Source: an optimization exercise on an open RTL-to-GDS flow (aim: small area, a short achievable clock period and few clock cycles per item). Production flows keep margins and buffers that such runs may drop. Where RTL was checked, it was by simulation tests only, not by an equivalence proof against the original. Not every run is shown, and edits may drop behaviour that the tests do not exercise. No functional check of the RTL was part of runs 1 to 5 and 13.

--- flow/design.v: outline only ---
// module PipeIntMul: 4101 lines
// module mul_fa: 3 lines
// module mul_ha: 3 lines
module PipeIntMul(
  input  [31:0] intA,
  input  [31:0] intB,
  output [63:0] longP,
  input         val_op,
  output        commit,
  output        oprand_rdy,
  input         clk,
  input         reset
);
  // ...
==> flow/run.sh <==
#!/bin/bash
# synth_recipe.tcl (not shown) runs the flow's synth.tcl, then flattens the netlist and writes it again
# the make line also repeats each setting of config.mk as NAME=value (left out here)
make -C /OpenROAD-flow-scripts/flow DESIGN_CONFIG=/design/flow/config.mk WORK_HOME=/design/flow/orfs CLKGATE_MAP_FILE= SYNTH_SCRIPT=/design/flow/synth_recipe.tcl finish
==> flow/config.mk <==
export PLATFORM = sky130hd
export DESIGN_NAME = PipeIntMul
export DESIGN_NICKNAME = PipeIntMul
export VERILOG_FILES = /design/flow/design.v
export SDC_FILE = /design/flow/constraint.sdc
export NUM_CORES = 4
export LEC_CHECK = 0
export CAP_MARGIN = 20
export CORE_MARGIN = 2
export CORE_UTILIZATION = 40
export SLEW_MARGIN = 20
export SYNTH_HIERARCHICAL = 1
export SYNTH_MINIMUM_KEEP_SIZE = 0
==> flow/constraint.sdc <==
create_clock -name core_clock -period 9.0 [get_ports {clk}]
set_input_delay 1.8000 -clock core_clock [delete_from_list [all_inputs] [get_ports {clk}]]
set_output_delay 1.8000 -clock core_clock [all_outputs]
set_load 0.01 [all_outputs]
### Sequential cells colored by netlist name, run 1

(2 px per um)
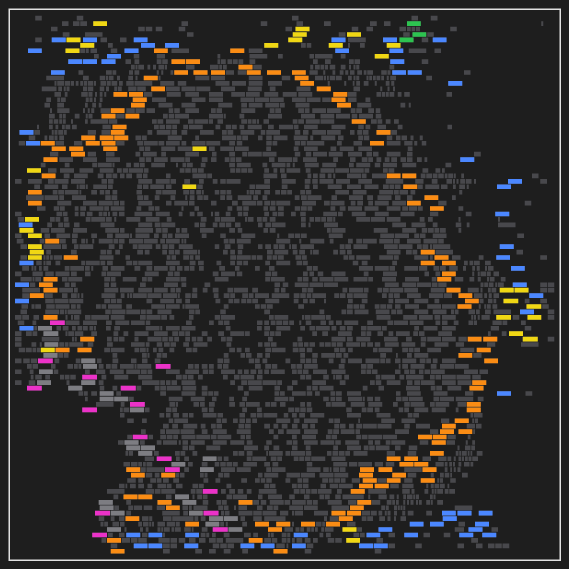
yellow -> a_r  # flops 32
magenta -> neg_r  # flops 16, where bottom left
green -> val_r  # flops 3
orange -> m_r  # flops 127, where widely spread
blue -> p_r  # flops 64, where widely spread
not colored = 32
Reg area: 0.00551 sq mm
sequential cell area share: 16.9%
post-layout util: 44.8%

### The clock network, run 1

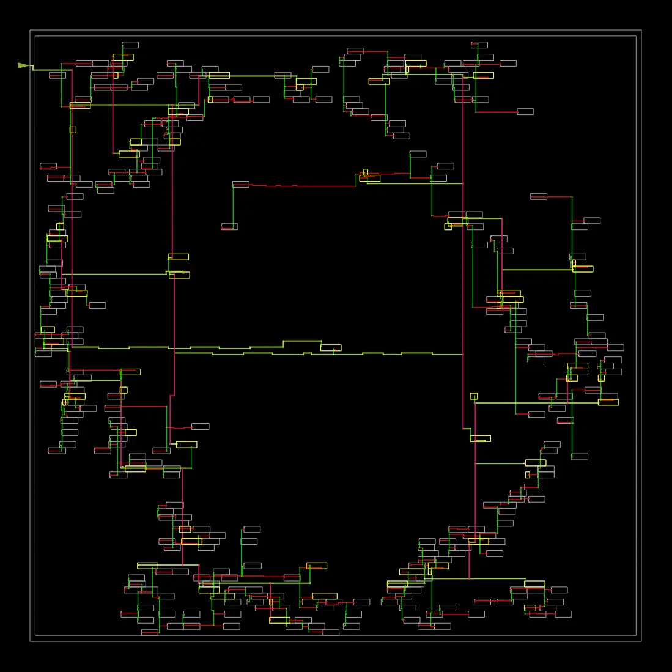
CTS buffer count: 36

### Placed cells, one color a class, run 1

(1.5 px per um) Fill, decap, tap and diode cells in gray.
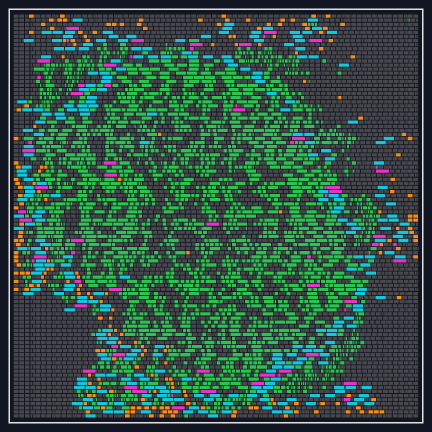
green -> combinational and other logic  # cells 2,181
magenta -> clock drivers and dummy loads  # cells 65
cyan -> flops  # cells 274
orange -> other buffers and delay cells  # cells 207
Cell Rows: 99
CORE AREA: 0.0727 sq mm
Post-Layout Inst Area: 0.0325 sq mm

==> run summary, run 1 <==
* Status: timing/DRC/antenna clean
* First-pass GRT wire length at 154,000 um
* Final wirelength at 102,000 um
* Reg clk slew, reported paths at 0.06 ns
* Hold depth at 1
* Critical path capture point type: flip-flop
* Fin crit share at 55.6%
* Critical path fanouts, max at 35
* Commonest cells after routing, fill and taps aside: xnor2_1 (571), a22oi_1 (497), fa_1 (480), dfxtp_1 (253), clkdlybuf4s50_1 (131)
* Drt pass-1 iters at 6
* Critical Path RT at 9.43 ns
* Iter 0 DRT Violations at 2,562
* Max Buffers Root-to-Sink at 3
* Syn Area/Cell at 10.7 sq um
* Worst stage delay on the critical path at 0.86 ns
* Fraction of the yosys area taken by sequential cells at 18.7%
* Pre-CTS WS at 4.09 ns
* CP top delay family: adder cells
* Cell taking the most area after synthesis: fa_1
* Multiplexer area fraction after synthesis at 0.0683%
* Critical path cell sequence: buf_4 -> and2_1 -> fa_1 -> fa_1 -> fa_1 -> fa_1 -> fa_1 -> fa_1 -> fa_1
* Fin nets at 3,356
* Layout cells sized above 1 at 6.12%
* Post-DP HPWL at 64,800 um
* Max reg flops at 127
* Port Buffers at 131
* Post-synth cell types at 59
* Die area at 0.0755 sq mm
* Gr usage total at 27.0%
* Clk sinks at 274
* Fill count at 6,658
* IO Pins at 133
* Crit path DAT at 5.44 ns
* Predominant post-synthesis flop cell: dfxtp_1
* CTS tree: built
* CTS Root Cell: clkbuf_16
* Share of Yosys cell area claimed by the top area cell type at 32.8%
* Unrepaired setup endpoints after global routing: no
* Adder and majority cell fraction of the synthesized area at 37.4%
* Total number of yosys warnings at 7
run 1: synth_stat cells, types with 5 or more instances:
cell type and number:
a31oi_1 12, o21ai_0 44, nand2b_1 21, nand4_1 11
fa_1 480, dfxtp_1 274, nand2_1 85, inv_1 34
clkbuf_1 269, nand3b_1 17, a22oi_1 497, o21a_1 5
o21bai_1 10, nor2_1 25, nor3_1 5, xnor2_1 571
a21oi_1 69, a21o_1 29, nand3_1 12, xor2_1 33
nor2b_1 7, buf_1 33, and2_1 33, ha_1 109
run 1: worst register-to-register path, delay by kind of cell (launching register included):
family,cells,cell delay [ns]
buffers and inverters,1,0.57
DFF,1,0.86
adders and majority gates,7,3.21
and+or+nand+nor,1,0.24
run 1: logic make-up after synthesis:
group | Yosys count
and+or+nand+nor | 231
xor gates and xnor gates | 604
AOI/OAI and AO/OA | 704
muxes | 2
adders and majority gates | 589
buffers and inverters | 340
DFF | 274
other | 1
run 1: cell type report:
cell class / instances / area [sq um] / share of cell area [%]
clock buffer: 49 / 1030 / 3.17
timing repair buffer: 207 / 1880 / 5.78
tap: 959 / 1200 / 3.69
antenna: 2 / 5.00 / 0.0154
clock inverter: 16 / 190 / 0.584
inverter: 34 / 128 / 0.392
sequential: 274 / 5510 / 16.9
multi-input combinational: 2147 / 22600 / 69.4
run 1: metrics by stage:
step | instances | utilization (%) | hold slack (ns)
global route | 3686 | 44.8 | 0.456
global placement | 3621 | 43.1 | 0.420
detailed placement | 3621 | 43.1 | 0.429
floorplan | 2761 | - | 0.329
CTS | 3686 | 44.8 | 0.449
finish | 3688 | 44.8 | 0.443
run 1: metal layers:
layer	vias up	share of wire (%)	track usage [%]
li1	9294	-	-
met1	11400	39	35.0
met2	1461	45	41.8
met3	318	11	7.48
met4	2	4.5	12.9
met5	-	0.0089	0
### Placement density heat map, run 1

(1.5 px per um) The die is cut into 27 by 27 equal tiles; white is low, dark blue is high, 0 to 100% covered.
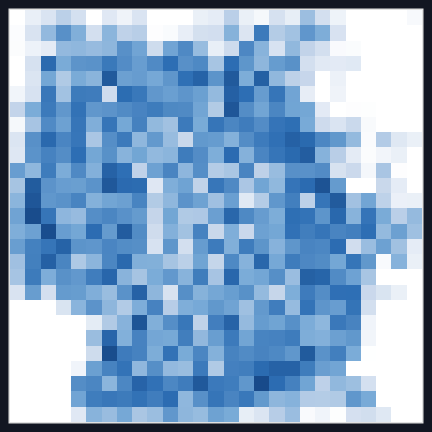

--- run 2 (diff from run 1) ---
--- a/flow/config.mk
+++ b/flow/config.mk
@@ -8,6 +8,8 @@
 export CAP_MARGIN = 20
 export CORE_MARGIN = 2
 export CORE_UTILIZATION = 40
+export SETUP_SLACK_MARGIN = 5
 export SLEW_MARGIN = 20
 export SYNTH_HIERARCHICAL = 1
 export SYNTH_MINIMUM_KEEP_SIZE = 0
+export TNS_END_PERCENT = 100
### Placement density heat map, run 2

(1.5 px per um) The die is cut into 27 by 27 equal tiles; white is low, dark blue is high, 0 to 100% covered.
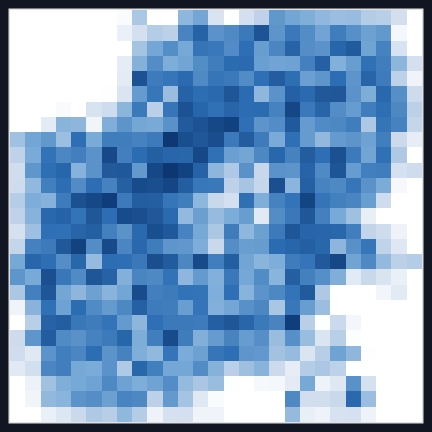
tiles over 75% full = 18%
nearly empty tiles = 16%
mean over tiles = 47%
fullest tile = 97%
emptiest ninth of the die = top left
post-layout util: 50.5%
Starting Density: 40.3%

### Sequential cells colored by netlist name, run 2

(2 px per um)
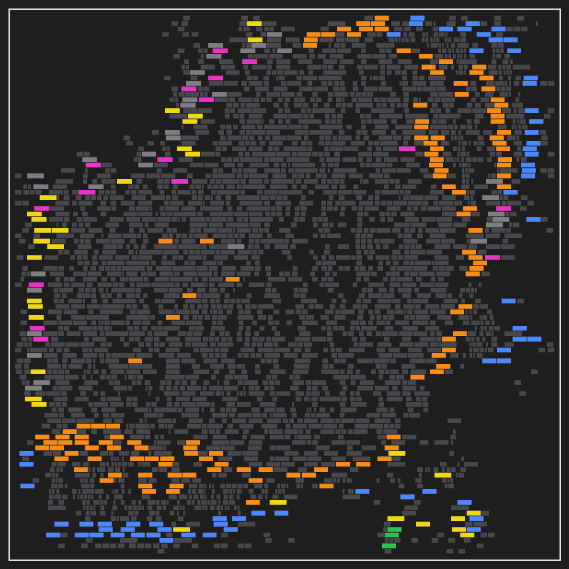
orange -> m_r  # flops 127, where widely spread
yellow -> a_r  # flops 32, where widely spread
blue -> p_r  # flops 64, where widely spread
green -> val_r  # flops 3
magenta -> neg_r  # flops 16
not colored = 32
sequential cell area share: 15.3%

### The clock network, run 2

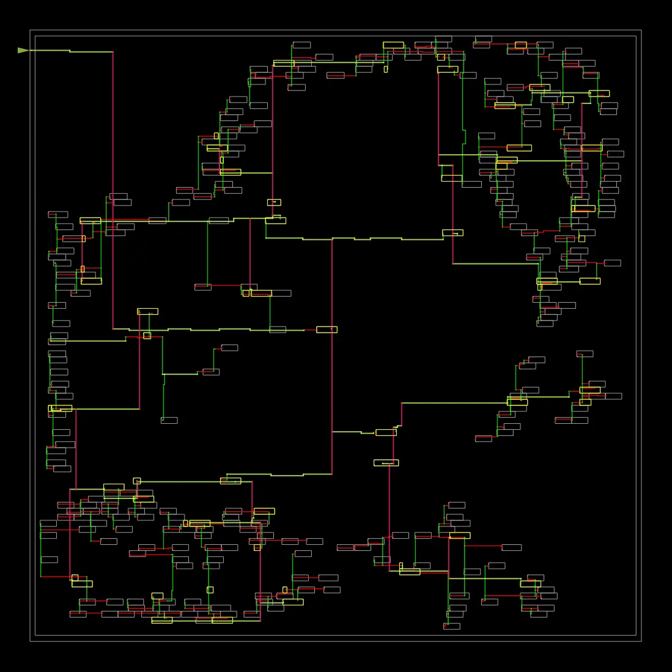
clock latency (worst-skew pair): 0.59 ns
clk sinks: 274

==> run 2 against run 1 <==
Compared with the run above:
- cell area up 13%
- critical path depth up 1
- core utilization up 5.8 points
- clock-buffer cell count unchanged
- first-iteration DRC count up 16%
- synthesized cell count unchanged
- critical path type unchanged
==> run summary, run 2 <==
* Cell taking the most area after synthesis: fa_1
* Critical path capture point type: flip-flop
* Fraction of the yosys area taken by sequential cells at 18.7% (unchanged)
* Critical path fanouts, max at 14 (-60%)
* Gr usage total at 29.0% (+2.0 points)
* Top-count cell post-synth: xnor2_1
* IO Pins at 133 (unchanged)
* Fin crit share at 46.0% (-9.6 points)
* Commonest cells after routing, fill and taps aside: xnor2_1 (554), a22oi_1 (429), fa_1 (394), dfxtp_1 (200), clkdlybuf4s50_1 (131)
* Crit path DAT at 4.57 ns (-0.87 ns)
* Max Buffers Root-to-Sink at 3 (unchanged)
* Commonest cells in the netlist: xnor2_1 (571), a22oi_1 (497), fa_1 (480)
* Cell Rows at 99 (unchanged)
* Port Buffers at 131 (unchanged)
* CTS buffer count at 36 (unchanged)
* Share of Yosys cell area claimed by the top area cell type at 32.8% (unchanged)
* Max reg flops at 127 (unchanged)
* First-pass GRT wire length at 162,000 um (+5.3%)
* Post-synth cell types at 59 (unchanged)
* Layout cells sized above 1 at 18.2% (+12 points)
* Die area at 0.0755 sq mm (unchanged)
* Syn Area/Cell at 10.7 sq um (unchanged)
* Critical Path RT at 9.43 ns (about the same)
* Total number of yosys warnings at 7 (unchanged)
* Status: timing/DRC/antenna clean
* Unrepaired setup endpoints after global routing: yes
[run 2: timing repair]
action	CTS	global route
buffers inserted	49	17
gates cloned	52	5
endpoints found under the setup margin	62	38
pin swaps	33	42
resized for setup	345	126
[run 2: cell families after synthesis]
kind of cell,after synthesis,synth area share [%]
DFF,274,18.7
buffers and inverters,340,4.40
adders and majority gates,589,37.4
muxes,2,0.0683
and+or+nand+nor,231,4.04
AOI/OAI and AO/OA,704,17.3
xor gates and xnor gates,604,18.0
other,1,0.0128
[run 2: per-stage QoR]
step                instances  hold WS, ns  instance area (sq um)  util, %  worst slack, ns
floorplan                2761        0.330                  29700        -             4.97
global placement         3625        0.427                  31400     43.2             4.30
detailed placement       3625        0.427                  31400     43.2             4.34
CTS                      3790        0.451                  36000     49.5             4.92
global route             3812        0.460                  36700     50.5             4.83
finish                   3812        0.446                  36700     50.5             4.86
[run 2: metal layers]
layer	global-route usage (%)	up-vias	wire [um]
met4	18.8	2	8440
met1	35.0	11900	39100
met2	44.9	1947	49800
met5	0	-	12
li1	-	9588	-
met3	8.98	533	14500
[run 2: worst max-delay path: stages (launching register included)]
cell	delay [ns]
dfxtp_2	0.42
buf_12	0.19
a22oi_2	0.10
xnor2_1	0.15
fa_2	0.43
fa_2	0.62
fa_1	0.46
fa_2	0.38
fa_1	0.46
fa_2	0.35
fa_1	0.42
[run 2: area by class of cell]
class	count	area, sq um	share of cell area (%)
Clock buffer	49	1020	2.78
Clock inverter	15	160	0.436
Inverter	34	128	0.347
Multi-Input combinational cell	2147	23300	63.4
Sequential cell	274	5640	15.3
Tap cell	959	1200	3.27
Timing Repair Buffer	334	5290	14.4
### Placed cells, one color a class, run 2

(1.5 px per um) Fill, decap, tap and diode cells in gray.
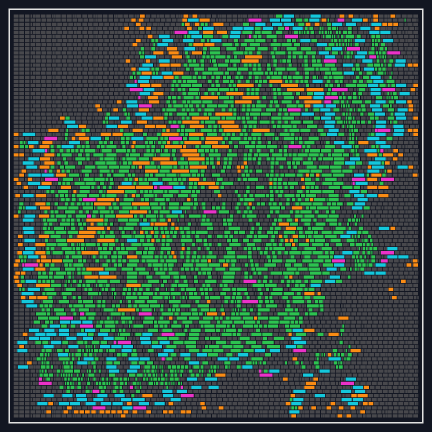

==> run 3: too many edits to list; what changed since run 2 <==
flow/design.v: 4107 -> 4277 lines; modules unchanged: 2
  PipeIntMul: edited, 4101 -> 4271 lines
### Placed cells, one color a class, run 3

(1.5 px per um) Fill, decap, tap and diode cells in gray.
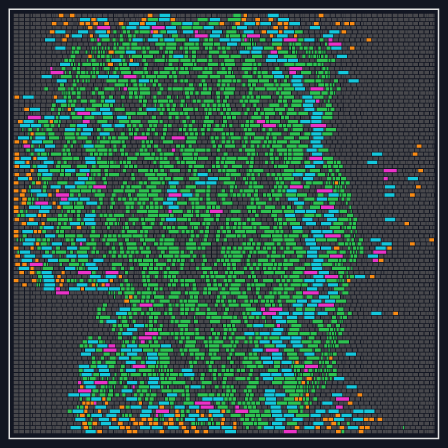
green -> combinational and other logic  # cells 2,188
cyan -> flops  # cells 390
orange -> other buffers and delay cells  # cells 207
magenta -> clock drivers and dummy loads  # cells 87
CORE AREA: 0.0786 sq mm
Cell Rows: 103

### Wires at chosen ports, followed through buffers, run 3

(2 px per um)
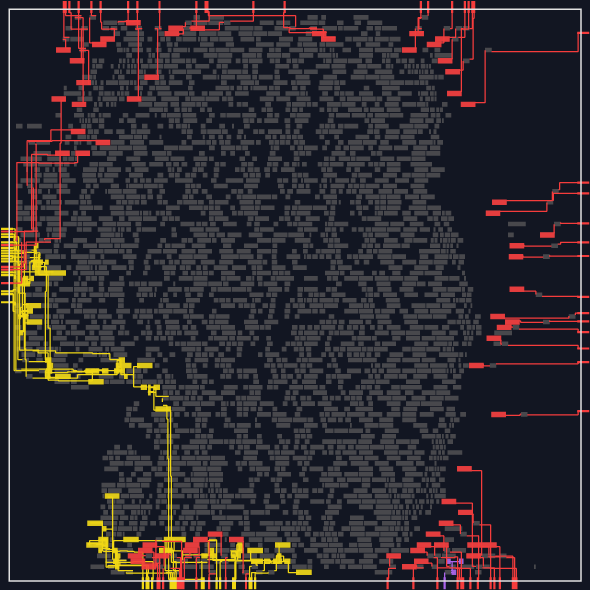
yellow -> intB  # bits 32, direction input, edge 17 bottom, 15 left, end cells 84, buffers 32, wire 2,020 um
red -> longP  # bits 64, direction output, edge 25 bottom, 21 top, 13 right, 5 left, end cells 64, buffers 64, wire 2,320 um
purple -> reset  # bits 1, direction input, edge bottom, end cells 3, buffers 1, wire 16.3 um
Port Buffers: 131
IO Pins: 133

==> run 3 against run 2 <==
Compared with the run above:
- core utilization fell by 4.9 points
- via count grew 0.17%
- clock-buffer cell count up 9
- routed wire length is 2.9% lower
- critical path depth rose by 3
- maximum frequency increased by 2.2%
==> run summary, run 3 <==
* Status: timing/DRC/antenna clean
* CTS buffer count at 47 (+31%)
* Crit path DAT at 4.55 ns (-0.02 ns)
* Area occupied by multi-input gates at 0.0230 sq mm (-1.3%)
* Iter 0 DRT Violations at 2,951
* R2R setup slack at 4.95 ns
* Crit. path cell count at 13 (+3)
* Share of Yosys cell area claimed by the top area cell type at 30.4% (-2.4 points)
* Critical path fanouts, max at 4 (-10)
* Reg clk slew, reported paths at 0.06 ns
* Worst setup SP type: flip-flop
* Starting Density at 40.2% (-0.087 points)
* CTS H-tree depth at 2
* Critical path cell sequence: fa_1 -> fa_1 -> ha_4 -> nand2_2 -> or4_4 -> o21ai_4 -> a41oi_4 -> a221o_2 -> buf_6 -> buf_6 -> o31ai_4 -> a21oi_2 -> xnor2_1
* Reg2Reg Depth at 13
* First-pass GRT wire length at 163,000 um (+0.56%)
* Placed cells at 3,819 (+5.4%)
* Critical Path RT at 9.50 ns (+0.07 ns)
* CTS tree: built
* CTS Root Cell: clkbuf_16
* Max Buffers Root-to-Sink at 3 (unchanged)
* Die area at 0.0813 sq mm (+7.8%)
* Non-filler cells, final at 3,924 (+2.9%)
* Commonest cells after routing, fill and taps aside: xnor2_1 (570), a22oi_1 (496), fa_1 (477), dfxtp_1 (329), clkdlybuf4s50_1 (131)
* Setup ws final at 4.95 ns (+0.0875 ns)
* Max reg flops at 243 (+91%)
* Global Route met2 Usage at 42.3% (-2.5 points)
* Layout cells sized above 1 at 10.2% (-8.0 points)
* Fraction of the yosys area taken by sequential cells at 24.7% (+6.0 points)
* Worst stage delay on the critical path at 0.56 ns (-0.06 ns)
* Remaining DRCs at 0
* Synth-to-layout area growth at 13.5%
* GRT met3 Usage at 9.00% (+0.019 points)
* Total number of yosys warnings at 7 (unchanged)
* WP buf/inv at 2 (+1)
* Gr usage total at 26.3% (-2.7 points)
* Critical path capture point type: flip-flop
* Setup TNS at 0 ns
* Critical path's slowest cell: fa_1
* Grt peak-use layer: met2
* Largest net degree at the start of global routing at 46
* Top-count cell post-synth: xnor2_1
* Met1 usage at 32.4% (-2.6 points)
* Post-synth cell types at 62 (+5.1%)
* Cell taking the most area after synthesis: fa_1
* CP top delay family: adder cells
* Unrepaired setup endpoints after global routing: yes
* Syn Area/Cell at 11.0 sq um (+3.4%)
* Pre-CTS WS at 4.37 ns (+0.0342 ns)
* Fin crit share at 45.0% (-0.97 points)
* Commonest cells in the netlist: xnor2_1 (570), a22oi_1 (496), fa_1 (480)
* Post-DP HPWL at 66,200 um
* Clk sinks at 390 (+42%)
* Reg area at 0.00788 sq mm (+40%)
* Rel. slew slack at 22.7%
* Predominant post-synthesis flop cell: dfxtp_1
* Fmax at 247 MHz
### The clock network, run 3

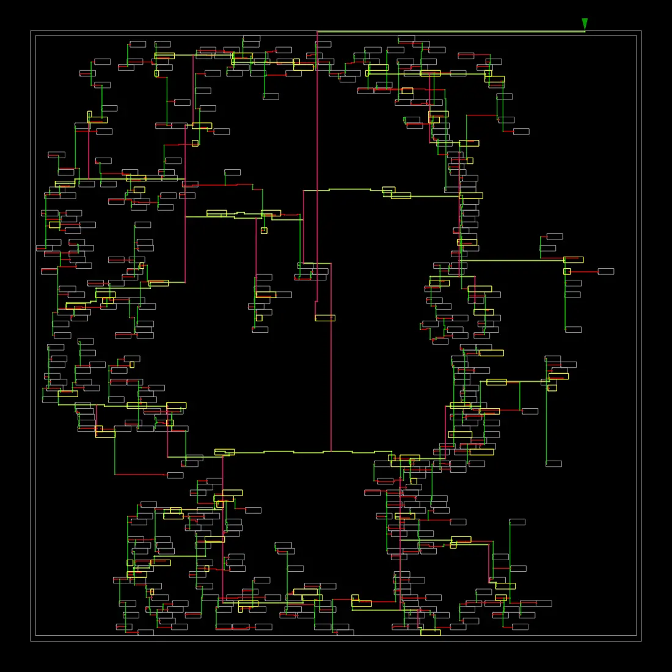
flip-flop and latch count: 390
clock latency (worst-skew pair): 0.61 ns

## run 3: changes by cell type after synthesis, moves of 3 or more
cell      delta
clkbuf_1     -4
nand3b_1     -7
nand4_1      -3
nor2_1       +7
dfxtp_1    +116
nand2b_1     -7
nand2_1      +9
## run 3: final cells by class
| cell class | instances | area share, % |
|---|---|---|
| Clock buffer | 58 | 3.65 |
| Tap cell | 1050 | 3.66 |
| Antenna cell | 2 | 0.0139 |
| Sequential cell | 390 | 22.0 |
| Inverter | 34 | 0.356 |
| Clock inverter | 29 | 1.00 |
| Timing Repair Buffer | 207 | 5.29 |
| Multi-Input combinational cell | 2154 | 64.1 |
## run 3: timing repair
action,CTS,global route
gates cloned,0,0
buffers inserted,6,10
gates resized for setup,36,50
pin swaps,11,33
setup endpoints to repair,23,22
## run 3: metrics by stage
step                area, sq um  hold slack (ns)  util (%)
floorplan                 31700            0.329         -
global placement          33700            0.422      42.8
detailed placement        33700            0.446      42.8
CTS                       35600            0.452      45.3
global route              35900            0.476      45.6
finish                    35900            0.442      45.7
## run 3: kinds of logic (layout without fill, tap and decap cells)
family / Yosys count / count (layout) / synth area share (%)
fa+ha+maj: 589 / 589 / 34.7
compound gates: 707 / 707 / 16.1
mux: 1 / 1 / 0.0317
other cells: 1 / 19 / 0.0119
xor+xnor: 603 / 603 / 16.7
flops: 390 / 390 / 24.7
buf+inv: 336 / 328 / 4.05
simple gates: 237 / 237 / 3.71
## run 3: layer usage
layer,routed length (um),vias up
li1,-,9710
met1,41200,12200
met2,49700,1702
met3,13200,398
met4,4530,0
met5,0,-
### Sequential cells colored by netlist name, run 3

(2 px per um)
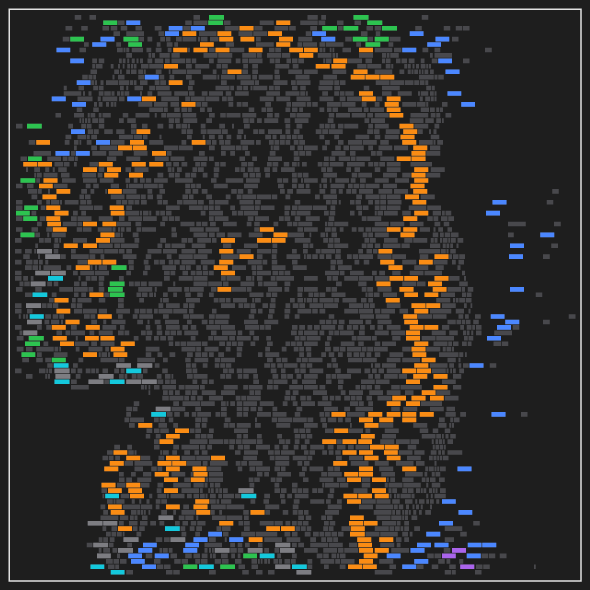

--- run 4: outline of the changes from run 3 ---
flow/design.v: 4277 -> 4224 lines; modules unchanged: 2
  PipeIntMul: edited, 4271 -> 4218 lines
### Sequential cells colored by netlist name, run 4

(2 px per um)
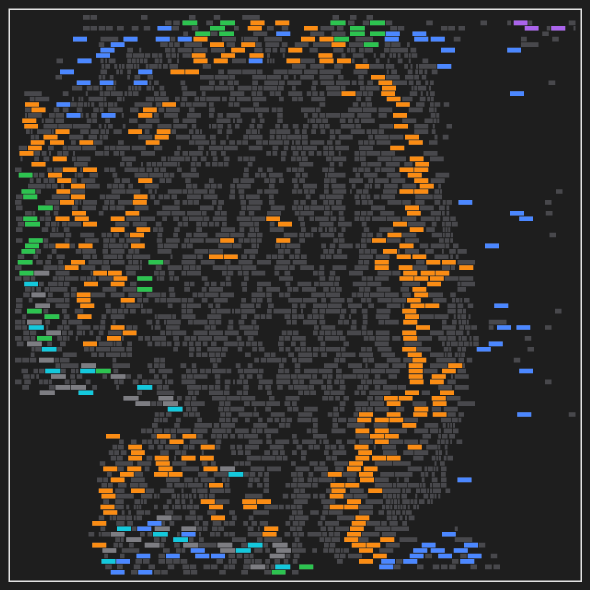
orange -> m0_r  # flops 243
purple -> val_r  # flops 3
cyan -> one0_r  # flops 16
green -> a0_r  # flops 32
blue -> p_r  # flops 64, where widely spread
not colored = 32
sequential cell area share: 22.1%
post-layout util: 45.3%

### The clock network, run 4

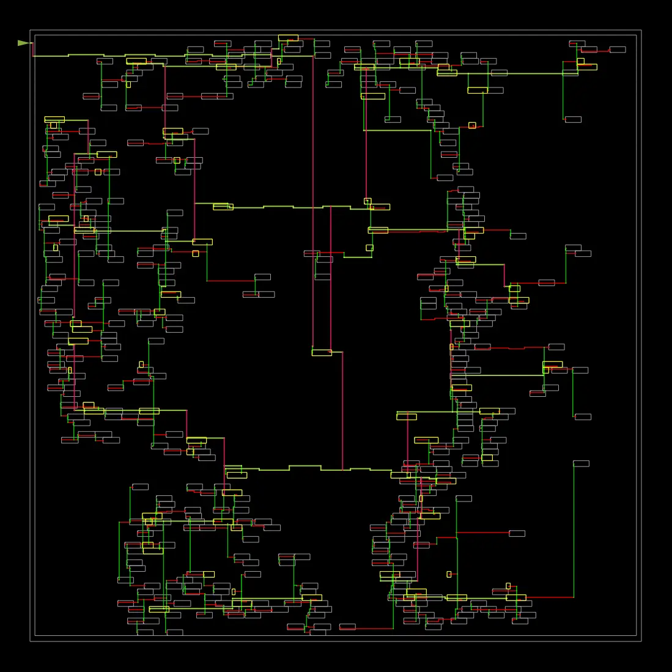
clock latency (worst-skew pair): 0.60 ns
Setup Skew: 0.0377 ns

### Wires at chosen ports, followed through buffers, run 4

(2 px per um)
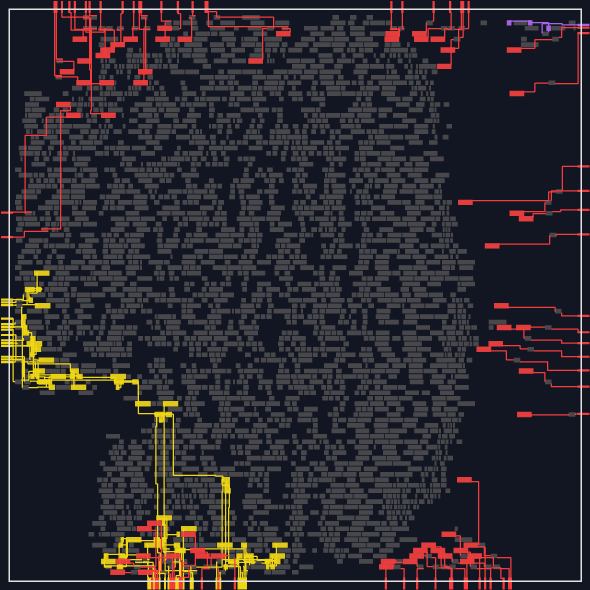
red -> longP  # bits 64, direction output, edge 25 bottom, 24 top, 13 right, 2 left, end cells 64, buffers 64, wire 2,000 um
yellow -> intB  # bits 32, direction input, edge 18 bottom, 14 left, end cells 78, buffers 32, wire 1,650 um
purple -> reset  # bits 1, direction input, edge right, end cells 3, buffers 1, wire 50.1 um

==> run 4 against run 3 <==
Compared with the run above:
- sequential share of layout area rose by 0.17 points
- highest routed layer is now met5
- critical path type unchanged
- worst setup slack got worse by 0.0094 ns
- largest cell class unchanged
- hold slack worse by 0.0061 ns
- cell area down 0.71%
==> run summary, run 4 <==
* Status: timing/DRC/antenna clean
* Gr usage total at 26.3% (-0.051 points)
* Top-count cell post-synth: xnor2_1
* Reg clk slew, reported paths at 0.06 ns (about the same)
* First-pass GRT wire length at 162,000 um (-0.32%)
* Pre-CTS WS at 4.38 ns (+0.00677 ns)
* Commonest cells after routing, fill and taps aside: xnor2_1 (571), a22oi_1 (497), fa_1 (478), dfxtp_1 (326), clkdlybuf4s50_1 (131)
* R2R setup slack at 4.94 ns (about the same)
* Crit path DAT at 4.55 ns (about the same)
* Rel. slew slack at 19.1% (-3.6 points)
* Area occupied by multi-input gates at 0.0229 sq mm (-0.25%)
* Post-DP HPWL at 65,700 um (-0.68%)
* Placement Cell Area at 0.0336 sq mm (-0.11%)
* Cell taking the most area after synthesis: fa_1
* Total number of yosys warnings at 7 (unchanged)
* Fmax at 246 MHz (-0.23%)
* Fraction of the yosys area taken by sequential cells at 24.7% (about the same)
* Share of Yosys cell area claimed by the top area cell type at 30.4% (about the same)
* Critical path cell sequence: fa_1 -> fa_2 -> ha_4 -> nand2_1 -> or4_4 -> o21ai_4 -> a41oi_4 -> buf_12 -> a221o_2 -> o22a_4 -> o31ai_4 -> a221oi_2 -> xnor2_1
* IO Pins at 133 (unchanged)
* Post-Layout Inst Area at 0.0356 sq mm (-0.71%)
* Worst stage delay on the critical path at 0.56 ns (about the same)
* Layout cells sized above 1 at 9.43% (-0.74 points)
* Worst setup SP type: flip-flop
* Post-synth cell types at 59 (-4.8%)
* CTS H-tree depth at 2 (unchanged)
run 4: layout make-up:
| cell class | count | area share, % |
|---|---|---|
| multi-input cells | 2147 | 64.4 |
| flip-flops and latches | 390 | 22.1 |
| clock inverters | 19 | 0.506 |
| inverters | 34 | 0.358 |
| repair buffers | 199 | 5.16 |
| well taps | 1050 | 3.69 |
| clock buffers | 64 | 3.79 |
run 4: logic make-up after synthesis:
logic type | synth area share (%)
AO/OA/AOI/OAI | 16.0
XOR/XNOR | 16.7
adder cells (fa/ha/maj) | 34.7
buffers and inverters | 4.07
flip-flops | 24.7
multiplexers | 0.0633
other | 0.0119
AND/OR/NAND/NOR | 3.74
run 4: worst max-delay path, delay by kind of cell (launching register included):
kind	cells	cell delay [ns]
AOI/OAI and AO/OA	6	1.37
xor gates and xnor gates	1	0.13
adders and majority gates	3	1.35
buffers and inverters	1	0.17
DFF	1	0.31
and+or+nand+nor	2	0.63
run 4: repair_timing:
| item | 4_1_cts | 5_1_grt |
|---|---|---|
| pin swaps | 7 | 12 |
| hold buffers | 0 | 0 |
| buffers inserted | 7 | 7 |
| resized for setup | 32 | 37 |
| endpoints found under the setup margin | 26 | 18 |
run 4: per-layer routing:
metal / routed length (um) / vias to the layer above / track usage, %
met2: 49700 / 1700 / 42.0
met4: 4420 / 2 / 10.7
met1: 40300 / 12000 / 32.2
li1: - / 9664 / -
met3: 13900 / 392 / 9.61
met5: 13 / - / 0
run 4: through the flow:
step / hold slack [ns] / utilization [%]
2_1_floorplan: 0.329 / -
3_3_place_gp: 0.415 / 42.8
3_5_place_dp: 0.427 / 42.8
4_1_cts: 0.440 / 45.0
5_1_grt: 0.457 / 45.3
6_report: 0.436 / 45.3
### Placement density heat map, run 4

(1.5 px per um) The die is cut into 29 by 29 equal tiles; white is low, dark blue is high, 0 to 100% covered.
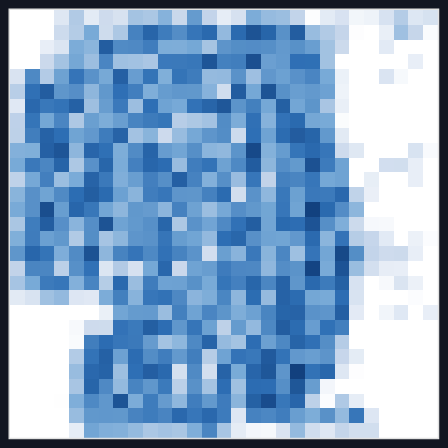

--- run 5 (diff from run 4) ---
--- a/flow/design.v
+++ b/flow/design.v
@@ -14,10 +14,11 @@
   reg [15:0] neg0_r;
   reg b31_r;
   reg [242:0] m0_r;
+  reg [126:0] m1_r;
   reg [63:0] p_r;
-  reg [2:0] val_r;
+  reg [3:0] val_r;
   assign oprand_rdy = 1'b1;
-  assign commit = val_r[2];
+  assign commit = val_r[3];
   assign longP = p_r;
   wire pp_0_0;
   wire pp_0_1;
@@ -3329,8 +3330,8 @@
   mul_fa us1063 (.a(1'b1), .b(m0_r[239]), .c(m0_r[240]), .s(s1063), .co(c1064));
   mul_ha us1065 (.a(c1060), .b(s1063), .s(s1065), .co(c1066));
   mul_fa us1067 (.a(m0_r[241]), .b(m0_r[242]), .c(c1064), .s(s1067), .co(c1068));
-  wire [63:0] opx = {c1066, s1065, c1058, c1054, c1050, c1046, c1042, c1038, c1034, c1030, c1026, c1022, c1018, c1014, c1010, c1006, c1002, c998, c994, c990, c986, c982, c978, c974, c970, c966, c962, c958, c954, c950, c946, c942, c938, c934, c930, c926, c922, c918, c914, c910, c906, c902, c898, c894, c890, c886, c882, c878, c874, c870, c866, c862, c858, c854, c850, c846, c842, c838, s835, s831, c828, m0_r[5], m0_r[2], m0_r[0]};
-  wire [63:0] opy = {s1067, c1062, s1061, s1057, s1053, s1049, s1045, s1041, s1037, s1033, s1029, s1025, s1021, s1017, s1013, s1009, s1005, s1001, s997, s993, s989, s985, s981, s977, s973, s969, s965, s961, s957, s953, s949, s945, s941, s937, s933, s929, s925, s921, s917, s913, s909, s905, s901, s897, s893, s889, s885, s881, s877, s873, s869, s865, s861, s857, s853, s849, s845, s841, s837, s833, s829, s827, 1'b0, m0_r[1]};
+  wire [63:0] opx = {m1_r[125], m1_r[123], m1_r[121], m1_r[119], m1_r[117], m1_r[115], m1_r[113], m1_r[111], m1_r[109], m1_r[107], m1_r[105], m1_r[103], m1_r[101], m1_r[99], m1_r[97], m1_r[95], m1_r[93], m1_r[91], m1_r[89], m1_r[87], m1_r[85], m1_r[83], m1_r[81], m1_r[79], m1_r[77], m1_r[75], m1_r[73], m1_r[71], m1_r[69], m1_r[67], m1_r[65], m1_r[63], m1_r[61], m1_r[59], m1_r[57], m1_r[55], m1_r[53], m1_r[51], m1_r[49], m1_r[47], m1_r[45], m1_r[43], m1_r[41], m1_r[39], m1_r[37], m1_r[35], m1_r[33], m1_r[31], m1_r[29], m1_r[27], m1_r[25], m1_r[23], m1_r[21], m1_r[19], m1_r[17], m1_r[15], m1_r[13], m1_r[11], m1_r[9], m1_r[7], m1_r[5], m1_r[3], m1_r[2], m1_r[0]};
+  wire [63:0] opy = {m1_r[126], m1_r[124], m1_r[122], m1_r[120], m1_r[118], m1_r[116], m1_r[114], m1_r[112], m1_r[110], m1_r[108], m1_r[106], m1_r[104], m1_r[102], m1_r[100], m1_r[98], m1_r[96], m1_r[94], m1_r[92], m1_r[90], m1_r[88], m1_r[86], m1_r[84], m1_r[82], m1_r[80], m1_r[78], m1_r[76], m1_r[74], m1_r[72], m1_r[70], m1_r[68], m1_r[66], m1_r[64], m1_r[62], m1_r[60], m1_r[58], m1_r[56], m1_r[54], m1_r[52], m1_r[50], m1_r[48], m1_r[46], m1_r[44], m1_r[42], m1_r[40], m1_r[38], m1_r[36], m1_r[34], m1_r[32], m1_r[30], m1_r[28], m1_r[26], m1_r[24], m1_r[22], m1_r[20], m1_r[18], m1_r[16], m1_r[14], m1_r[12], m1_r[10], m1_r[8], m1_r[6], m1_r[4], 1'b0, m1_r[1]};
   wire [63:0] g0 = opx & opy;
   wire [63:0] p0 = opx ^ opy;
   assign pg1069 = g0[1] | (p0[1] & g0[0]);
@@ -4207,13 +4208,140 @@
     m0_r[240] <= pp_15_32;
     m0_r[241] <= ns16;
     m0_r[242] <= pp_16_31;
+    m1_r[0] <= m0_r[0];
+    m1_r[1] <= m0_r[1];
+    m1_r[2] <= m0_r[2];
+    m1_r[3] <= m0_r[5];
+    m1_r[4] <= s827;
+    m1_r[5] <= c828;
+    m1_r[6] <= s829;
+    m1_r[7] <= s831;
+    m1_r[8] <= s833;
+    m1_r[9] <= s835;
+    m1_r[10] <= s837;
+    m1_r[11] <= c838;
+    m1_r[12] <= s841;
+    m1_r[13] <= c842;
+    m1_r[14] <= s845;
+    m1_r[15] <= c846;
+    m1_r[16] <= s849;
+    m1_r[17] <= c850;
+    m1_r[18] <= s853;
+    m1_r[19] <= c854;
+    m1_r[20] <= s857;
+    m1_r[21] <= c858;
+    m1_r[22] <= s861;
+    m1_r[23] <= c862;
+    m1_r[24] <= s865;
+    m1_r[25] <= c866;
+    m1_r[26] <= s869;
+    m1_r[27] <= c870;
+    m1_r[28] <= s873;
+    m1_r[29] <= c874;
+    m1_r[30] <= s877;
+    m1_r[31] <= c878;
+    m1_r[32] <= s881;
+    m1_r[33] <= c882;
+    m1_r[34] <= s885;
+    m1_r[35] <= c886;
+    m1_r[36] <= s889;
+    m1_r[37] <= c890;
+    m1_r[38] <= s893;
+    m1_r[39] <= c894;
+    m1_r[40] <= s897;
+    m1_r[41] <= c898;
+    m1_r[42] <= s901;
+    m1_r[43] <= c902;
+    m1_r[44] <= s905;
+    m1_r[45] <= c906;
+    m1_r[46] <= s909;
+    m1_r[47] <= c910;
+    m1_r[48] <= s913;
+    m1_r[49] <= c914;
+    m1_r[50] <= s917;
+    m1_r[51] <= c918;
+    m1_r[52] <= s921;
+    m1_r[53] <= c922;
+    m1_r[54] <= s925;
+    m1_r[55] <= c926;
+    m1_r[56] <= s929;
+    m1_r[57] <= c930;
+    m1_r[58] <= s933;
+    m1_r[59] <= c934;
+    m1_r[60] <= s937;
+    m1_r[61] <= c938;
+    m1_r[62] <= s941;
+    m1_r[63] <= c942;
+    m1_r[64] <= s945;
+    m1_r[65] <= c946;
+    m1_r[66] <= s949;
+    m1_r[67] <= c950;
+    m1_r[68] <= s953;
+    m1_r[69] <= c954;
+    m1_r[70] <= s957;
+    m1_r[71] <= c958;
+    m1_r[72] <= s961;
+    m1_r[73] <= c962;
+    m1_r[74] <= s965;
+    m1_r[75] <= c966;
+    m1_r[76] <= s969;
+    m1_r[77] <= c970;
+    m1_r[78] <= s973;
+    m1_r[79] <= c974;
+    m1_r[80] <= s977;
+    m1_r[81] <= c978;
+    m1_r[82] <= s981;
+    m1_r[83] <= c982;
+    m1_r[84] <= s985;
+    m1_r[85] <= c986;
+    m1_r[86] <= s989;
+    m1_r[87] <= c990;
+    m1_r[88] <= s993;
+    m1_r[89] <= c994;
+    m1_r[90] <= s997;
+    m1_r[91] <= c998;
+    m1_r[92] <= s1001;
+    m1_r[93] <= c1002;
+    m1_r[94] <= s1005;
+    m1_r[95] <= c1006;
+    m1_r[96] <= s1009;
+    m1_r[97] <= c1010;
+    m1_r[98] <= s1013;
+    m1_r[99] <= c1014;
+    m1_r[100] <= s1017;
+    m1_r[101] <= c1018;
+    m1_r[102] <= s1021;
+    m1_r[103] <= c1022;
+    m1_r[104] <= s1025;
+    m1_r[105] <= c1026;
+    m1_r[106] <= s1029;
+    m1_r[107] <= c1030;
+    m1_r[108] <= s1033;
+    m1_r[109] <= c1034;
+    m1_r[110] <= s1037;
+    m1_r[111] <= c1038;
+    m1_r[112] <= s1041;
+    m1_r[113] <= c1042;
+    m1_r[114] <= s1045;
+    m1_r[115] <= c1046;
+    m1_r[116] <= s1049;
+    m1_r[117] <= c1050;
+    m1_r[118] <= s1053;
+    m1_r[119] <= c1054;
+    m1_r[120] <= s1057;
+    m1_r[121] <= c1058;
+    m1_r[122] <= s1061;
+    m1_r[123] <= s1065;
+    m1_r[124] <= c1062;
+    m1_r[125] <= c1066;
+    m1_r[126] <= s1067;
     p_r <= prod;
   end
   always @(posedge clk) begin
     if (reset)
-      val_r <= 3'd0;
+      val_r <= 4'd0;
     else
-      val_r <= {val_r[1:0], val_op};
+      val_r <= {val_r[2:0], val_op};
   end
 endmodule
 module mul_fa(input a, input b, input c, output s, output co);
==> flow/flow/run.sh (new file) <==
#!/bin/bash
set -euo pipefail
MARGIN=$(cat flow/margin.txt 2>/dev/null || echo 5)
bash standard.sh SETUP_SLACK_MARGIN="$MARGIN" TNS_END_PERCENT=100 finish > flow_make.log 2>&1
==> flow/flow/margin.txt (new file) <==
6
==> flow/standard.sh (new file) <==
#!/bin/bash
# synth_recipe.tcl (not shown) runs the flow's synth.tcl, then flattens the netlist and writes it again
# the make line also repeats each setting of config.mk as NAME=value (left out here)
make -C /OpenROAD-flow-scripts/flow DESIGN_CONFIG=/design/flow/config.mk WORK_HOME=/design/flow/orfs CLKGATE_MAP_FILE= SYNTH_SCRIPT=/design/flow/synth_recipe.tcl "${@:-finish}"
--- a/flow/config.mk
+++ b/flow/config.mk
@@ -8,8 +8,6 @@
 export CAP_MARGIN = 20
 export CORE_MARGIN = 2
 export CORE_UTILIZATION = 40
-export SETUP_SLACK_MARGIN = 5
 export SLEW_MARGIN = 20
 export SYNTH_HIERARCHICAL = 1
 export SYNTH_MINIMUM_KEEP_SIZE = 0
-export TNS_END_PERCENT = 100
removed: flow/run.sh
### Placement density heat map, run 5

(1 px per um) The die is cut into 30 by 30 equal tiles; white is low, dark blue is high, 0 to 100% covered.
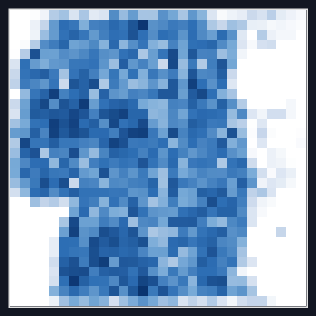
fullest tile = 99%
nearly empty tiles = 20%
mean over tiles = 47%
tiles over 75% full = 22%
emptiest ninth of the die = top right
CORE AREA: 0.0850 sq mm
post-layout util: 50.5%
Starting Density: 40.2%

### Placed cells, one color a class, run 5

(1 px per um) Fill, decap, tap and diode cells in gray.
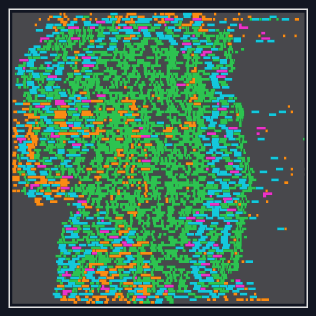
orange -> other buffers and delay cells  # cells 397
magenta -> clock drivers and dummy loads  # cells 104
green -> combinational and other logic  # cells 2,182
cyan -> flops  # cells 518
sequential cell area share: 24.7%
Cell Rows: 107
Post-Layout Inst Area: 0.0429 sq mm

==> run 5 against run 4 <==
Compared with the run above:
- flip-flop and latch count is 128 higher
- critical path type unchanged
- critical path depth decreased by 2
- sequential share of layout area is 2.5 points higher
- synthesized area is 8.1% higher
- hold slack got worse by 0.11 ns
- still clean on timing, DRC and antenna
- critical endpoint unchanged
- clock skew decreased by 0.0034 ns
- maximum frequency is 29% higher
- non-clock buffer count increased by 198
==> run summary, run 5 <==
* WP buf/inv at 0 (-1)
* Share of Yosys cell area claimed by the top area cell type at 30.3% (-0.057 points)
* Adder and majority cell fraction of the synthesized area at 32.1% (-2.6 points)
* First-pass GRT wire length at 176,000 um (+8.7%)
* Worst-margin pin slew at 0.760 ns
* Fin. max-slew vios at 0
* Largest family of logic cells by synthesized area: adder cells
* Worst setup SP type: flip-flop
* Post-synth cell types at 59 (unchanged)
* Setup TNS at 0 ns
* Clock latency (worst-skew pair) at 0.63 ns (+0.03 ns)
* Rel. slew slack at 48.8% (+30 points)
* Status: timing/DRC/antenna clean
* Post-CTS Hold Buffers at 0 (unchanged)
* Compound-Gate Fraction of Synth Area at 14.8% (-1.2 points)
* Synth Area in XOR/XNOR at 15.5% (-1.3 points)
* Multiplexer area fraction after synthesis at 0.0585% (-0.0048 points)
* Pre-CTS WS at 5.19 ns (+0.812 ns)
* Cell taking the most area after synthesis: dfxtp_1
* Fraction of the yosys area taken by sequential cells at 30.3% (+5.6 points)
* Largest cells by area after synthesis: dfxtp_1 (30%), fa_1 (28%), xnor2_1 (15%)
* Total number of yosys warnings at 7 (unchanged)
* Gr usage total at 27.3% (+0.98 points)
* Commonest cells after routing, fill and taps aside: xnor2_1 (550), a22oi_1 (447), dfxtp_1 (431), fa_1 (416), buf_4 (114)
* Total congestion overflow at 0
* Critical path cell sequence: ha_4 -> nand3_4 -> a32oi_4 -> a31oi_4 -> o21ai_4 -> a41oi_4 -> a221o_2 -> o22a_4 -> o31ai_4 -> a221oi_2 -> xnor2_1
* Most common cell after layout, fill and taps aside: xnor2_1
* Area occupied by multi-input gates at 0.0237 sq mm (+3.1%)
* Layout cells sized above 1 at 21.7% (+12 points)
* Crit. path cell count at 11 (-2)
* R2R setup slack at 5.86 ns (+0.92 ns)
* Post-synthesis simple-gate area fraction at 3.48% (-0.26 points)
* Worst stage delay on the critical path at 0.53 ns (-0.03 ns)
* Synth-to-layout area growth at 25.5%
* Setup Skew at 0.0343 ns (-0.00341 ns)
* CP top delay family: compound AO/OA/AOI/OAI gates
* CTS H-tree depth at 2 (unchanged)
* Fmax at 318 MHz (+29%)
* Largest net degree at the start of global routing at 36
* Crit Path Class: flip-flop to flip-flop
* Reg clk slew, reported paths at 0.06 ns (about the same)
* Top-count cell post-synth: xnor2_1
* Hold Vio Cnt, Final at 0
* IO Pins at 133 (unchanged)
* Post-DP HPWL at 67,000 um (+2.0%)
* Crit path DAT at 3.65 ns (-0.90 ns)
### Sequential cells colored by netlist name, run 5

(2 px per um)
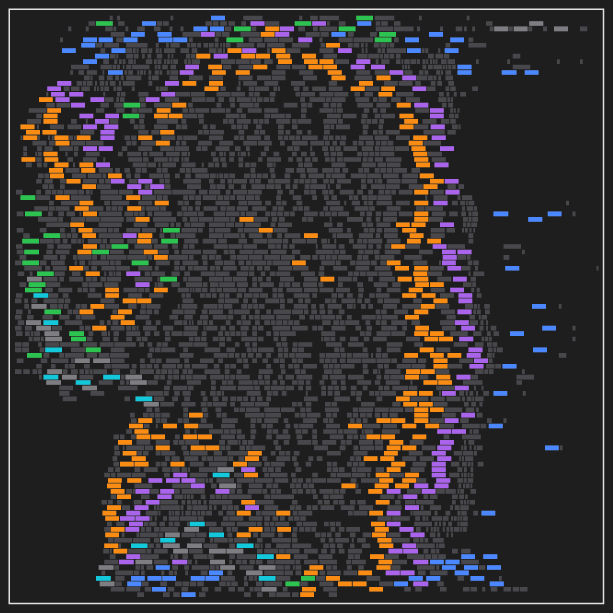
purple -> m1_r  # flops 127
green -> a0_r  # flops 32
orange -> m0_r  # flops 243
cyan -> one0_r  # flops 16, where bottom left
blue -> p_r  # flops 64, where widely spread
Reg area: 0.0106 sq mm

## run 5: cell types whose count changed after synthesis
cell | before | now
dfxtp_1 | 390 | 518
nor2b_1 | 7 | 8
## run 5: cells by family (layout without fill, tap and decap cells)
kind of cell    after synthesis  in the layout
flops                       518            518
compound gates              704            704
buf+inv                     340            535
xor+xnor                    604            604
other cells                   1             19
simple gates                232            232
mux                           2              2
fa+ha+maj                   589            589
## run 5: cell type report
cell class                 count  share of cell area (%)
clock inverter                26                   0.708
tap                         1144                    3.33
antenna                        2                  0.0117
inverter                      34                   0.297
multi-input combinational   2148                    55.1
clock buffer                  78                    3.74
sequential                   518                    24.7
timing repair buffer         397                    12.1
## run 5: repair_timing
action | CTS | global route
gates cloned | 11 | 10
gates resized for setup | 387 | 240
endpoints found under the setup margin | 200 | 88
setup buffers | 98 | 98
pin swaps | 19 | 114
## run 5: metrics by stage
step	instances	utilization [%]	cell area, sq um	hold slack [ns]
floorplan	3006	-	34400	0.310
global placement	4024	42.7	36300	0.314
detailed placement	4024	42.7	36300	0.316
CTS	4237	48.1	40900	0.330
global route	4345	50.5	42900	0.332
finish	4347	50.5	42900	0.329
## run 5: layer usage
metal	up-vias	routed length [um]	global-route usage, %
met3	595	16400	8.78
met1	13100	44900	33.3
met4	6	8430	15.6
li1	10500	-	-
met5	-	64	0
met2	2136	55000	42.5
### Wires at chosen ports, followed through buffers, run 5

(2 px per um)
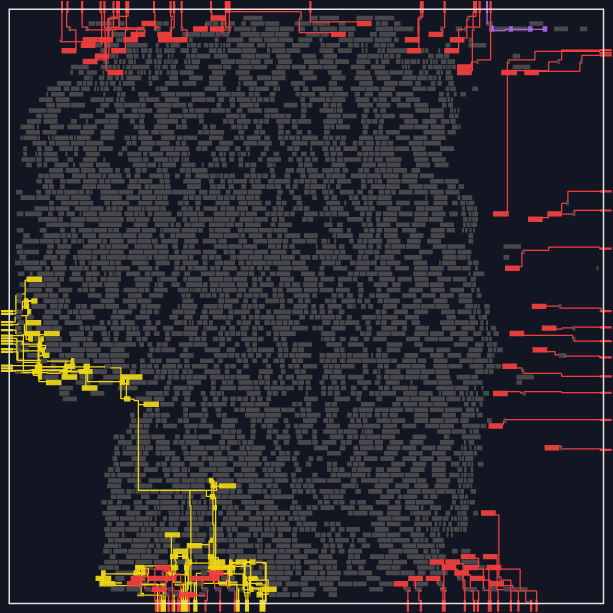

## Run 6: large edit since run 5, in outline
flow/design.v: 4352 -> 4169 lines; modules unchanged: 2
  PipeIntMul: edited, 4346 -> 4163 lines
### Wires at chosen ports, followed through buffers, run 6

(2 px per um)
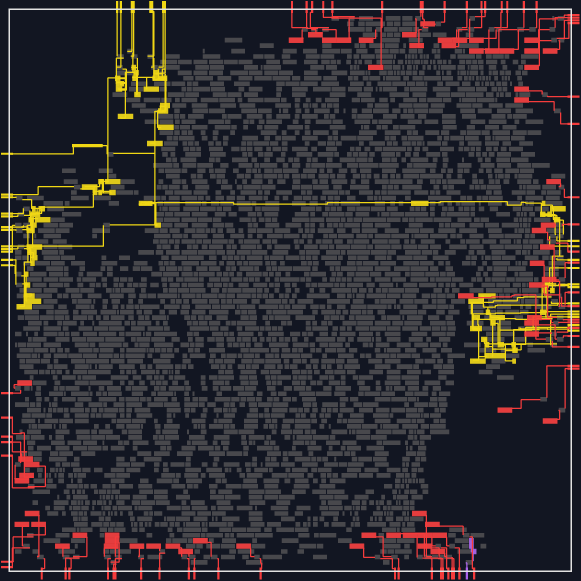
yellow -> intB  # bits 32, direction input, edge 12 right, 12 left, 8 top, end cells 78, buffers 32, wire 2,140 um
red -> longP  # bits 64, direction output, edge 22 bottom, 19 right, 16 top, 7 left, end cells 64, buffers 64, wire 1,550 um
purple -> reset  # bits 1, direction input, edge bottom, end cells 3, buffers 1, wire 15.7 um

### Sequential cells colored by netlist name, run 6

(2 px per um)
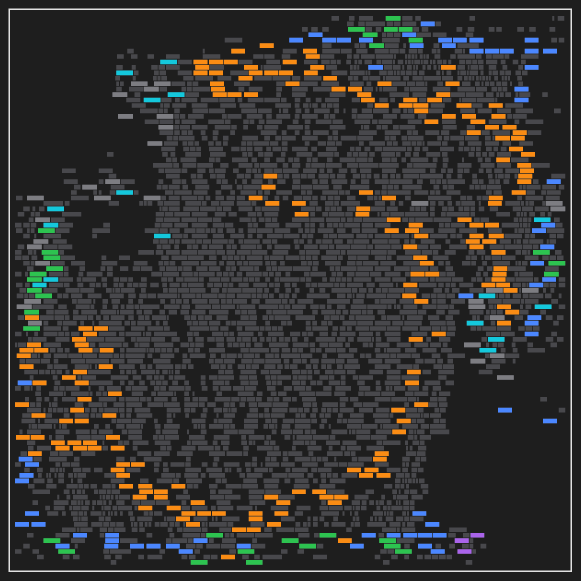
green -> a0_r  # flops 32, where widely spread
purple -> val_r  # flops 3
orange -> m0_r  # flops 188, where widely spread
cyan -> one0_r  # flops 16
blue -> p_r  # flops 64, where widely spread
Reg area: 0.00693 sq mm
post-layout util: 56.9%
sequential cell area share: 16.1%

==> run 6 against run 5 <==
Compared with the run above:
- still clean on timing, DRC and antenna
- clock skew is 0.0093 ns lower
- sequential share of layout area is 8.6 points lower
- routed wire length is 1.5% higher
- die area is 11% lower
- register-to-register slack worse by 0.47 ns
- clock-buffer cell count is 24 lower
- global-route usage is 3.5 points higher
- maximum frequency is 13% lower
==> run summary, run 6 <==
* Status: timing/DRC/antenna clean
* Grt peak-use layer: met2
* Placed cells at 3,694 (-8.2%)
* Fin. max-slew vios at 0 (unchanged)
* IO Pins at 133 (unchanged)
* Fraction of the yosys area taken by sequential cells at 22.0% (-8.4 points)
* First-pass GRT wire length at 178,000 um (+1.0%)
* Commonest cells after routing, fill and taps aside: xnor2_1 (476), a22oi_1 (316), dfxtp_1 (251), fa_2 (248), fa_1 (232)
* Setup Skew at 0.0250 ns (-0.00927 ns)
* Layout cells sized above 1 at 40.0% (+18 points)
* Total number of yosys warnings at 7 (unchanged)
* Share of Yosys cell area claimed by the top area cell type at 31.5% (+1.2 points)
* Critical path cell sequence: fa_1 -> ha_4 -> nand2_2 -> or4_4 -> o21ai_4 -> a41oi_4 -> buf_12 -> a221o_2 -> o22a_4 -> buf_6 -> o21ai_2 -> a21oi_2 -> xnor2_2
* Post-CTS Hold Buffers at 0 (unchanged)
* Hold Vio Cnt, Final at 0 (unchanged)
* Crit Path Class: flip-flop to flip-flop
* Top-count cell post-synth: xnor2_1
* Worst-margin pin slew at 0.764 ns (+0.00394 ns)
* Cell taking the most area after synthesis: fa_1
* Clock latency (worst-skew pair) at 0.62 ns (about the same)
* Post-DP HPWL at 64,500 um (-3.8%)
* Worst setup SP type: flip-flop
* Setup TNS at 0 ns (unchanged)
* Gr usage total at 30.8% (+3.5 points)
* Largest cells by area after synthesis: fa_1 (31%), dfxtp_1 (22%), xnor2_1 (16%)
* CP top delay family: compound AO/OA/AOI/OAI gates
* Global Route met2 Usage at 47.9% (+5.5 points)
* Total congestion overflow at 0 (unchanged)
* GRT met3 Usage at 9.53% (+0.76 points)
* Crit path DAT at 4.10 ns (+0.45 ns)
* CTS H-tree depth at 2 (unchanged)
* WP buf/inv at 2 (+2)
Testbench counts for the RTL of run 6, summed over its fixed seeds: cycles 816, items 800.
### Placement density heat map, run 6

(1.5 px per um) The die is cut into 28 by 28 equal tiles; white is low, dark blue is high, 0 to 100% covered.
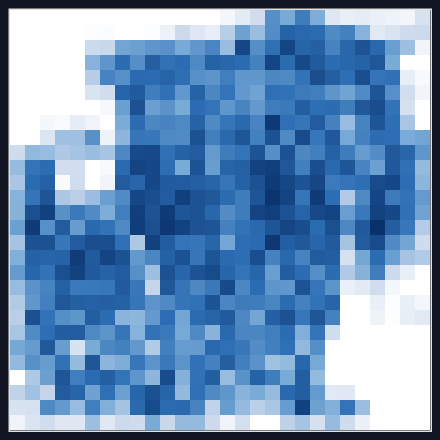
mean over tiles = 53%
fullest tile = 100%
tiles over 75% full = 31%
densest ninth of the die = middle
nearly empty tiles = 14%
CORE AREA: 0.0757 sq mm
Starting Density: 40.3%

[run 6: cell types whose count changed in the layout (fill, tap and decap cells not counted), sizes merged, moves of 2 or more]
cell | previous run | this run
bufinv | 5 | 3
dfxtp | 518 | 335
clkbuf | 103 | 68
bufbuf | 11 | 19
clkinv | 13 | 10
dlygate4sd2 | 0 | 29
clkdlybuf4s15 | 29 | 34
buf | 266 | 387
[run 6: cells by family (layout without fill, tap and decap cells)]
kind of cell / Yosys count / in the layout / synth area share (%)
adder cells (fa/ha/maj): 589 / 589 / 35.9
AND/OR/NAND/NOR: 231 / 231 / 3.88
multiplexers: 2 / 2 / 0.0656
flip-flops: 335 / 335 / 22.0
buffers and inverters: 340 / 659 / 4.22
AO/OA/AOI/OAI: 704 / 704 / 16.6
other: 1 / 18 / 0.0123
XOR/XNOR: 604 / 604 / 17.3
[run 6: repair_timing]
action / CTS / global route
setup endpoints to repair: 209 / 166
pin swaps: 194 / 280
gates resized for setup: 772 / 371
setup buffers: 196 / 99
gates cloned: 43 / 11
hold endpoints to repair: 0 / 0
[run 6: per-layer routing]
metal | part of all wire [%] | vias up
met5 | 0.084 | -
met1 | 35 | 13100
met3 | 12 | 697
met4 | 8.5 | 6
met2 | 44 | 2085
li1 | - | 10300
[run 6: area by class of cell]
cell class,count,area share (%)
clock buffer,54,2.64
inverter,34,0.296
timing repair buffer,549,17.1
multi-input combinational,2147,60.5
tap,978,2.84
clock inverter,22,0.586
antenna,1,0.00581
sequential,335,16.1
[run 6: worst reg2reg max path, delay by kind of cell, from the launching register on]
family,cells,cell delay (ns)
AO/OA/AOI/OAI,6,1.29
XOR/XNOR,1,0.14
adder cells (fa/ha/maj),2,0.82
buffers and inverters,2,0.31
flip-flops,1,0.32
AND/OR/NAND/NOR,2,0.59
[run 6: stage by stage]
stage	cell area (sq um)	utilization [%]	hold slack, ns	setup WS (ns)
after CTS	40300	53.2	0.453	5.44
after global routing	43100	56.9	0.455	5.33
after floorplan	32000	-	0.330	5.64
after detailed placement	33000	43.6	0.443	4.68
final	43100	56.9	0.451	5.39
after global placement	33000	43.6	0.425	4.76
### The clock network, run 6

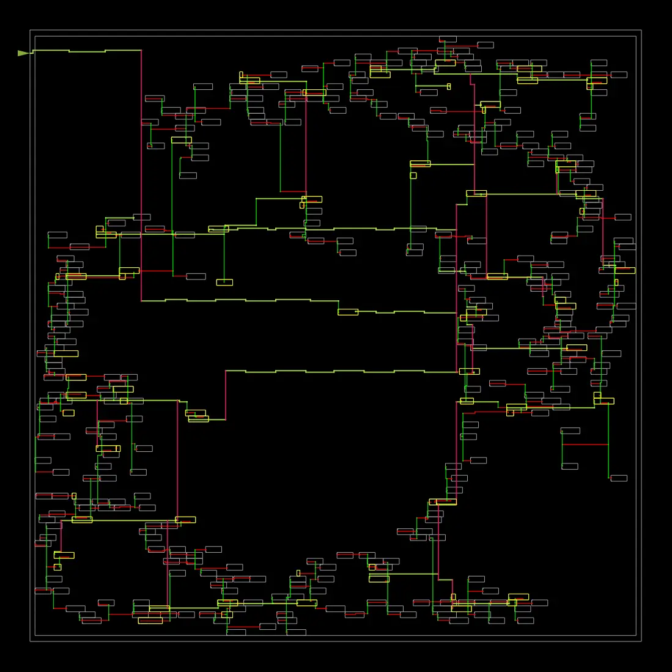

--- run 7 (diff from run 6) ---
==> flow/run.sh (new file) <==
#!/bin/bash
# synth_recipe.tcl (not shown) runs the flow's synth.tcl, then flattens the netlist and writes it again
# the make line also repeats each setting of config.mk as NAME=value (left out here)
make -C /OpenROAD-flow-scripts/flow DESIGN_CONFIG=/design/flow/config.mk WORK_HOME=/design/flow/orfs CLKGATE_MAP_FILE= SYNTH_SCRIPT=/design/flow/synth_recipe.tcl finish
--- a/flow/config.mk
+++ b/flow/config.mk
@@ -8,6 +8,8 @@
 export CAP_MARGIN = 20
 export CORE_MARGIN = 2
 export CORE_UTILIZATION = 40
+export SETUP_SLACK_MARGIN = 5
 export SLEW_MARGIN = 20
 export SYNTH_HIERARCHICAL = 1
 export SYNTH_MINIMUM_KEEP_SIZE = 0
+export TNS_END_PERCENT = 100
removed: flow/flow/run.sh
removed: flow/flow/margin.txt
removed: flow/standard.sh
### The clock network, run 7

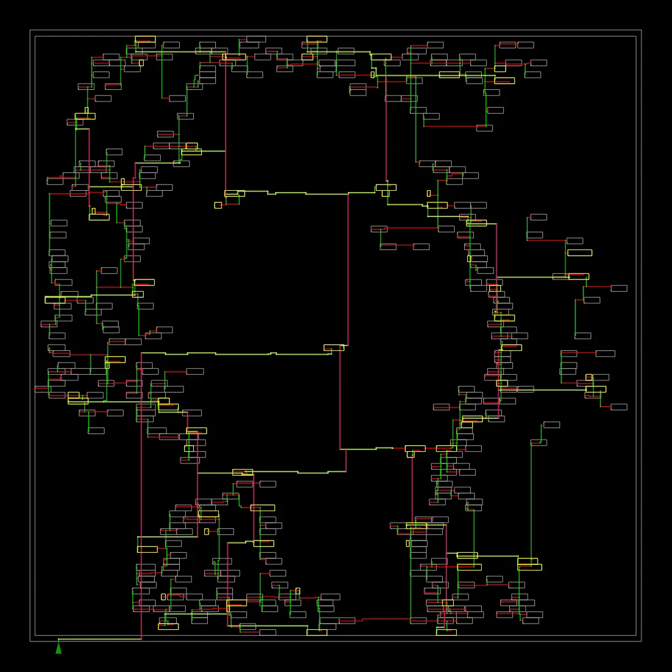
Setup Skew: 0.0241 ns
clock buf count: 58
clock latency (worst-skew pair): 0.58 ns
CTS buffer count: 39

### Placed cells, one color a class, run 7

(1.5 px per um) Fill, decap, tap and diode cells in gray.
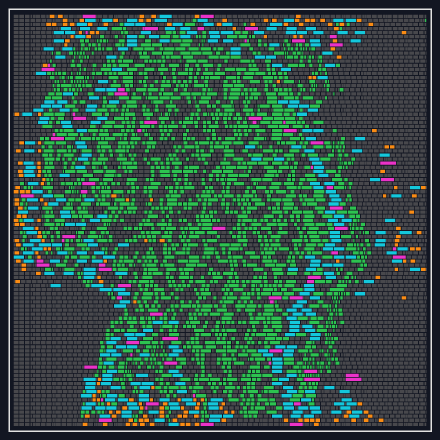
orange -> other buffers and delay cells  # cells 196
cyan -> flops  # cells 335
magenta -> clock drivers and dummy loads  # cells 72
green -> combinational and other logic  # cells 2,181
Post-Layout Inst Area: 0.0339 sq mm
Cell Rows: 101
sequential cell area share: 20.1%
post-layout util: 44.8%

### Placement density heat map, run 7

(1.5 px per um) The die is cut into 28 by 28 equal tiles; white is low, dark blue is high, 0 to 100% covered.
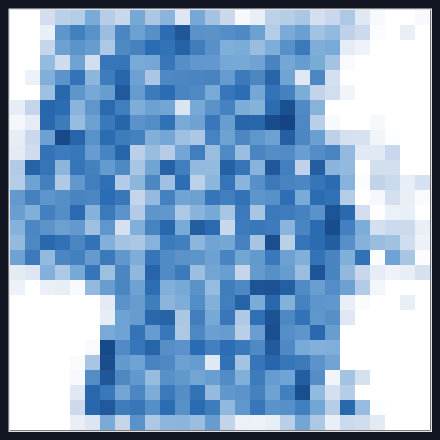
nearly empty tiles = 19%
tiles over 75% full = 9.8%
mean over tiles = 42%
fullest tile = 92%
emptiest ninth of the die = top right

==> run 7 against run 6 <==
Compared with the run above:
- clock skew fell by 0.00095 ns
- non-clock buffer count fell by 353
- worst setup slack got worse by 0.35 ns
- largest cell class unchanged
- register-to-register slack got worse by 0.35 ns
- still clean on timing, DRC and antenna
- synthesized area did not move
- synthesized cell count did not move
- hold slack got worse by 0.010 ns
- critical endpoint is now m0_r[91]$_DFF_P_
- via count fell by 11%
- maximum frequency fell by 8.7%
==> run summary, run 7 <==
* Reg2Reg Depth at 9
* CTS Root Cell: clkbuf_16
* Top-count cell post-synth: xnor2_1
* Iter 0 DRT Violations at 2,732
* Layout cells sized above 1 at 6.68% (-33 points)
* Gr usage total at 26.3% (-4.5 points)
* Cell taking the most area after synthesis: fa_1
* Largest cells by area after synthesis: fa_1 (31%), dfxtp_1 (22%), xnor2_1 (16%)
* Status: timing/DRC/antenna clean
* CORE AREA at 0.0757 sq mm (unchanged)
* Crit path DAT at 4.40 ns (+0.30 ns)
* Fraction of the yosys area taken by sequential cells at 22.0% (unchanged)
* Fin. max-slew vios at 0 (unchanged)
* Commonest cells after routing, fill and taps aside: xnor2_1 (571), a22oi_1 (497), fa_1 (480), dfxtp_1 (293), clkdlybuf4s50_1 (131)
* IO Pins at 133 (unchanged)
* First-pass GRT wire length at 156,000 um (-12%)
* Post-DP HPWL at 65,900 um (+2.2%)
* Crit Path Class: flip-flop to flip-flop
* WP buf/inv at 1 (-1)
* Critical path cell sequence: buf_4 -> a22oi_1 -> xnor2_1 -> fa_1 -> fa_1 -> fa_1 -> fa_1 -> fa_1 -> ha_1
* Postcts setup bufs at 0 (-100%)
* Port Buffers at 131
* Drt pass-1 iters at 7
* Grt peak-use layer: met2
* Share of Yosys cell area claimed by the top area cell type at 31.5% (unchanged)
* Worst setup SP type: flip-flop
* CTS H-tree depth at 2 (unchanged)
* Total congestion overflow at 0 (unchanged)
* Hold depth at 1
* Total number of yosys warnings at 7 (unchanged)
* GRT met3 Usage at 8.08% (-1.5 points)
* Post-CTS Hold Buffers at 0 (unchanged)
* Hold Vio Cnt, Final at 0 (unchanged)
* Global Route met2 Usage at 41.0% (-6.9 points)
* CP top delay family: adder cells
* Max_cap viols at 0
* Setup TNS at 0 ns (unchanged)
* Worst-margin pin slew at 0.915 ns (+0.151 ns)
## run 7: cell type report
type	count	share of cell area, %
clock buffers	58	3.38
diodes	1	0.00737
flip-flops and latches	335	20.1
multi-input cells	2147	66.7
clock inverters	14	0.560
repair buffers	196	5.32
inverters	34	0.376
well taps	978	3.60
## run 7: what timing repair did
item / 4_1_cts / 5_1_grt
pin swaps: 0 / 2
resized for setup: 18 / 12
endpoints found under the setup margin: 17 / 18
## run 7: worst register-to-register path: stages, from the launching register on
cell,delay [ns]
dfxtp_1,0.32
buf_4,0.48
a22oi_1,0.26
xnor2_1,0.20
fa_1,0.49
fa_1,0.46
fa_1,0.54
fa_1,0.43
fa_1,0.38
ha_1,0.28
## run 7: logic make-up after synthesis
kind of cell / synth area share (%)
AOI/OAI and AO/OA: 16.6
xor gates and xnor gates: 17.3
adders and majority gates: 35.9
DFF: 22.0
other: 0.0123
and+or+nand+nor: 3.88
muxes: 0.0656
buffers and inverters: 4.22
## run 7: through the flow
step | worst slack (ns) | instances | utilization (%) | hold WS, ns | cell area (sq um)
after floorplan | 5.23 | 2822 | - | 0.329 | 30600
after global placement | 4.87 | 3690 | 42.9 | 0.422 | 32500
after detailed placement | 4.84 | 3690 | 42.9 | 0.434 | 32500
after CTS | 5.02 | 3762 | 44.8 | 0.450 | 33900
after global routing | 4.93 | 3762 | 44.8 | 0.461 | 33900
final | 5.04 | 3763 | 44.8 | 0.441 | 33900
## run 7: layer usage
layer	wire, um	part of all wire [%]	vias to the layer above
li1	-	-	9481
met1	39200	38	11700
met2	46500	45	1640
met3	12700	12	402
met4	4890	4.7	0
met5	0	0	-
### Wires at chosen ports, followed through buffers, run 7

(2 px per um)
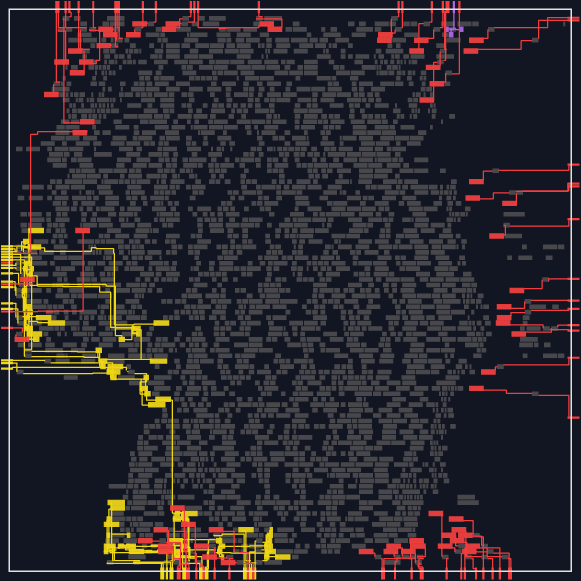

--- run 8 (diff from run 7) ---
--- a/flow/config.mk
+++ b/flow/config.mk
@@ -7,7 +7,8 @@
 export LEC_CHECK = 0
 export CAP_MARGIN = 20
 export CORE_MARGIN = 2
-export CORE_UTILIZATION = 40
+export CORE_UTILIZATION = 60
+export CTS_BUF_LIST = sky130_fd_sc_hd__clkbuf_4 sky130_fd_sc_hd__clkbuf_8
 export SETUP_SLACK_MARGIN = 5
 export SLEW_MARGIN = 20
 export SYNTH_HIERARCHICAL = 1
### Wires at chosen ports, followed through buffers, run 8

(3 px per um)
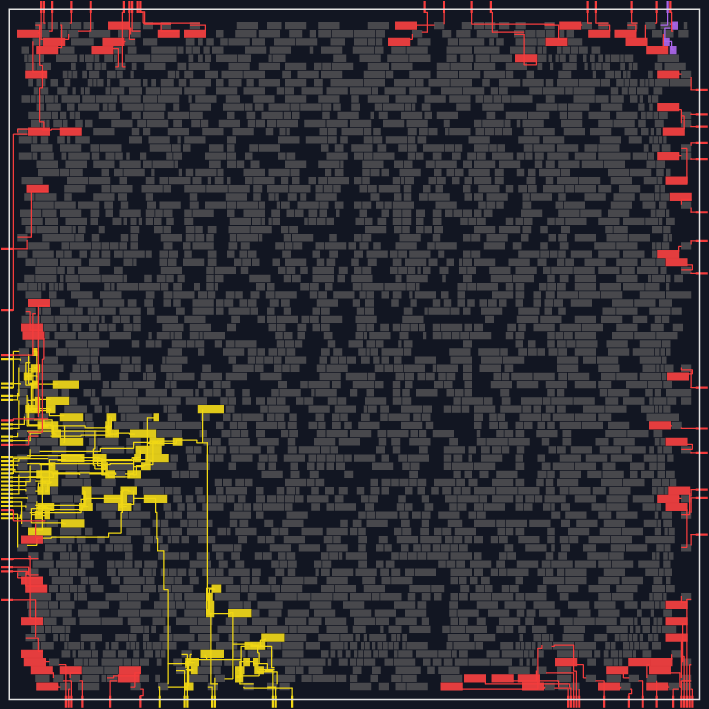
red -> longP  # bits 64, direction output, edge 21 bottom, 19 top, 14 right, 10 left, end cells 64, buffers 64, wire 1,290 um
yellow -> intB  # bits 32, direction input, edge 24 left, 8 bottom, end cells 78, buffers 32, wire 1,480 um
purple -> reset  # bits 1, direction input, edge top, end cells 3, buffers 1, wire 20.9 um

### Placed cells, one color a class, run 8

(1.5 px per um) Fill, decap, tap and diode cells in gray.
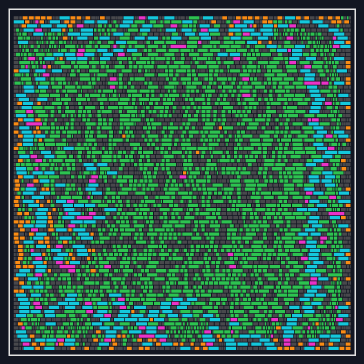
orange -> other buffers and delay cells  # cells 189
green -> combinational and other logic  # cells 2,181
cyan -> flops  # cells 335
magenta -> clock drivers and dummy loads  # cells 104
Cell Rows: 82
sequential cell area share: 20.4%
post-layout util: 67.0%
CORE AREA: 0.0502 sq mm
Post-Layout Inst Area: 0.0336 sq mm

==> run 8 against run 7 <==
Compared with the run above:
- clock skew is 0.028 ns higher
- sequential share of layout area is 0.30 points higher
- synthesized area stayed put
- worst setup slack better by 0.0097 ns
- routed wire length is 3.9% lower
- critical path type unchanged
- core utilization is 22 points higher
- die area is 33% lower
- maximum frequency is 0.24% higher
- cell count is 7.5% lower
- critical path depth stayed put
- largest cell class unchanged
==> run summary, run 8 <==
* Reg area at 0.00684 sq mm
* Pre-CTS WS at 4.83 ns (-0.0135 ns)
* Count of final setup violators at 0
* Status: timing/DRC/antenna clean
* DR top layer: met5
* IO Pins at 133 (unchanged)
* Placement Cell Area at 0.0321 sq mm (-1.4%)
* Reg2Reg Depth at 9 (unchanged)
* Die area at 0.0527 sq mm
* Post-DP HPWL at 63,100 um (-4.4%)
* Largest cells by area after synthesis: fa_1 (31%), dfxtp_1 (22%), xnor2_1 (16%)
* Hold Vio Cnt, Final at 0 (unchanged)
* Top-count cell post-synth: xnor2_1
* Layout cells sized above 1 at 8.12% (+1.4 points)
* Hold depth at 1 (unchanged)
* Max_cap viols at 0 (unchanged)
* CTS Root Cell: clkbuf_8
* Drt pass-1 iters at 8 (+1)
* CTS H-tree depth at 2 (unchanged)
* Post-CTS Hold Buffers at 0 (unchanged)
* Met2 routed WL at 43,300 um (-6.8%)
* Post-DRT Antenna Nets at 0
* Worst-margin pin slew at 0.821 ns (-0.0940 ns)
* Fin. max-slew vios at 0 (unchanged)
* Port Buffers at 131 (unchanged)
* Setup ws final at 5.05 ns (+0.00967 ns)
* Fraction of the yosys area taken by sequential cells at 22.0% (unchanged)
* Largest net degree at the start of global routing at 36
* First-pass GRT wire length at 151,000 um (-3.5%)
* Crit path DAT at 4.52 ns (+0.12 ns)
* Iter 0 DRT Violations at 2,871 (+5.1%)
* Setup TNS at 0 ns (unchanged)
* Cell taking the most area after synthesis: fa_1
* Clock latency (worst-skew pair) at 0.69 ns (+0.11 ns)
* Met3 wire length at 13,400 um (+5.7%)
* Share of Yosys cell area claimed by the top area cell type at 31.5% (unchanged)
* Total congestion overflow at 0 (unchanged)
* Critical path cell sequence: buf_4 -> a22oi_1 -> xnor2_1 -> fa_1 -> fa_1 -> fa_1 -> fa_1 -> fa_1 -> ha_1
* R2R setup slack at 5.05 ns
### The clock network, run 8

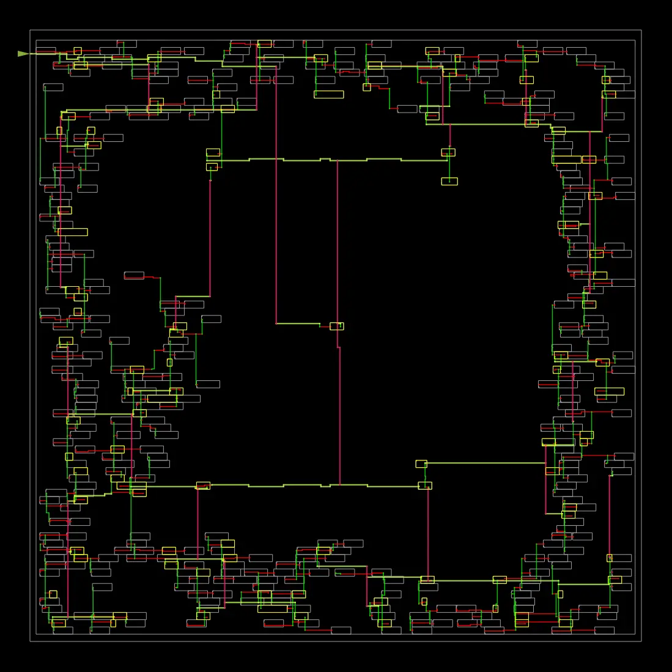
clock buf count: 85
clk sinks: 335
flip-flop and latch count: 335
Setup Skew: 0.0519 ns

## run 8: stage by stage
stage / instances / hold WS (ns)
2_1_floorplan: 2822 / 0.329
3_5_place_dp: 3375 / 0.437
5_1_grt: 3481 / 0.477
4_1_cts: 3480 / 0.455
6_report: 3482 / 0.452
3_3_place_gp: 3375 / 0.428
## run 8: layer usage
layer	vias up	GRT usage, %
li1	9496	-
met1	11700	49.6
met2	1732	56.8
met3	428	13.7
met4	2	15.7
met5	-	0
## run 8: kinds of logic after synthesis
family / synth area share, %
AOI/OAI and AO/OA: 16.6
xor gates and xnor gates: 17.3
adders and majority gates: 35.9
buffers and inverters: 4.22
DFF: 22.0
muxes: 0.0656
other: 0.0123
and+or+nand+nor: 3.88
## run 8: repair_timing
item | 4_1_cts | 5_1_grt
setup buffers | 1 | 1
cloned | 0 | 0
resized for setup | 17 | 27
pin swaps | 1 | 3
setup endpoints to repair | 20 | 31
## run 8: critical path: cells and delay by family, from the launching register on
family	cells	cell delay, ns
flip-flops	1	0.31
XOR/XNOR	1	0.20
AO/OA/AOI/OAI	1	0.22
buffers and inverters	1	0.49
adder cells (fa/ha/maj)	6	2.60
## run 8: area by class of cell
cell class | count | share of cell area, %
clock buffers | 85 | 3.26
repair buffers | 189 | 5.29
multi-input cells | 2147 | 67.3
diodes | 1 | 0.00745
clock inverters | 19 | 0.875
flip-flops and latches | 335 | 20.4
inverters | 34 | 0.380
well taps | 672 | 2.50
### Placement density heat map, run 8

(1.5 px per um) The die is cut into 23 by 23 equal tiles; white is low, dark blue is high, 0 to 100% covered.
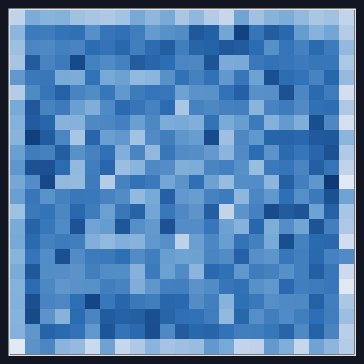

## Run 9: large edit since run 8, in outline
flow/design.v: 4169 -> 4119 lines; modules unchanged: 2
  PipeIntMul: edited, 4163 -> 4113 lines
--- a/flow/config.mk
+++ b/flow/config.mk
@@ -8,6 +8,5 @@
 export CAP_MARGIN = 20
 export CORE_MARGIN = 2
-export CORE_UTILIZATION = 60
-export CTS_BUF_LIST = sky130_fd_sc_hd__clkbuf_4 sky130_fd_sc_hd__clkbuf_8
+export CORE_UTILIZATION = 40
 export SETUP_SLACK_MARGIN = 5
 export SLEW_MARGIN = 20
### Placement density heat map, run 9

(1.5 px per um) The die is cut into 28 by 28 equal tiles; white is low, dark blue is high, 0 to 100% covered.
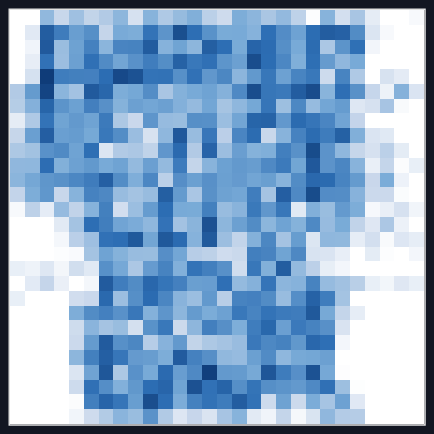
tiles over 75% full = 9.9%
fullest tile = 95%
mean over tiles = 42%
CORE AREA: 0.0732 sq mm
Starting Density: 40.5%
post-layout util: 44.8%

### Wires at chosen ports, followed through buffers, run 9

(2 px per um)
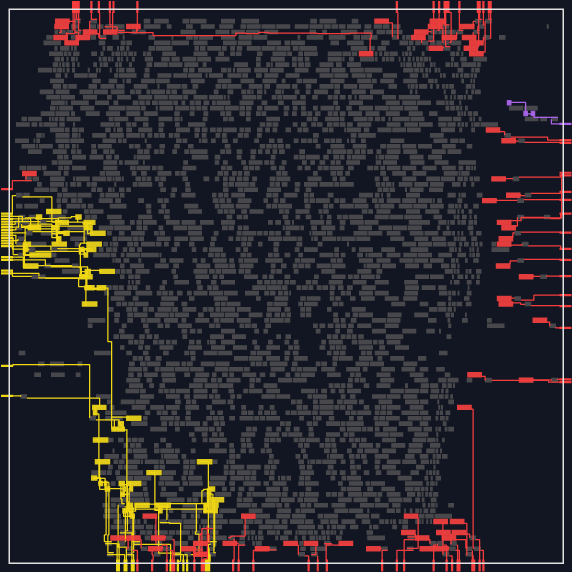
red -> longP  # bits 64, direction output, edge 26 bottom, 21 top, 16 right, 1 left, end cells 64, buffers 64, wire 1,440 um
yellow -> intB  # bits 32, direction input, edge 19 left, 13 bottom, end cells 78, buffers 32, wire 1,870 um
purple -> reset  # bits 1, direction input, edge right, end cells 3, buffers 1, wire 39.6 um

### Placed cells, one color a class, run 9

(1.5 px per um) Fill, decap, tap and diode cells in gray.
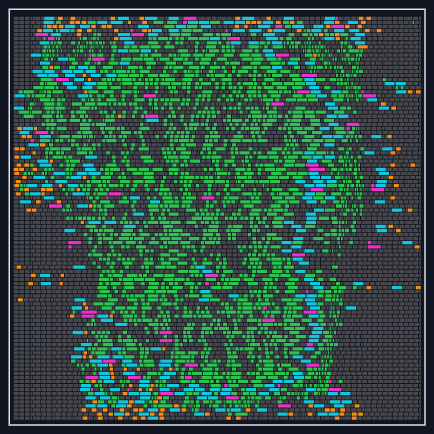
orange -> other buffers and delay cells  # cells 173
green -> combinational and other logic  # cells 2,204
cyan -> flops  # cells 285
magenta -> clock drivers and dummy loads  # cells 67
Post-Layout Inst Area: 0.0328 sq mm
Cell Rows: 99

==> run 9 against run 8 <==
Compared with the run above:
- still clean
- die area up 45%
- non-clock buffer count down 16
- clock-buffer cell count decreased by 35
- register-to-register slack got worse by 0.08 ns
- worst setup slack got worse by 0.083 ns
- synthesized area fell by 2.9%
- largest cell class unchanged
==> run summary, run 9 <==
* Setup Skew at 0.0320 ns (-0.0198 ns)
* Clock latency (worst-skew pair) at 0.58 ns (-0.11 ns)
* IO Pins at 133 (unchanged)
* Max_cap viols at 0 (unchanged)
* Hold Vio Cnt, Final at 0 (unchanged)
* Layout cells sized above 1 at 7.07% (-1.0 points)
* Critical path capture point type: flip-flop
* Crit path DAT at 4.43 ns (-0.09 ns)
* Post-CTS Hold Buffers at 0 (unchanged)
* Post-DP HPWL at 67,400 um (+6.9%)
* Share of Yosys cell area claimed by the top area cell type at 33.0% (+1.5 points)
* Port Buffers at 131 (unchanged)
* Post-DRT Antenna Nets at 0 (unchanged)
* CP top delay family: adder cells
* Wire per inst at 28.2 um
* Fraction of the yosys area taken by sequential cells at 19.3% (-2.7 points)
* Hold depth at 1 (unchanged)
* Cell taking the most area after synthesis: fa_1
* Iter 0 DRT Violations at 2,532 (-12%)
* Reg2Reg Depth at 7 (-2)
* Count of final setup violators at 0 (unchanged)
* R2R setup slack at 4.97 ns (-0.08 ns)
* Total congestion overflow at 0 (unchanged)
* Largest net degree at the start of global routing at 60 (+67%)
* First-pass GRT wire length at 156,000 um (+3.3%)
* Critical path cell sequence: a22oi_1 -> xnor2_1 -> fa_1 -> fa_1 -> fa_1 -> fa_1 -> fa_1
* CTS H-tree depth at 2 (unchanged)
* Drt pass-1 iters at 6 (-2)
* Worst-margin pin slew at 0.977 ns (+0.157 ns)
* Top-count cell post-synth: xnor2_1
* Status: timing/DRC/antenna clean
* WP buf/inv at 0 (-1)
Testbench counts for the RTL of run 9, summed over its fixed seeds: cycles 816, items 800.
[run 9: area by class of cell]
cell class              instances  area, sq um  area share (%)
multi-input cells            2171        22700            69.2
flip-flops and latches        285         5880            17.9
repair buffers                173         1650            5.02
well taps                     959         1200            3.66
clock buffers                  50         1060            3.22
clock inverters                17          186           0.568
inverters                      33          124           0.377
diodes                          2         5.00          0.0152
[run 9: through the flow]
step                      hold slack [ns]  setup slack [ns]  cells  cell area (sq um)
final                               0.435              4.97   3690              32800
after global routing                0.450              4.92   3688              32800
after CTS                           0.440              4.95   3687              32700
after detailed placement            0.426              4.85   3620              31500
after global placement              0.423              4.81   3620              31500
after floorplan                     0.329              5.14   2795              29700
[run 9: per-layer routing]
| metal | up-vias | wire length (um) | track usage [%] |
|---|---|---|---|
| met5 | - | 126 | 1.06 |
| met4 | 4 | 4110 | 11.3 |
| met3 | 318 | 13100 | 9.21 |
| met2 | 1606 | 45800 | 41.1 |
| met1 | 11600 | 40800 | 34.7 |
| li1 | 9350 | - | - |
[run 9: logic make-up (layout without fill, tap and decap cells)]
group                    Yosys count  count (layout)  share of synthesized area (%)
buffers and inverters            339             273                           4.32
adder cells (fa/ha/maj)          581             581                           36.9
AO/OA/AOI/OAI                    712             712                           17.2
flip-flops                       285             285                           19.3
multiplexers                       2               2                         0.0676
XOR/XNOR                         602             602                           17.8
AND/OR/NAND/NOR                  257             257                           4.46
other                              1              19                         0.0127
[run 9: timing repair]
action | in CTS | in global routing
pin swaps | 0 | 0
gates resized for setup | 19 | 23
cloned | 0 | 0
endpoints found under the hold margin | 0 | 0
setup buffers | 0 | 1
setup endpoints to repair | 22 | 36
### The clock network, run 9

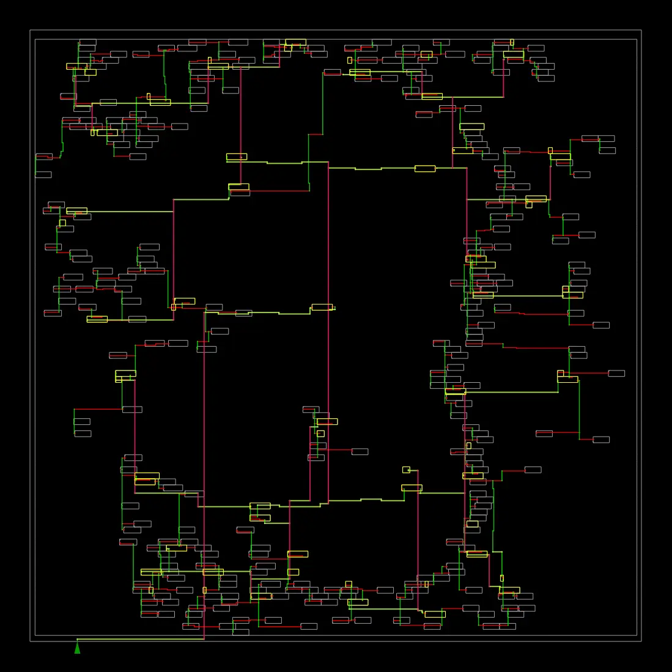

--- run 10 (diff from run 9) ---
--- a/flow/config.mk
+++ b/flow/config.mk
@@ -5,6 +5,7 @@
 export SDC_FILE = /design/flow/constraint.sdc
 export NUM_CORES = 4
 export LEC_CHECK = 0
+export ABC_AREA = 1
 export CAP_MARGIN = 20
 export CORE_MARGIN = 2
 export CORE_UTILIZATION = 40
### The clock network, run 10

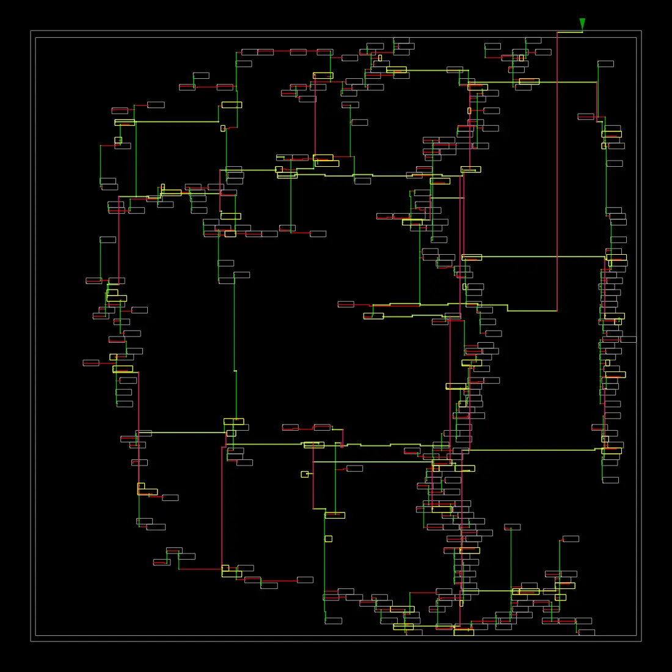
clock buf count: 46
clk sinks: 285

### Placed cells, one color a class, run 10

(1.5 px per um) Fill, decap, tap and diode cells in gray.
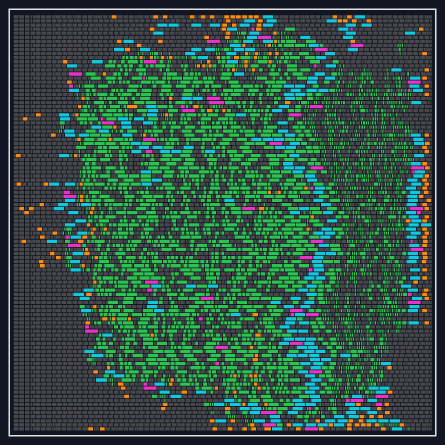
magenta -> clock drivers and dummy loads  # cells 65
green -> combinational and other logic  # cells 2,980
orange -> other buffers and delay cells  # cells 222
cyan -> flops  # cells 285
Cell Rows: 102
sequential cell area share: 16.4%
Post-Layout Inst Area: 0.0349 sq mm

### Sequential cells colored by netlist name, run 10

(2 px per um)
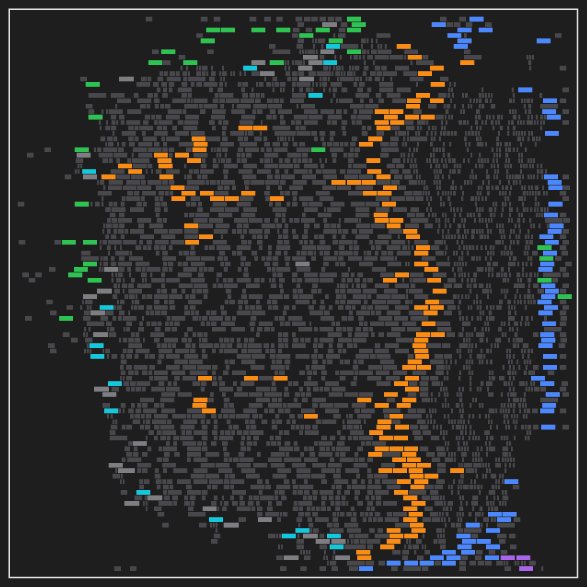
purple -> val_r  # flops 3
orange -> m0_r  # flops 138
green -> a0_r  # flops 32
cyan -> one0_r  # flops 16
blue -> p_r  # flops 64, where a vertical strip on the right
not colored = 32
Reg area: 0.00573 sq mm
post-layout util: 45.1%

==> run 10 against run 9 <==
Compared with the run above:
- still clean on timing, DRC and antenna
- maximum frequency fell by 0.61%
- cell count rose by 24%
- critical path depth rose by 1
- critical endpoint is now m0_r[87]$_DFF_P_
- highest routed layer is now met4
==> run summary, run 10 <==
* Layout cells sized above 1 at 6.95% (-0.12 points)
* Largest net degree at the start of global routing at 43 (-28%)
* Max_cap viols at 0 (unchanged)
* Critical path capture point type: flip-flop
* First-pass GRT wire length at 167,000 um (+7.1%)
* Worst-margin pin slew at 0.796 ns (-0.182 ns)
* Fraction of the yosys area taken by sequential cells at 18.3% (-0.98 points)
* Setup ws final at 4.95 ns (-0.0246 ns)
* IO Pins at 133 (unchanged)
* Area occupied by multi-input gates at 0.0230 sq mm (+1.2%)
* Hold depth at 2 (+1)
* Post-DP HPWL at 77,200 um (+15%)
* CTS H-tree depth at 2 (unchanged)
* Placed cells at 4,517 (+25%)
* Reg2Reg Depth at 8 (+1)
* CORE AREA at 0.0773 sq mm (+5.6%)
* Total congestion overflow at 0 (unchanged)
* Drt pass-1 iters at 5 (-1)
* Crit path DAT at 4.50 ns (+0.07 ns)
* Status: timing/DRC/antenna clean
* Clock latency (worst-skew pair) at 0.58 ns (about the same)
-- run 10: changes by cell type in the layout (fill, tap and decap cells not counted), sizes merged, moves of 31 or more --
cell	previous run	this run
xor2	34	561
buf	41	90
o22ai	1	496
o21ai	56	8
nand3	23	54
nor2	42	140
xnor2	568	4
and2	36	0
a21oi	71	38
a22oi	496	1
nand2	80	612
inv	34	408
-- run 10: per-stage QoR --
step | area [sq um] | utilization [%]
after floorplan | 31300 | -
after global placement | 33500 | 43.3
after detailed placement | 33500 | 43.3
after CTS | 34800 | 44.9
after global routing | 34900 | 45.1
final | 34900 | 45.1
-- run 10: worst max-delay path: stages, from the launching register on --
cell	delay, ns
dfxtp_2	0.32
buf_6	0.42
inv_1	0.37
xor2_1	0.38
fa_1	0.49
fa_1	0.42
fa_1	0.60
fa_1	0.45
fa_1	0.44
-- run 10: layer usage --
layer	routed length [um]	vias up	global-route usage [%]
met3	14300	410	8.67
met5	0	-	0
met2	49100	1806	42.5
met1	42300	12400	34.4
met4	6610	0	15.0
li1	-	11300	-
-- run 10: timing repair --
item                                    4_1_cts  5_1_grt
endpoints found under the setup margin       33       23
resized for setup                            10       19
buffers inserted                              5        5
endpoints found under the hold margin         0        0
-- run 10: final cells by class --
type | count | area share (%)
Timing Repair Buffer | 222 | 5.97
Clock buffer | 46 | 2.84
Clock inverter | 19 | 0.560
Tap cell | 1040 | 3.73
Multi-Input combinational cell | 2571 | 66.0
Inverter | 409 | 4.46
Sequential cell | 285 | 16.4
Antenna cell | 1 | 0.00718
-- run 10: logic make-up (layout without fill, tap and decap cells) --
family	Yosys count	count (layout)	synth area share (%)
xor gates and xnor gates	565	565	15.8
AOI/OAI and AO/OA	548	548	10.8
adders and majority gates	581	581	35.0
muxes	15	15	0.541
other	1	18	0.0120
and+or+nand+nor	845	845	11.2
buffers and inverters	669	696	8.26
DFF	285	285	18.3
### Placement density heat map, run 10

(1.5 px per um) The die is cut into 28 by 28 equal tiles; white is low, dark blue is high, 0 to 100% covered.
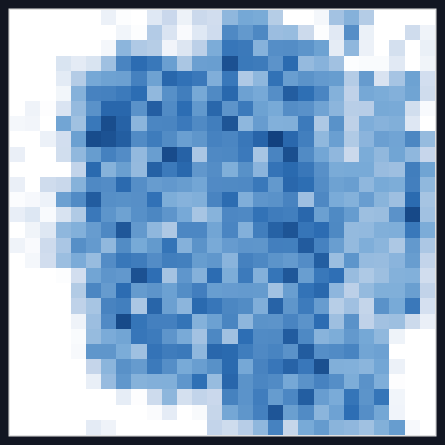

--- run 11 (diff from run 10) ---
==> flow/flow/run.sh (new file) <==
#!/bin/bash
# Own layout flow: the standard ORFS flow (standard.sh, with its synthesis
# unchanged) with two knobs set on the make command line:
#  - SETUP_SLACK_MARGIN: timing repair aims this many ns below the clock period
#    (flow/margin.txt), so the achieved period is pushed down;
set -euo pipefail
MARGIN=$(cat flow/margin.txt 2>/dev/null || echo 5)
bash standard.sh SETUP_SLACK_MARGIN="$MARGIN" TNS_END_PERCENT=100 \
  BUFFER_PORTS_ARGS="-buffer_cell sky130_fd_sc_hd__buf_1" finish > flow_make.log 2>&1
==> flow/flow/margin.txt (new file) <==
5
==> flow/standard.sh (new file) <==
#!/bin/bash
# synth_recipe.tcl (not shown) runs the flow's synth.tcl, then flattens the netlist and writes it again
# the make line also repeats each setting of config.mk as NAME=value (left out here)
make -C /OpenROAD-flow-scripts/flow DESIGN_CONFIG=/design/flow/config.mk WORK_HOME=/design/flow/orfs CLKGATE_MAP_FILE= SYNTH_SCRIPT=/design/flow/synth_recipe.tcl "${@:-finish}"
==> flow/config.mk (replaced) <==
export PLATFORM = sky130hd
export DESIGN_NAME = PipeIntMul
export DESIGN_NICKNAME = PipeIntMul
export VERILOG_FILES = /design/flow/design.v
export SDC_FILE = /design/flow/constraint.sdc
export NUM_CORES = 4
export LEC_CHECK = 0
export CAP_MARGIN = 20
export CORE_MARGIN = 2
export CORE_UTILIZATION = 60
export CTS_BUF_LIST = sky130_fd_sc_hd__clkbuf_4 sky130_fd_sc_hd__clkbuf_8
export SLEW_MARGIN = 20
export SYNTH_HIERARCHICAL = 1
export SYNTH_MINIMUM_KEEP_SIZE = 0
removed: flow/run.sh
### Placement density heat map, run 11

(1.5 px per um) The die is cut into 23 by 23 equal tiles; white is low, dark blue is high, 0 to 100% covered.
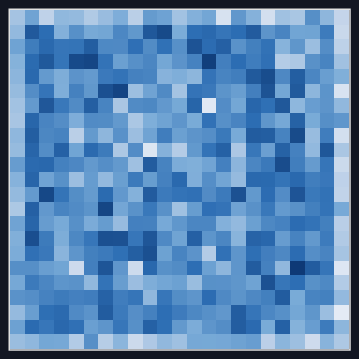
fullest tile = 96%
tiles over 75% full = 17%
mean over tiles = 60%
Starting Density: 60.7%
post-layout util: 64.6%

### The clock network, run 11

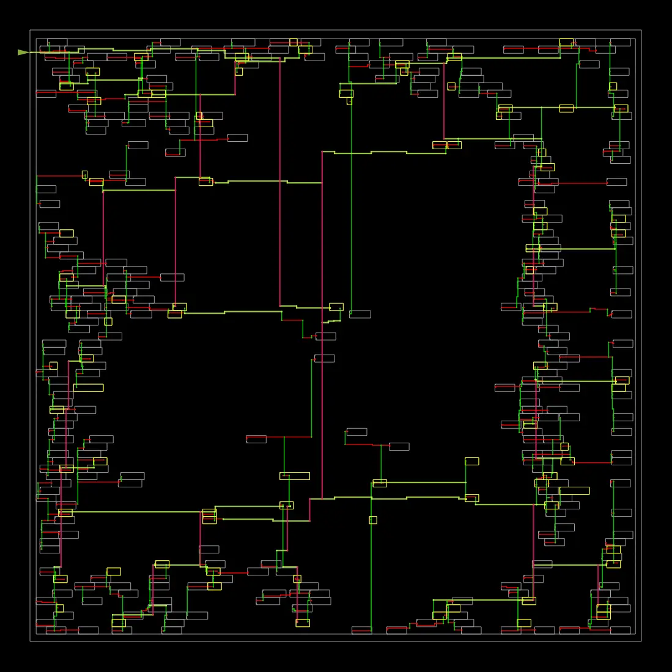
CTS buffer count: 50
Setup Skew: 0.0359 ns
clock buf count: 79
flip-flop and latch count: 285

### Sequential cells colored by netlist name, run 11

(3 px per um)
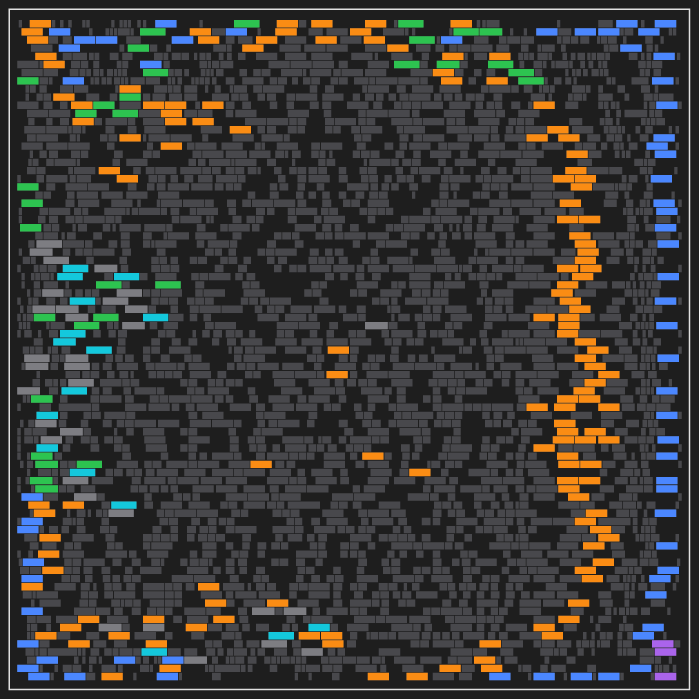
blue -> p_r  # flops 64, where widely spread
purple -> val_r  # flops 3
orange -> m0_r  # flops 138, where widely spread
green -> a0_r  # flops 32, where widely spread
cyan -> one0_r  # flops 16
not colored = 32
sequential cell area share: 18.6%
Reg area: 0.00588 sq mm

==> run 11 against run 10 <==
Compared with the run above:
- flip-flop and latch count did not move
- clock-buffer cell count is 33 higher
- synthesized area shrank 5.1%
- first-iteration DRC count grew 19%
- global-route usage increased by 12 points
- register-to-register slack improved by 0.15 ns
- routed wire length fell by 10%
- critical path type unchanged
==> run summary, run 11 <==
* Placed cells at 3,326 (-26%)
* Clock latency (worst-skew pair) at 0.66 ns (+0.08 ns)
* Drt pass-1 iters at 13 (+8)
* IO Pins at 133 (unchanged)
* CTS tree: built
* Post-Layout Inst Area at 0.0315 sq mm (-9.5%)
* Largest net degree at the start of global routing at 50 (+16%)
* Worst-margin pin slew at 0.934 ns (+0.139 ns)
* Max_cap viols at 0 (unchanged)
* Reg2Reg Depth at 12 (+4)
* Unrepaired setup endpoints after global routing: no
* CTS H-tree depth at 2 (unchanged)
* First-pass GRT wire length at 150,000 um (-9.8%)
* Status: timing/DRC/antenna clean
* Critical path capture point type: flip-flop
* Wire per inst at 29.4 um
* Post-DP HPWL at 62,100 um (-20%)
* Placement Cell Area at 0.0303 sq mm (-9.6%)
* Fraction of the yosys area taken by sequential cells at 19.3% (+0.98 points)
* Area occupied by multi-input gates at 0.0227 sq mm (-1.2%)
* Crit path DAT at 4.43 ns (-0.07 ns)
* Async SR Flop Fraction at 0%
* Clk sinks at 285 (unchanged)
* Total congestion overflow at 0 (unchanged)
* Layout cells sized above 1 at 7.85% (+0.90 points)
* Hold depth at 1 (-1)
* CORE AREA at 0.0488 sq mm (-37%)
[run 11: logic make-up (layout without fill, tap and decap cells)]
| kind of cell | after synthesis | in the layout | share of synthesized area (%) |
|---|---|---|---|
| buf+inv | 339 | 296 | 4.32 |
| compound gates | 712 | 712 | 17.2 |
| flops | 285 | 285 | 19.3 |
| mux | 2 | 2 | 0.0676 |
| other cells | 1 | 19 | 0.0127 |
| simple gates | 257 | 257 | 4.46 |
| xor+xnor | 602 | 602 | 17.8 |
| fa+ha+maj | 581 | 581 | 36.9 |
[run 11: what timing repair did]
| action | CTS | global route |
|---|---|---|
| setup buffers | 0 | 2 |
| gates resized for setup | 13 | 33 |
| setup endpoints to repair | 8 | 46 |
| pin swaps | 1 | 1 |
[run 11: critical path: stages, from the launching register on]
cell       delay (ns)
dfxtp_1          0.32
fa_1             0.55
fa_1             0.42
ha_1             0.37
nand2_1          0.13
nor2_1           0.05
a211oi_1         0.45
a211oi_1         0.15
nor3_1           0.31
o211ai_1         0.21
a31oi_4          0.46
mux2i_1          0.14
nand4bb_1        0.20
[run 11: stage by stage]
| stage | utilization, % | worst slack [ns] | hold slack [ns] |
|---|---|---|---|
| after floorplan | - | 5.14 | 0.329 |
| after global placement | 61.9 | 4.98 | 0.430 |
| after detailed placement | 61.9 | 4.91 | 0.425 |
| after CTS | 64.3 | 5.00 | 0.453 |
| after global routing | 64.6 | 5.01 | 0.467 |
| final | 64.6 | 5.09 | 0.450 |
[run 11: per-layer routing]
metal | GRT usage [%] | up-vias | wire [um]
met5 | 1.08 | - | 132
met4 | 14.6 | 6 | 3930
met3 | 17.9 | 361 | 15500
met2 | 57.4 | 1877 | 42400
met1 | 53.0 | 11700 | 38600
li1 | - | 9384 | -
[run 11: area by class of cell]
class / instances / share of cell area [%]
repair buffers: 175 / 2.63
inverters: 33 / 0.393
multi-input cells: 2171 / 72.1
clock buffers: 79 / 3.23
diodes: 2 / 0.0159
flip-flops and latches: 285 / 18.6
well taps: 664 / 2.63
clock inverters: 9 / 0.397
### Placed cells, one color a class, run 11

(1.5 px per um) Fill, decap, tap and diode cells in gray.
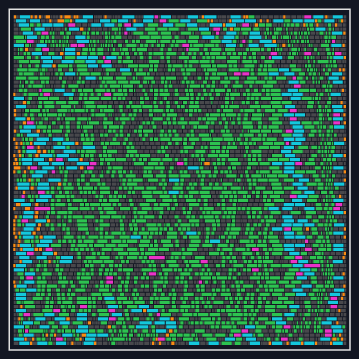

--- run 12 (diff from run 11) ---
==> flow/flow/margin.txt (replaced) <==
5.5
### Placed cells, one color a class, run 12

(1.5 px per um) Fill, decap, tap and diode cells in gray.
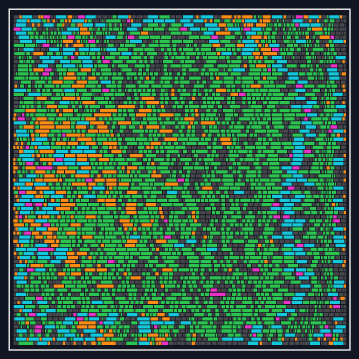
cyan -> flops  # cells 285
magenta -> clock drivers and dummy loads  # cells 81
orange -> other buffers and delay cells  # cells 392
green -> combinational and other logic  # cells 2,204
Post-Layout Inst Area: 0.0363 sq mm
sequential cell area share: 16.4%

### Placement density heat map, run 12

(1.5 px per um) The die is cut into 23 by 23 equal tiles; white is low, dark blue is high, 0 to 100% covered.
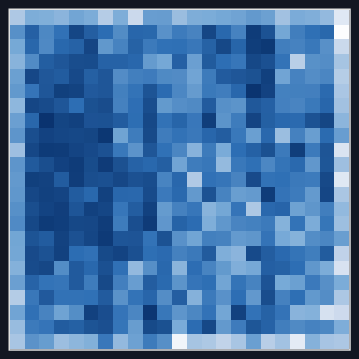
mean over tiles = 69%
densest ninth of the die = left middle
fullest tile = 99%
nearly empty tiles = 0.20%
tiles over 75% full = 42%
post-layout util: 74.3%
CORE AREA: 0.0488 sq mm

==> run 12 against run 11 <==
Compared with the run above:
- synthesized area did not move
- non-clock buffer count rose by 217
- via count rose by 13%
- cell count rose by 6.3%
- critical path depth fell by 4
- maximum frequency rose by 4.2%
- sequential share of layout area fell by 2.2 points
- core utilization rose by 9.7 points
- critical endpoint is now m0_r[65]$_DFF_P_
==> run summary, run 12 <==
* Status: timing/DRC/antenna clean
* Avg Vias per Cell at 7.24
* CTS tree: built
* Drt pass-1 iters at 10 (-3)
* Crit path DAT at 4.24 ns (-0.19 ns)
* CTS H-tree depth at 2 (unchanged)
* Layout cells sized above 1 at 21.3% (+13 points)
* Total congestion overflow at 0 (unchanged)
* Synth Register Bits at 285
* Adder and majority cell fraction of the synthesized area at 36.9% (unchanged)
* Worst-margin pin slew at 0.630 ns (-0.304 ns)
* Post-DP HPWL at 62,300 um (+0.41%)
* Rel. slew slack at 57.7%
* Wire per inst at 33.5 um (+14%)
* Critical path capture point type: flip-flop
* Largest family of logic cells by synthesized area: adder cells
* Hold depth at 1 (unchanged)
* Multiplexer area fraction after synthesis at 0.0676% (unchanged)
* Clock latency (worst-skew pair) at 0.65 ns (about the same)
* First-pass GRT wire length at 167,000 um (+11%)
* Largest net degree at the start of global routing at 43 (-14%)
* Clk sinks at 285 (unchanged)
* Share of Yosys cell area claimed by the top area cell type at 33.0%
* Starting Density at 60.7% (unchanged)
* Max_cap viols at 0 (unchanged)
* Synth Area in XOR/XNOR at 17.8% (unchanged)
* Critical Path RT at 9.49 ns
* Count of final setup violators at 0
* IO Pins at 133 (unchanged)
* Async SR Flop Fraction at 0% (unchanged)
* Unrepaired setup endpoints after global routing: yes
* Compound-Gate Fraction of Synth Area at 17.2% (unchanged)
* Area occupied by multi-input gates at 0.0236 sq mm (+3.9%)
* Setup Skew at 0.0385 ns (+0.00263 ns)
* Fraction of the yosys area taken by sequential cells at 19.3% (unchanged)
* Post-synthesis simple-gate area fraction at 4.46% (unchanged)
* Reg2Reg Depth at 8 (-4)
* Reg area at 0.00594 sq mm (+1.1%)
* CTS buffer count at 49 (-2.0%)
### Wires at chosen ports, followed through buffers, run 12

(3 px per um)
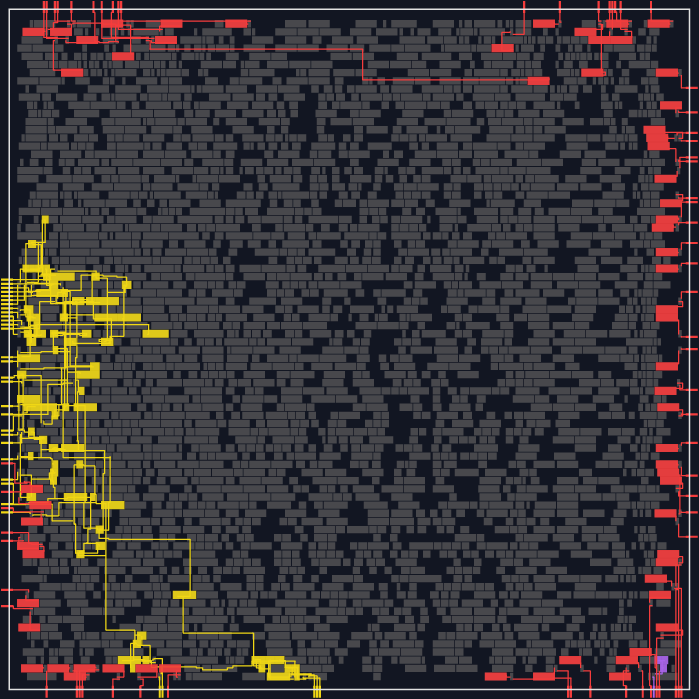
yellow -> intB  # bits 32, direction input, edge 27 left, 5 bottom, end cells 78, buffers 32, wire 1,930 um
red -> longP  # bits 64, direction output, edge 21 right, 18 bottom, 18 top, 7 left, end cells 64, buffers 64, wire 1,160 um
purple -> reset  # bits 1, direction input, edge bottom, end cells 3, buffers 1, wire 14.0 um

run 12: cell counts after synthesis:
No cell type changed its count.
run 12: layout make-up:
cell class / count / share of cell area (%)
Multi-Input combinational cell: 2171 / 65.1
Sequential cell: 285 / 16.4
Timing Repair Buffer: 392 / 13.0
Clock buffer: 75 / 2.52
Tap cell: 664 / 2.29
Inverter: 33 / 0.341
Clock inverter: 6 / 0.297
Antenna cell: 8 / 0.0552
run 12: kinds of logic after synthesis:
| logic type | after synthesis |
|---|---|
| buffers and inverters | 339 |
| adder cells (fa/ha/maj) | 581 |
| XOR/XNOR | 602 |
| other | 1 |
| flip-flops | 285 |
| multiplexers | 2 |
| AO/OA/AOI/OAI | 712 |
| AND/OR/NAND/NOR | 257 |
run 12: metrics by stage:
step | cells | hold WS [ns] | cell area (sq um) | worst slack [ns]
6_report | 3634 | 0.448 | 36300 | 5.25
3_5_place_dp | 3319 | 0.441 | 30200 | 4.94
5_1_grt | 3626 | 0.465 | 36300 | 5.29
3_3_place_gp | 3319 | 0.428 | 30200 | 4.93
4_1_cts | 3547 | 0.457 | 34300 | 5.42
2_1_floorplan | 2795 | 0.330 | 29800 | 5.47
run 12: repair_timing:
action | 4_1_cts | 5_1_grt
resized for setup | 158 | 228
setup endpoints to repair | 110 | 80
gates cloned | 7 | 13
pin swaps | 16 | 102
buffers inserted | 140 | 66
run 12: worst max-delay path, cell delays in order, from the launching register on:
cell and delay [ns]:
dfxtp_4 0.42, buf_12 0.18, a22oi_1 0.13, xnor2_1 0.38
fa_2 0.57, fa_2 0.36, fa_1 0.49, fa_1 0.58
fa_1 0.48
run 12: routing by layer:
metal	global-route usage [%]	share of wire, %
met5	2.15	0.29
met2	62.8	40
met3	23.4	18
met1	57.0	34
met4	23.3	8.0
### Sequential cells colored by netlist name, run 12

(3 px per um)
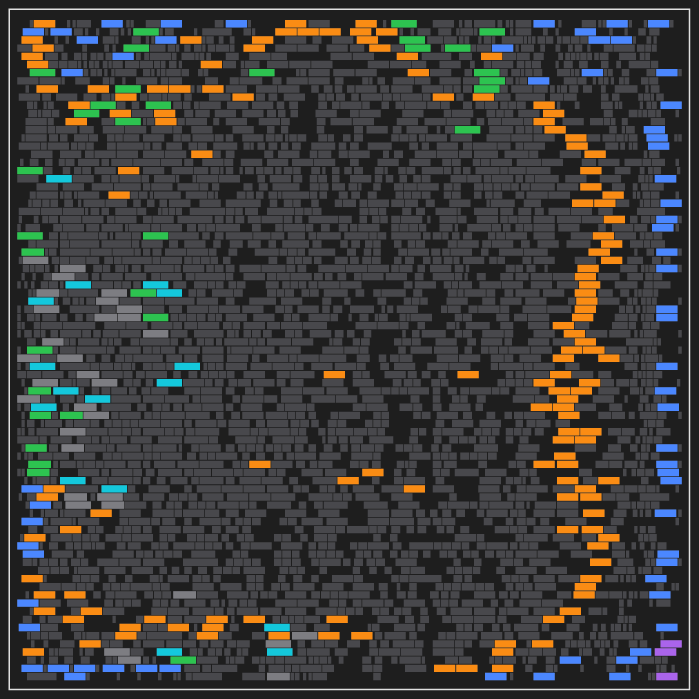

## Run 13: large edit since run 12, in outline
flow/design.v: 4119 -> 4175 lines; modules unchanged: 2
  PipeIntMul: edited, 4113 -> 4157 lines
  mul_aoi: new, 3 lines
  mul_oai: new, 3 lines
  mul_nand: new, 3 lines
  mul_nor: new, 3 lines
==> module mul_nand as of run 13 <==
module mul_nand(input a, input b, output y);
  assign y = ~(a & b);
endmodule
==> module mul_aoi as of run 13 <==
module mul_aoi(input a, input b, input c, output y);
  assign y = ~(a | (b & c));
endmodule
==> module mul_oai as of run 13 <==
module mul_oai(input a, input b, input c, output y);
  assign y = ~(a & (b | c));
endmodule
==> module mul_nor as of run 13 <==
module mul_nor(input a, input b, output y);
  assign y = ~(a | b);
endmodule
==> flow/flow/run.sh (replaced) <==
#!/bin/bash
set -euo pipefail
MARGIN=$(cat flow/margin.txt 2>/dev/null || echo 5)
bash standard.sh SETUP_SLACK_MARGIN="$MARGIN" TNS_END_PERCENT=100 finish > flow_make.log 2>&1
==> flow/flow/margin.txt (replaced) <==
6
--- a/flow/config.mk
+++ b/flow/config.mk
@@ -8,6 +8,5 @@
 export CAP_MARGIN = 20
 export CORE_MARGIN = 2
-export CORE_UTILIZATION = 60
-export CTS_BUF_LIST = sky130_fd_sc_hd__clkbuf_4 sky130_fd_sc_hd__clkbuf_8
+export CORE_UTILIZATION = 40
 export SLEW_MARGIN = 20
 export SYNTH_HIERARCHICAL = 1
### Sequential cells colored by netlist name, run 13

(2 px per um)
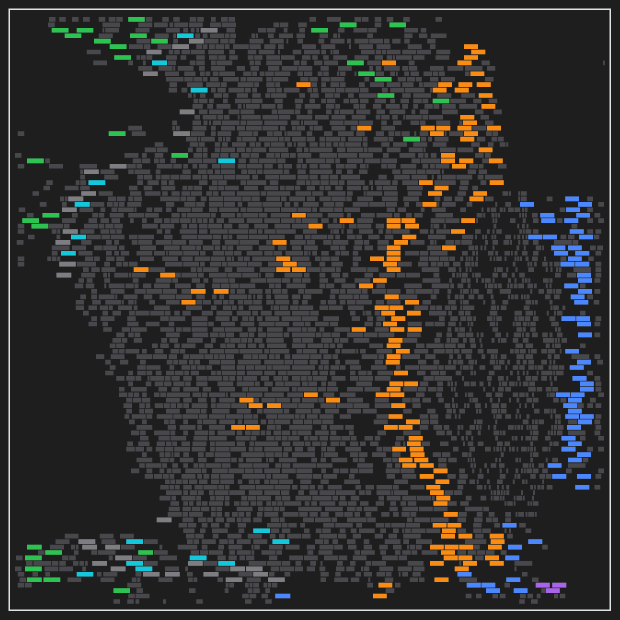
green -> a0_r  # flops 32
purple -> val_r  # flops 3
cyan -> one0_r  # flops 16
orange -> m0_r  # flops 140
blue -> p_r  # flops 64
post-layout util: 51.4%
sequential cell area share: 13.4%
Reg area: 0.00598 sq mm

### Wires at chosen ports, followed through buffers, run 13

(2 px per um)
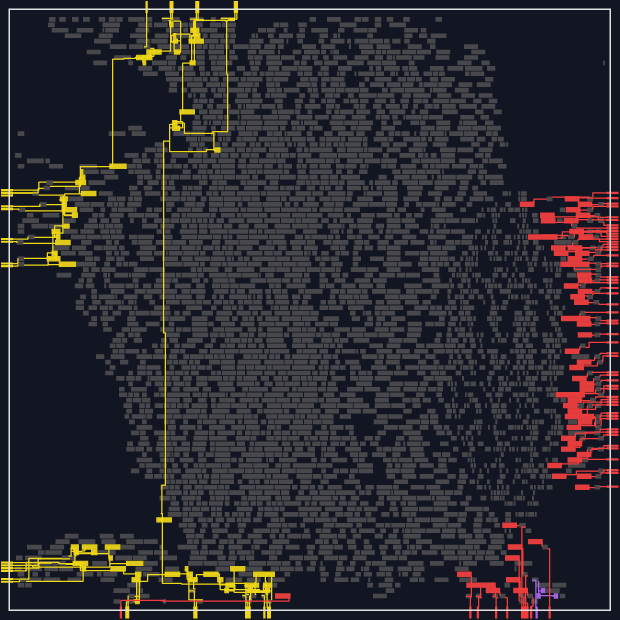
yellow -> intB  # bits 32, direction input, edge 15 left, 10 bottom, 7 top, end cells 78, buffers 32, wire 1,880 um
red -> longP  # bits 64, direction output, edge 53 right, 11 bottom, end cells 64, buffers 64, wire 1,040 um
purple -> reset  # bits 1, direction input, edge bottom, end cells 3, buffers 1, wire 35.6 um

==> run 13 against run 12 <==
Compared with the run above:
- synthesized area up 18%
- highest routed layer unchanged
- core utilization down 23 points
- clock skew grew 0.0090 ns
- routed wire length increased by 28%
- hold slack got worse by 0.0065 ns
==> run summary, run 13 <==
* Status: timing/DRC/antenna clean
* Setup Skew at 0.0475 ns (+0.00900 ns)
* Total congestion overflow at 0 (unchanged)
* Avg Vias per Cell at 6.28 (-13%)
* CORE AREA at 0.0868 sq mm (+78%)
* Fraction of the yosys area taken by sequential cells at 16.4% (-2.8 points)
* Max Buffers Root-to-Sink at 3
* Hold Vio Cnt, Final at 0
* Worst hold slack at 0.441 ns (-0.00653 ns)
* Share of Yosys cell area claimed by the top area cell type at 27.9% (-5.1 points)
* Critical path capture point type: flip-flop
* Crit path DAT at 4.00 ns (-0.24 ns)
* Max_cap viols at 0 (unchanged)
* Critical Path RT at 9.42 ns (-0.07 ns)
* Hold depth at 1 (unchanged)
* Starting Density at 40.3% (-20 points)
* Worst-margin pin slew at 0.687 ns (+0.0571 ns)
* Clock latency (worst-skew pair) at 0.61 ns (-0.04 ns)
* Synth Register Bits at 287 (+0.70%)
* Clk sinks at 287 (+0.70%)
* Drt pass-1 iters at 9 (-1)
* Reg2Reg Depth at 8 (unchanged)
* Largest net degree at the start of global routing at 68 (+58%)
* Async SR Flop Fraction at 0% (unchanged)
* Rel. slew slack at 54.1% (-3.6 points)
* Layout cells sized above 1 at 49.7% (+28 points)
* Wire per inst at 34.7 um (+3.4%)
* Pre-CTS WS at 4.95 ns (+0.0137 ns)
* Unrepaired setup endpoints after global routing: yes
* Initial antenna violation count at 3
### The clock network, run 13

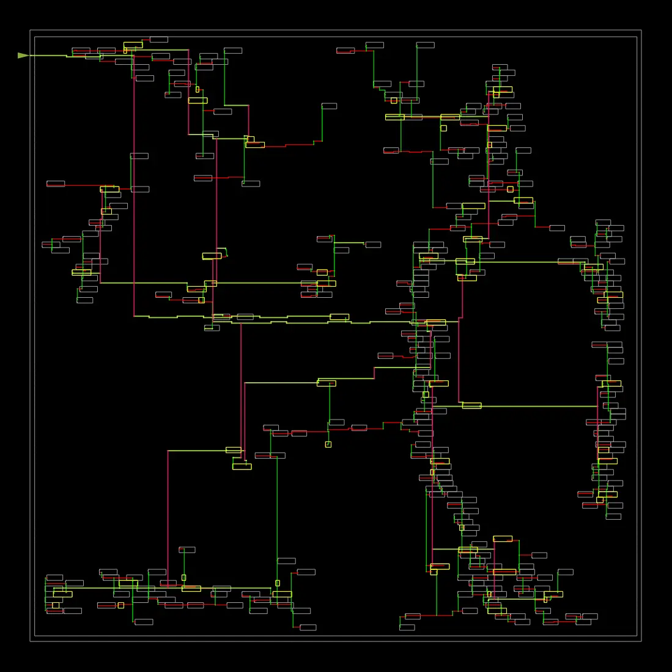
clock buf count: 47
CTS buffer count: 37

-- run 13: changes by cell type after synthesis, moves of 61 or more --
| cell | before | now |
|---|---|---|
| a21oi_1 | 69 | 0 |
| a21oi_2 | 2 | 168 |
| a22oi_1 | 496 | 0 |
| a22oi_2 | 0 | 496 |
| buf_4 | 2 | 63 |
| buf_6 | 0 | 159 |
| clkbuf_1 | 271 | 2 |
| nand2_1 | 80 | 179 |
| nor2_1 | 42 | 106 |
| o21ai_1 | 3 | 147 |
-- run 13: critical path, cell delays in order (launching register included) --
cell	delay, ns
dfxtp_4	0.42
bufbuf_16	0.39
a22oi_2	0.12
xnor2_1	0.17
fa_1	0.43
fa_2	0.36
fa_2	0.42
fa_2	0.56
fa_2	0.51
-- run 13: through the flow --
stage / cell area (sq um) / std cells
3_5_place_dp: 36000 / 4082
3_3_place_gp: 36000 / 4082
4_1_cts: 41300 / 4308
6_report: 44600 / 4510
5_1_grt: 44600 / 4507
2_1_floorplan: 35700 / 3009
-- run 13: repair_timing --
item | CTS | global route
gates resized for setup | 457 | 300
pin swaps | 34 | 110
endpoints found under the hold margin | 0 | 0
gates cloned | 49 | 28
setup buffers | 110 | 171
endpoints found under the setup margin | 215 | 140
-- run 13: routing by layer --
metal,vias up,track usage (%),share of wire (%)
met1,14100,38.6,35
met4,16,18.1,8.0
li1,10800,-,-
met2,2593,45.4,41
met3,797,12.6,16
met5,-,0,0.21
-- run 13: final cells by class --
| cell class | instances | area (sq um) | area share (%) |
|---|---|---|---|
| antenna | 3 | 7.51 | 0.0168 |
| clock buffer | 47 | 1020 | 2.30 |
| clock inverter | 20 | 211 | 0.474 |
| inverter | 32 | 120 | 0.269 |
| multi-input combinational | 2398 | 28100 | 63.0 |
| sequential | 287 | 5980 | 13.4 |
| tap | 1155 | 1450 | 3.24 |
| timing repair buffer | 568 | 7700 | 17.3 |
-- run 13: cells by family after synthesis --
kind of cell             after synthesis  synth area share, %
AND/OR/NAND/NOR                      351                 4.29
AO/OA/AOI/OAI                        826                 24.3
flip-flops                           287                 16.4
buffers and inverters                324                 8.63
XOR/XNOR                             607                 15.2
adder cells (fa/ha/maj)              580                 31.2
other                                  2               0.0215

-- afterwards: timing with drivers on the ports --
Ports are ideal in the flow. The routed layouts listed here were re-timed in OpenROAD. Step 1 (the two cells are an assumption about what drives the block):
set clk [get_ports {clk}]
set_driving_cell -lib_cell sky130_fd_sc_hd__clkbuf_16 $clk
set_driving_cell -lib_cell sky130_fd_sc_hd__buf_2 [delete_from_list [all_inputs] $clk]
Step 2 times the ports against the registers' clock, not the clock port: input delays grow and output delays shrink by t, the midpoint of the rising clock arrivals with the driver on. Three values: ideal ports, drivers, drivers and shift; two values: the first two.
run | shift t [ns] | slack for setup (ns) | worst setup path at the end | pins driven straight from the clock port
run 1 | 0.633 | 3.994 / 3.994 / 3.994 | register to register | 1
run 2 | 0.633 | 4.860 / 4.860 / 4.860 | register to register | 1
run 3 | 0.655 | 4.948 / 4.948 / 4.948 | register to register | 1
run 4 | 0.651 | 4.938 / 4.938 / 4.938 | register to register | 1
run 5 | 0.682 | 5.858 / 5.858 / 5.858 | register to register | 1
run 6 | 0.676 | 5.390 / 5.390 / 5.390 | register to register | 1
run 7 | 0.629 | 5.044 / 5.044 / 5.044 | register to register | 1
run 8 | 0.721 | 5.054 / 5.054 / 5.054 | register to register | 1
run 9 | 0.632 | 4.971 / 4.971 / 4.971 | register to register | 1
run 10 | 0.631 | 4.947 / 4.947 / 4.947 | register to register | 1
run 11 | 0.701 | 5.094 / 5.094 / 5.094 | register to register | 1
run 12 | 0.695 | 5.252 / 5.252 / 5.252 | register to register | 1
run 13 | 0.661 | 5.423 / 5.423 / 5.423 | register to register | 1
After both steps setup and hold are still met in every run listed.
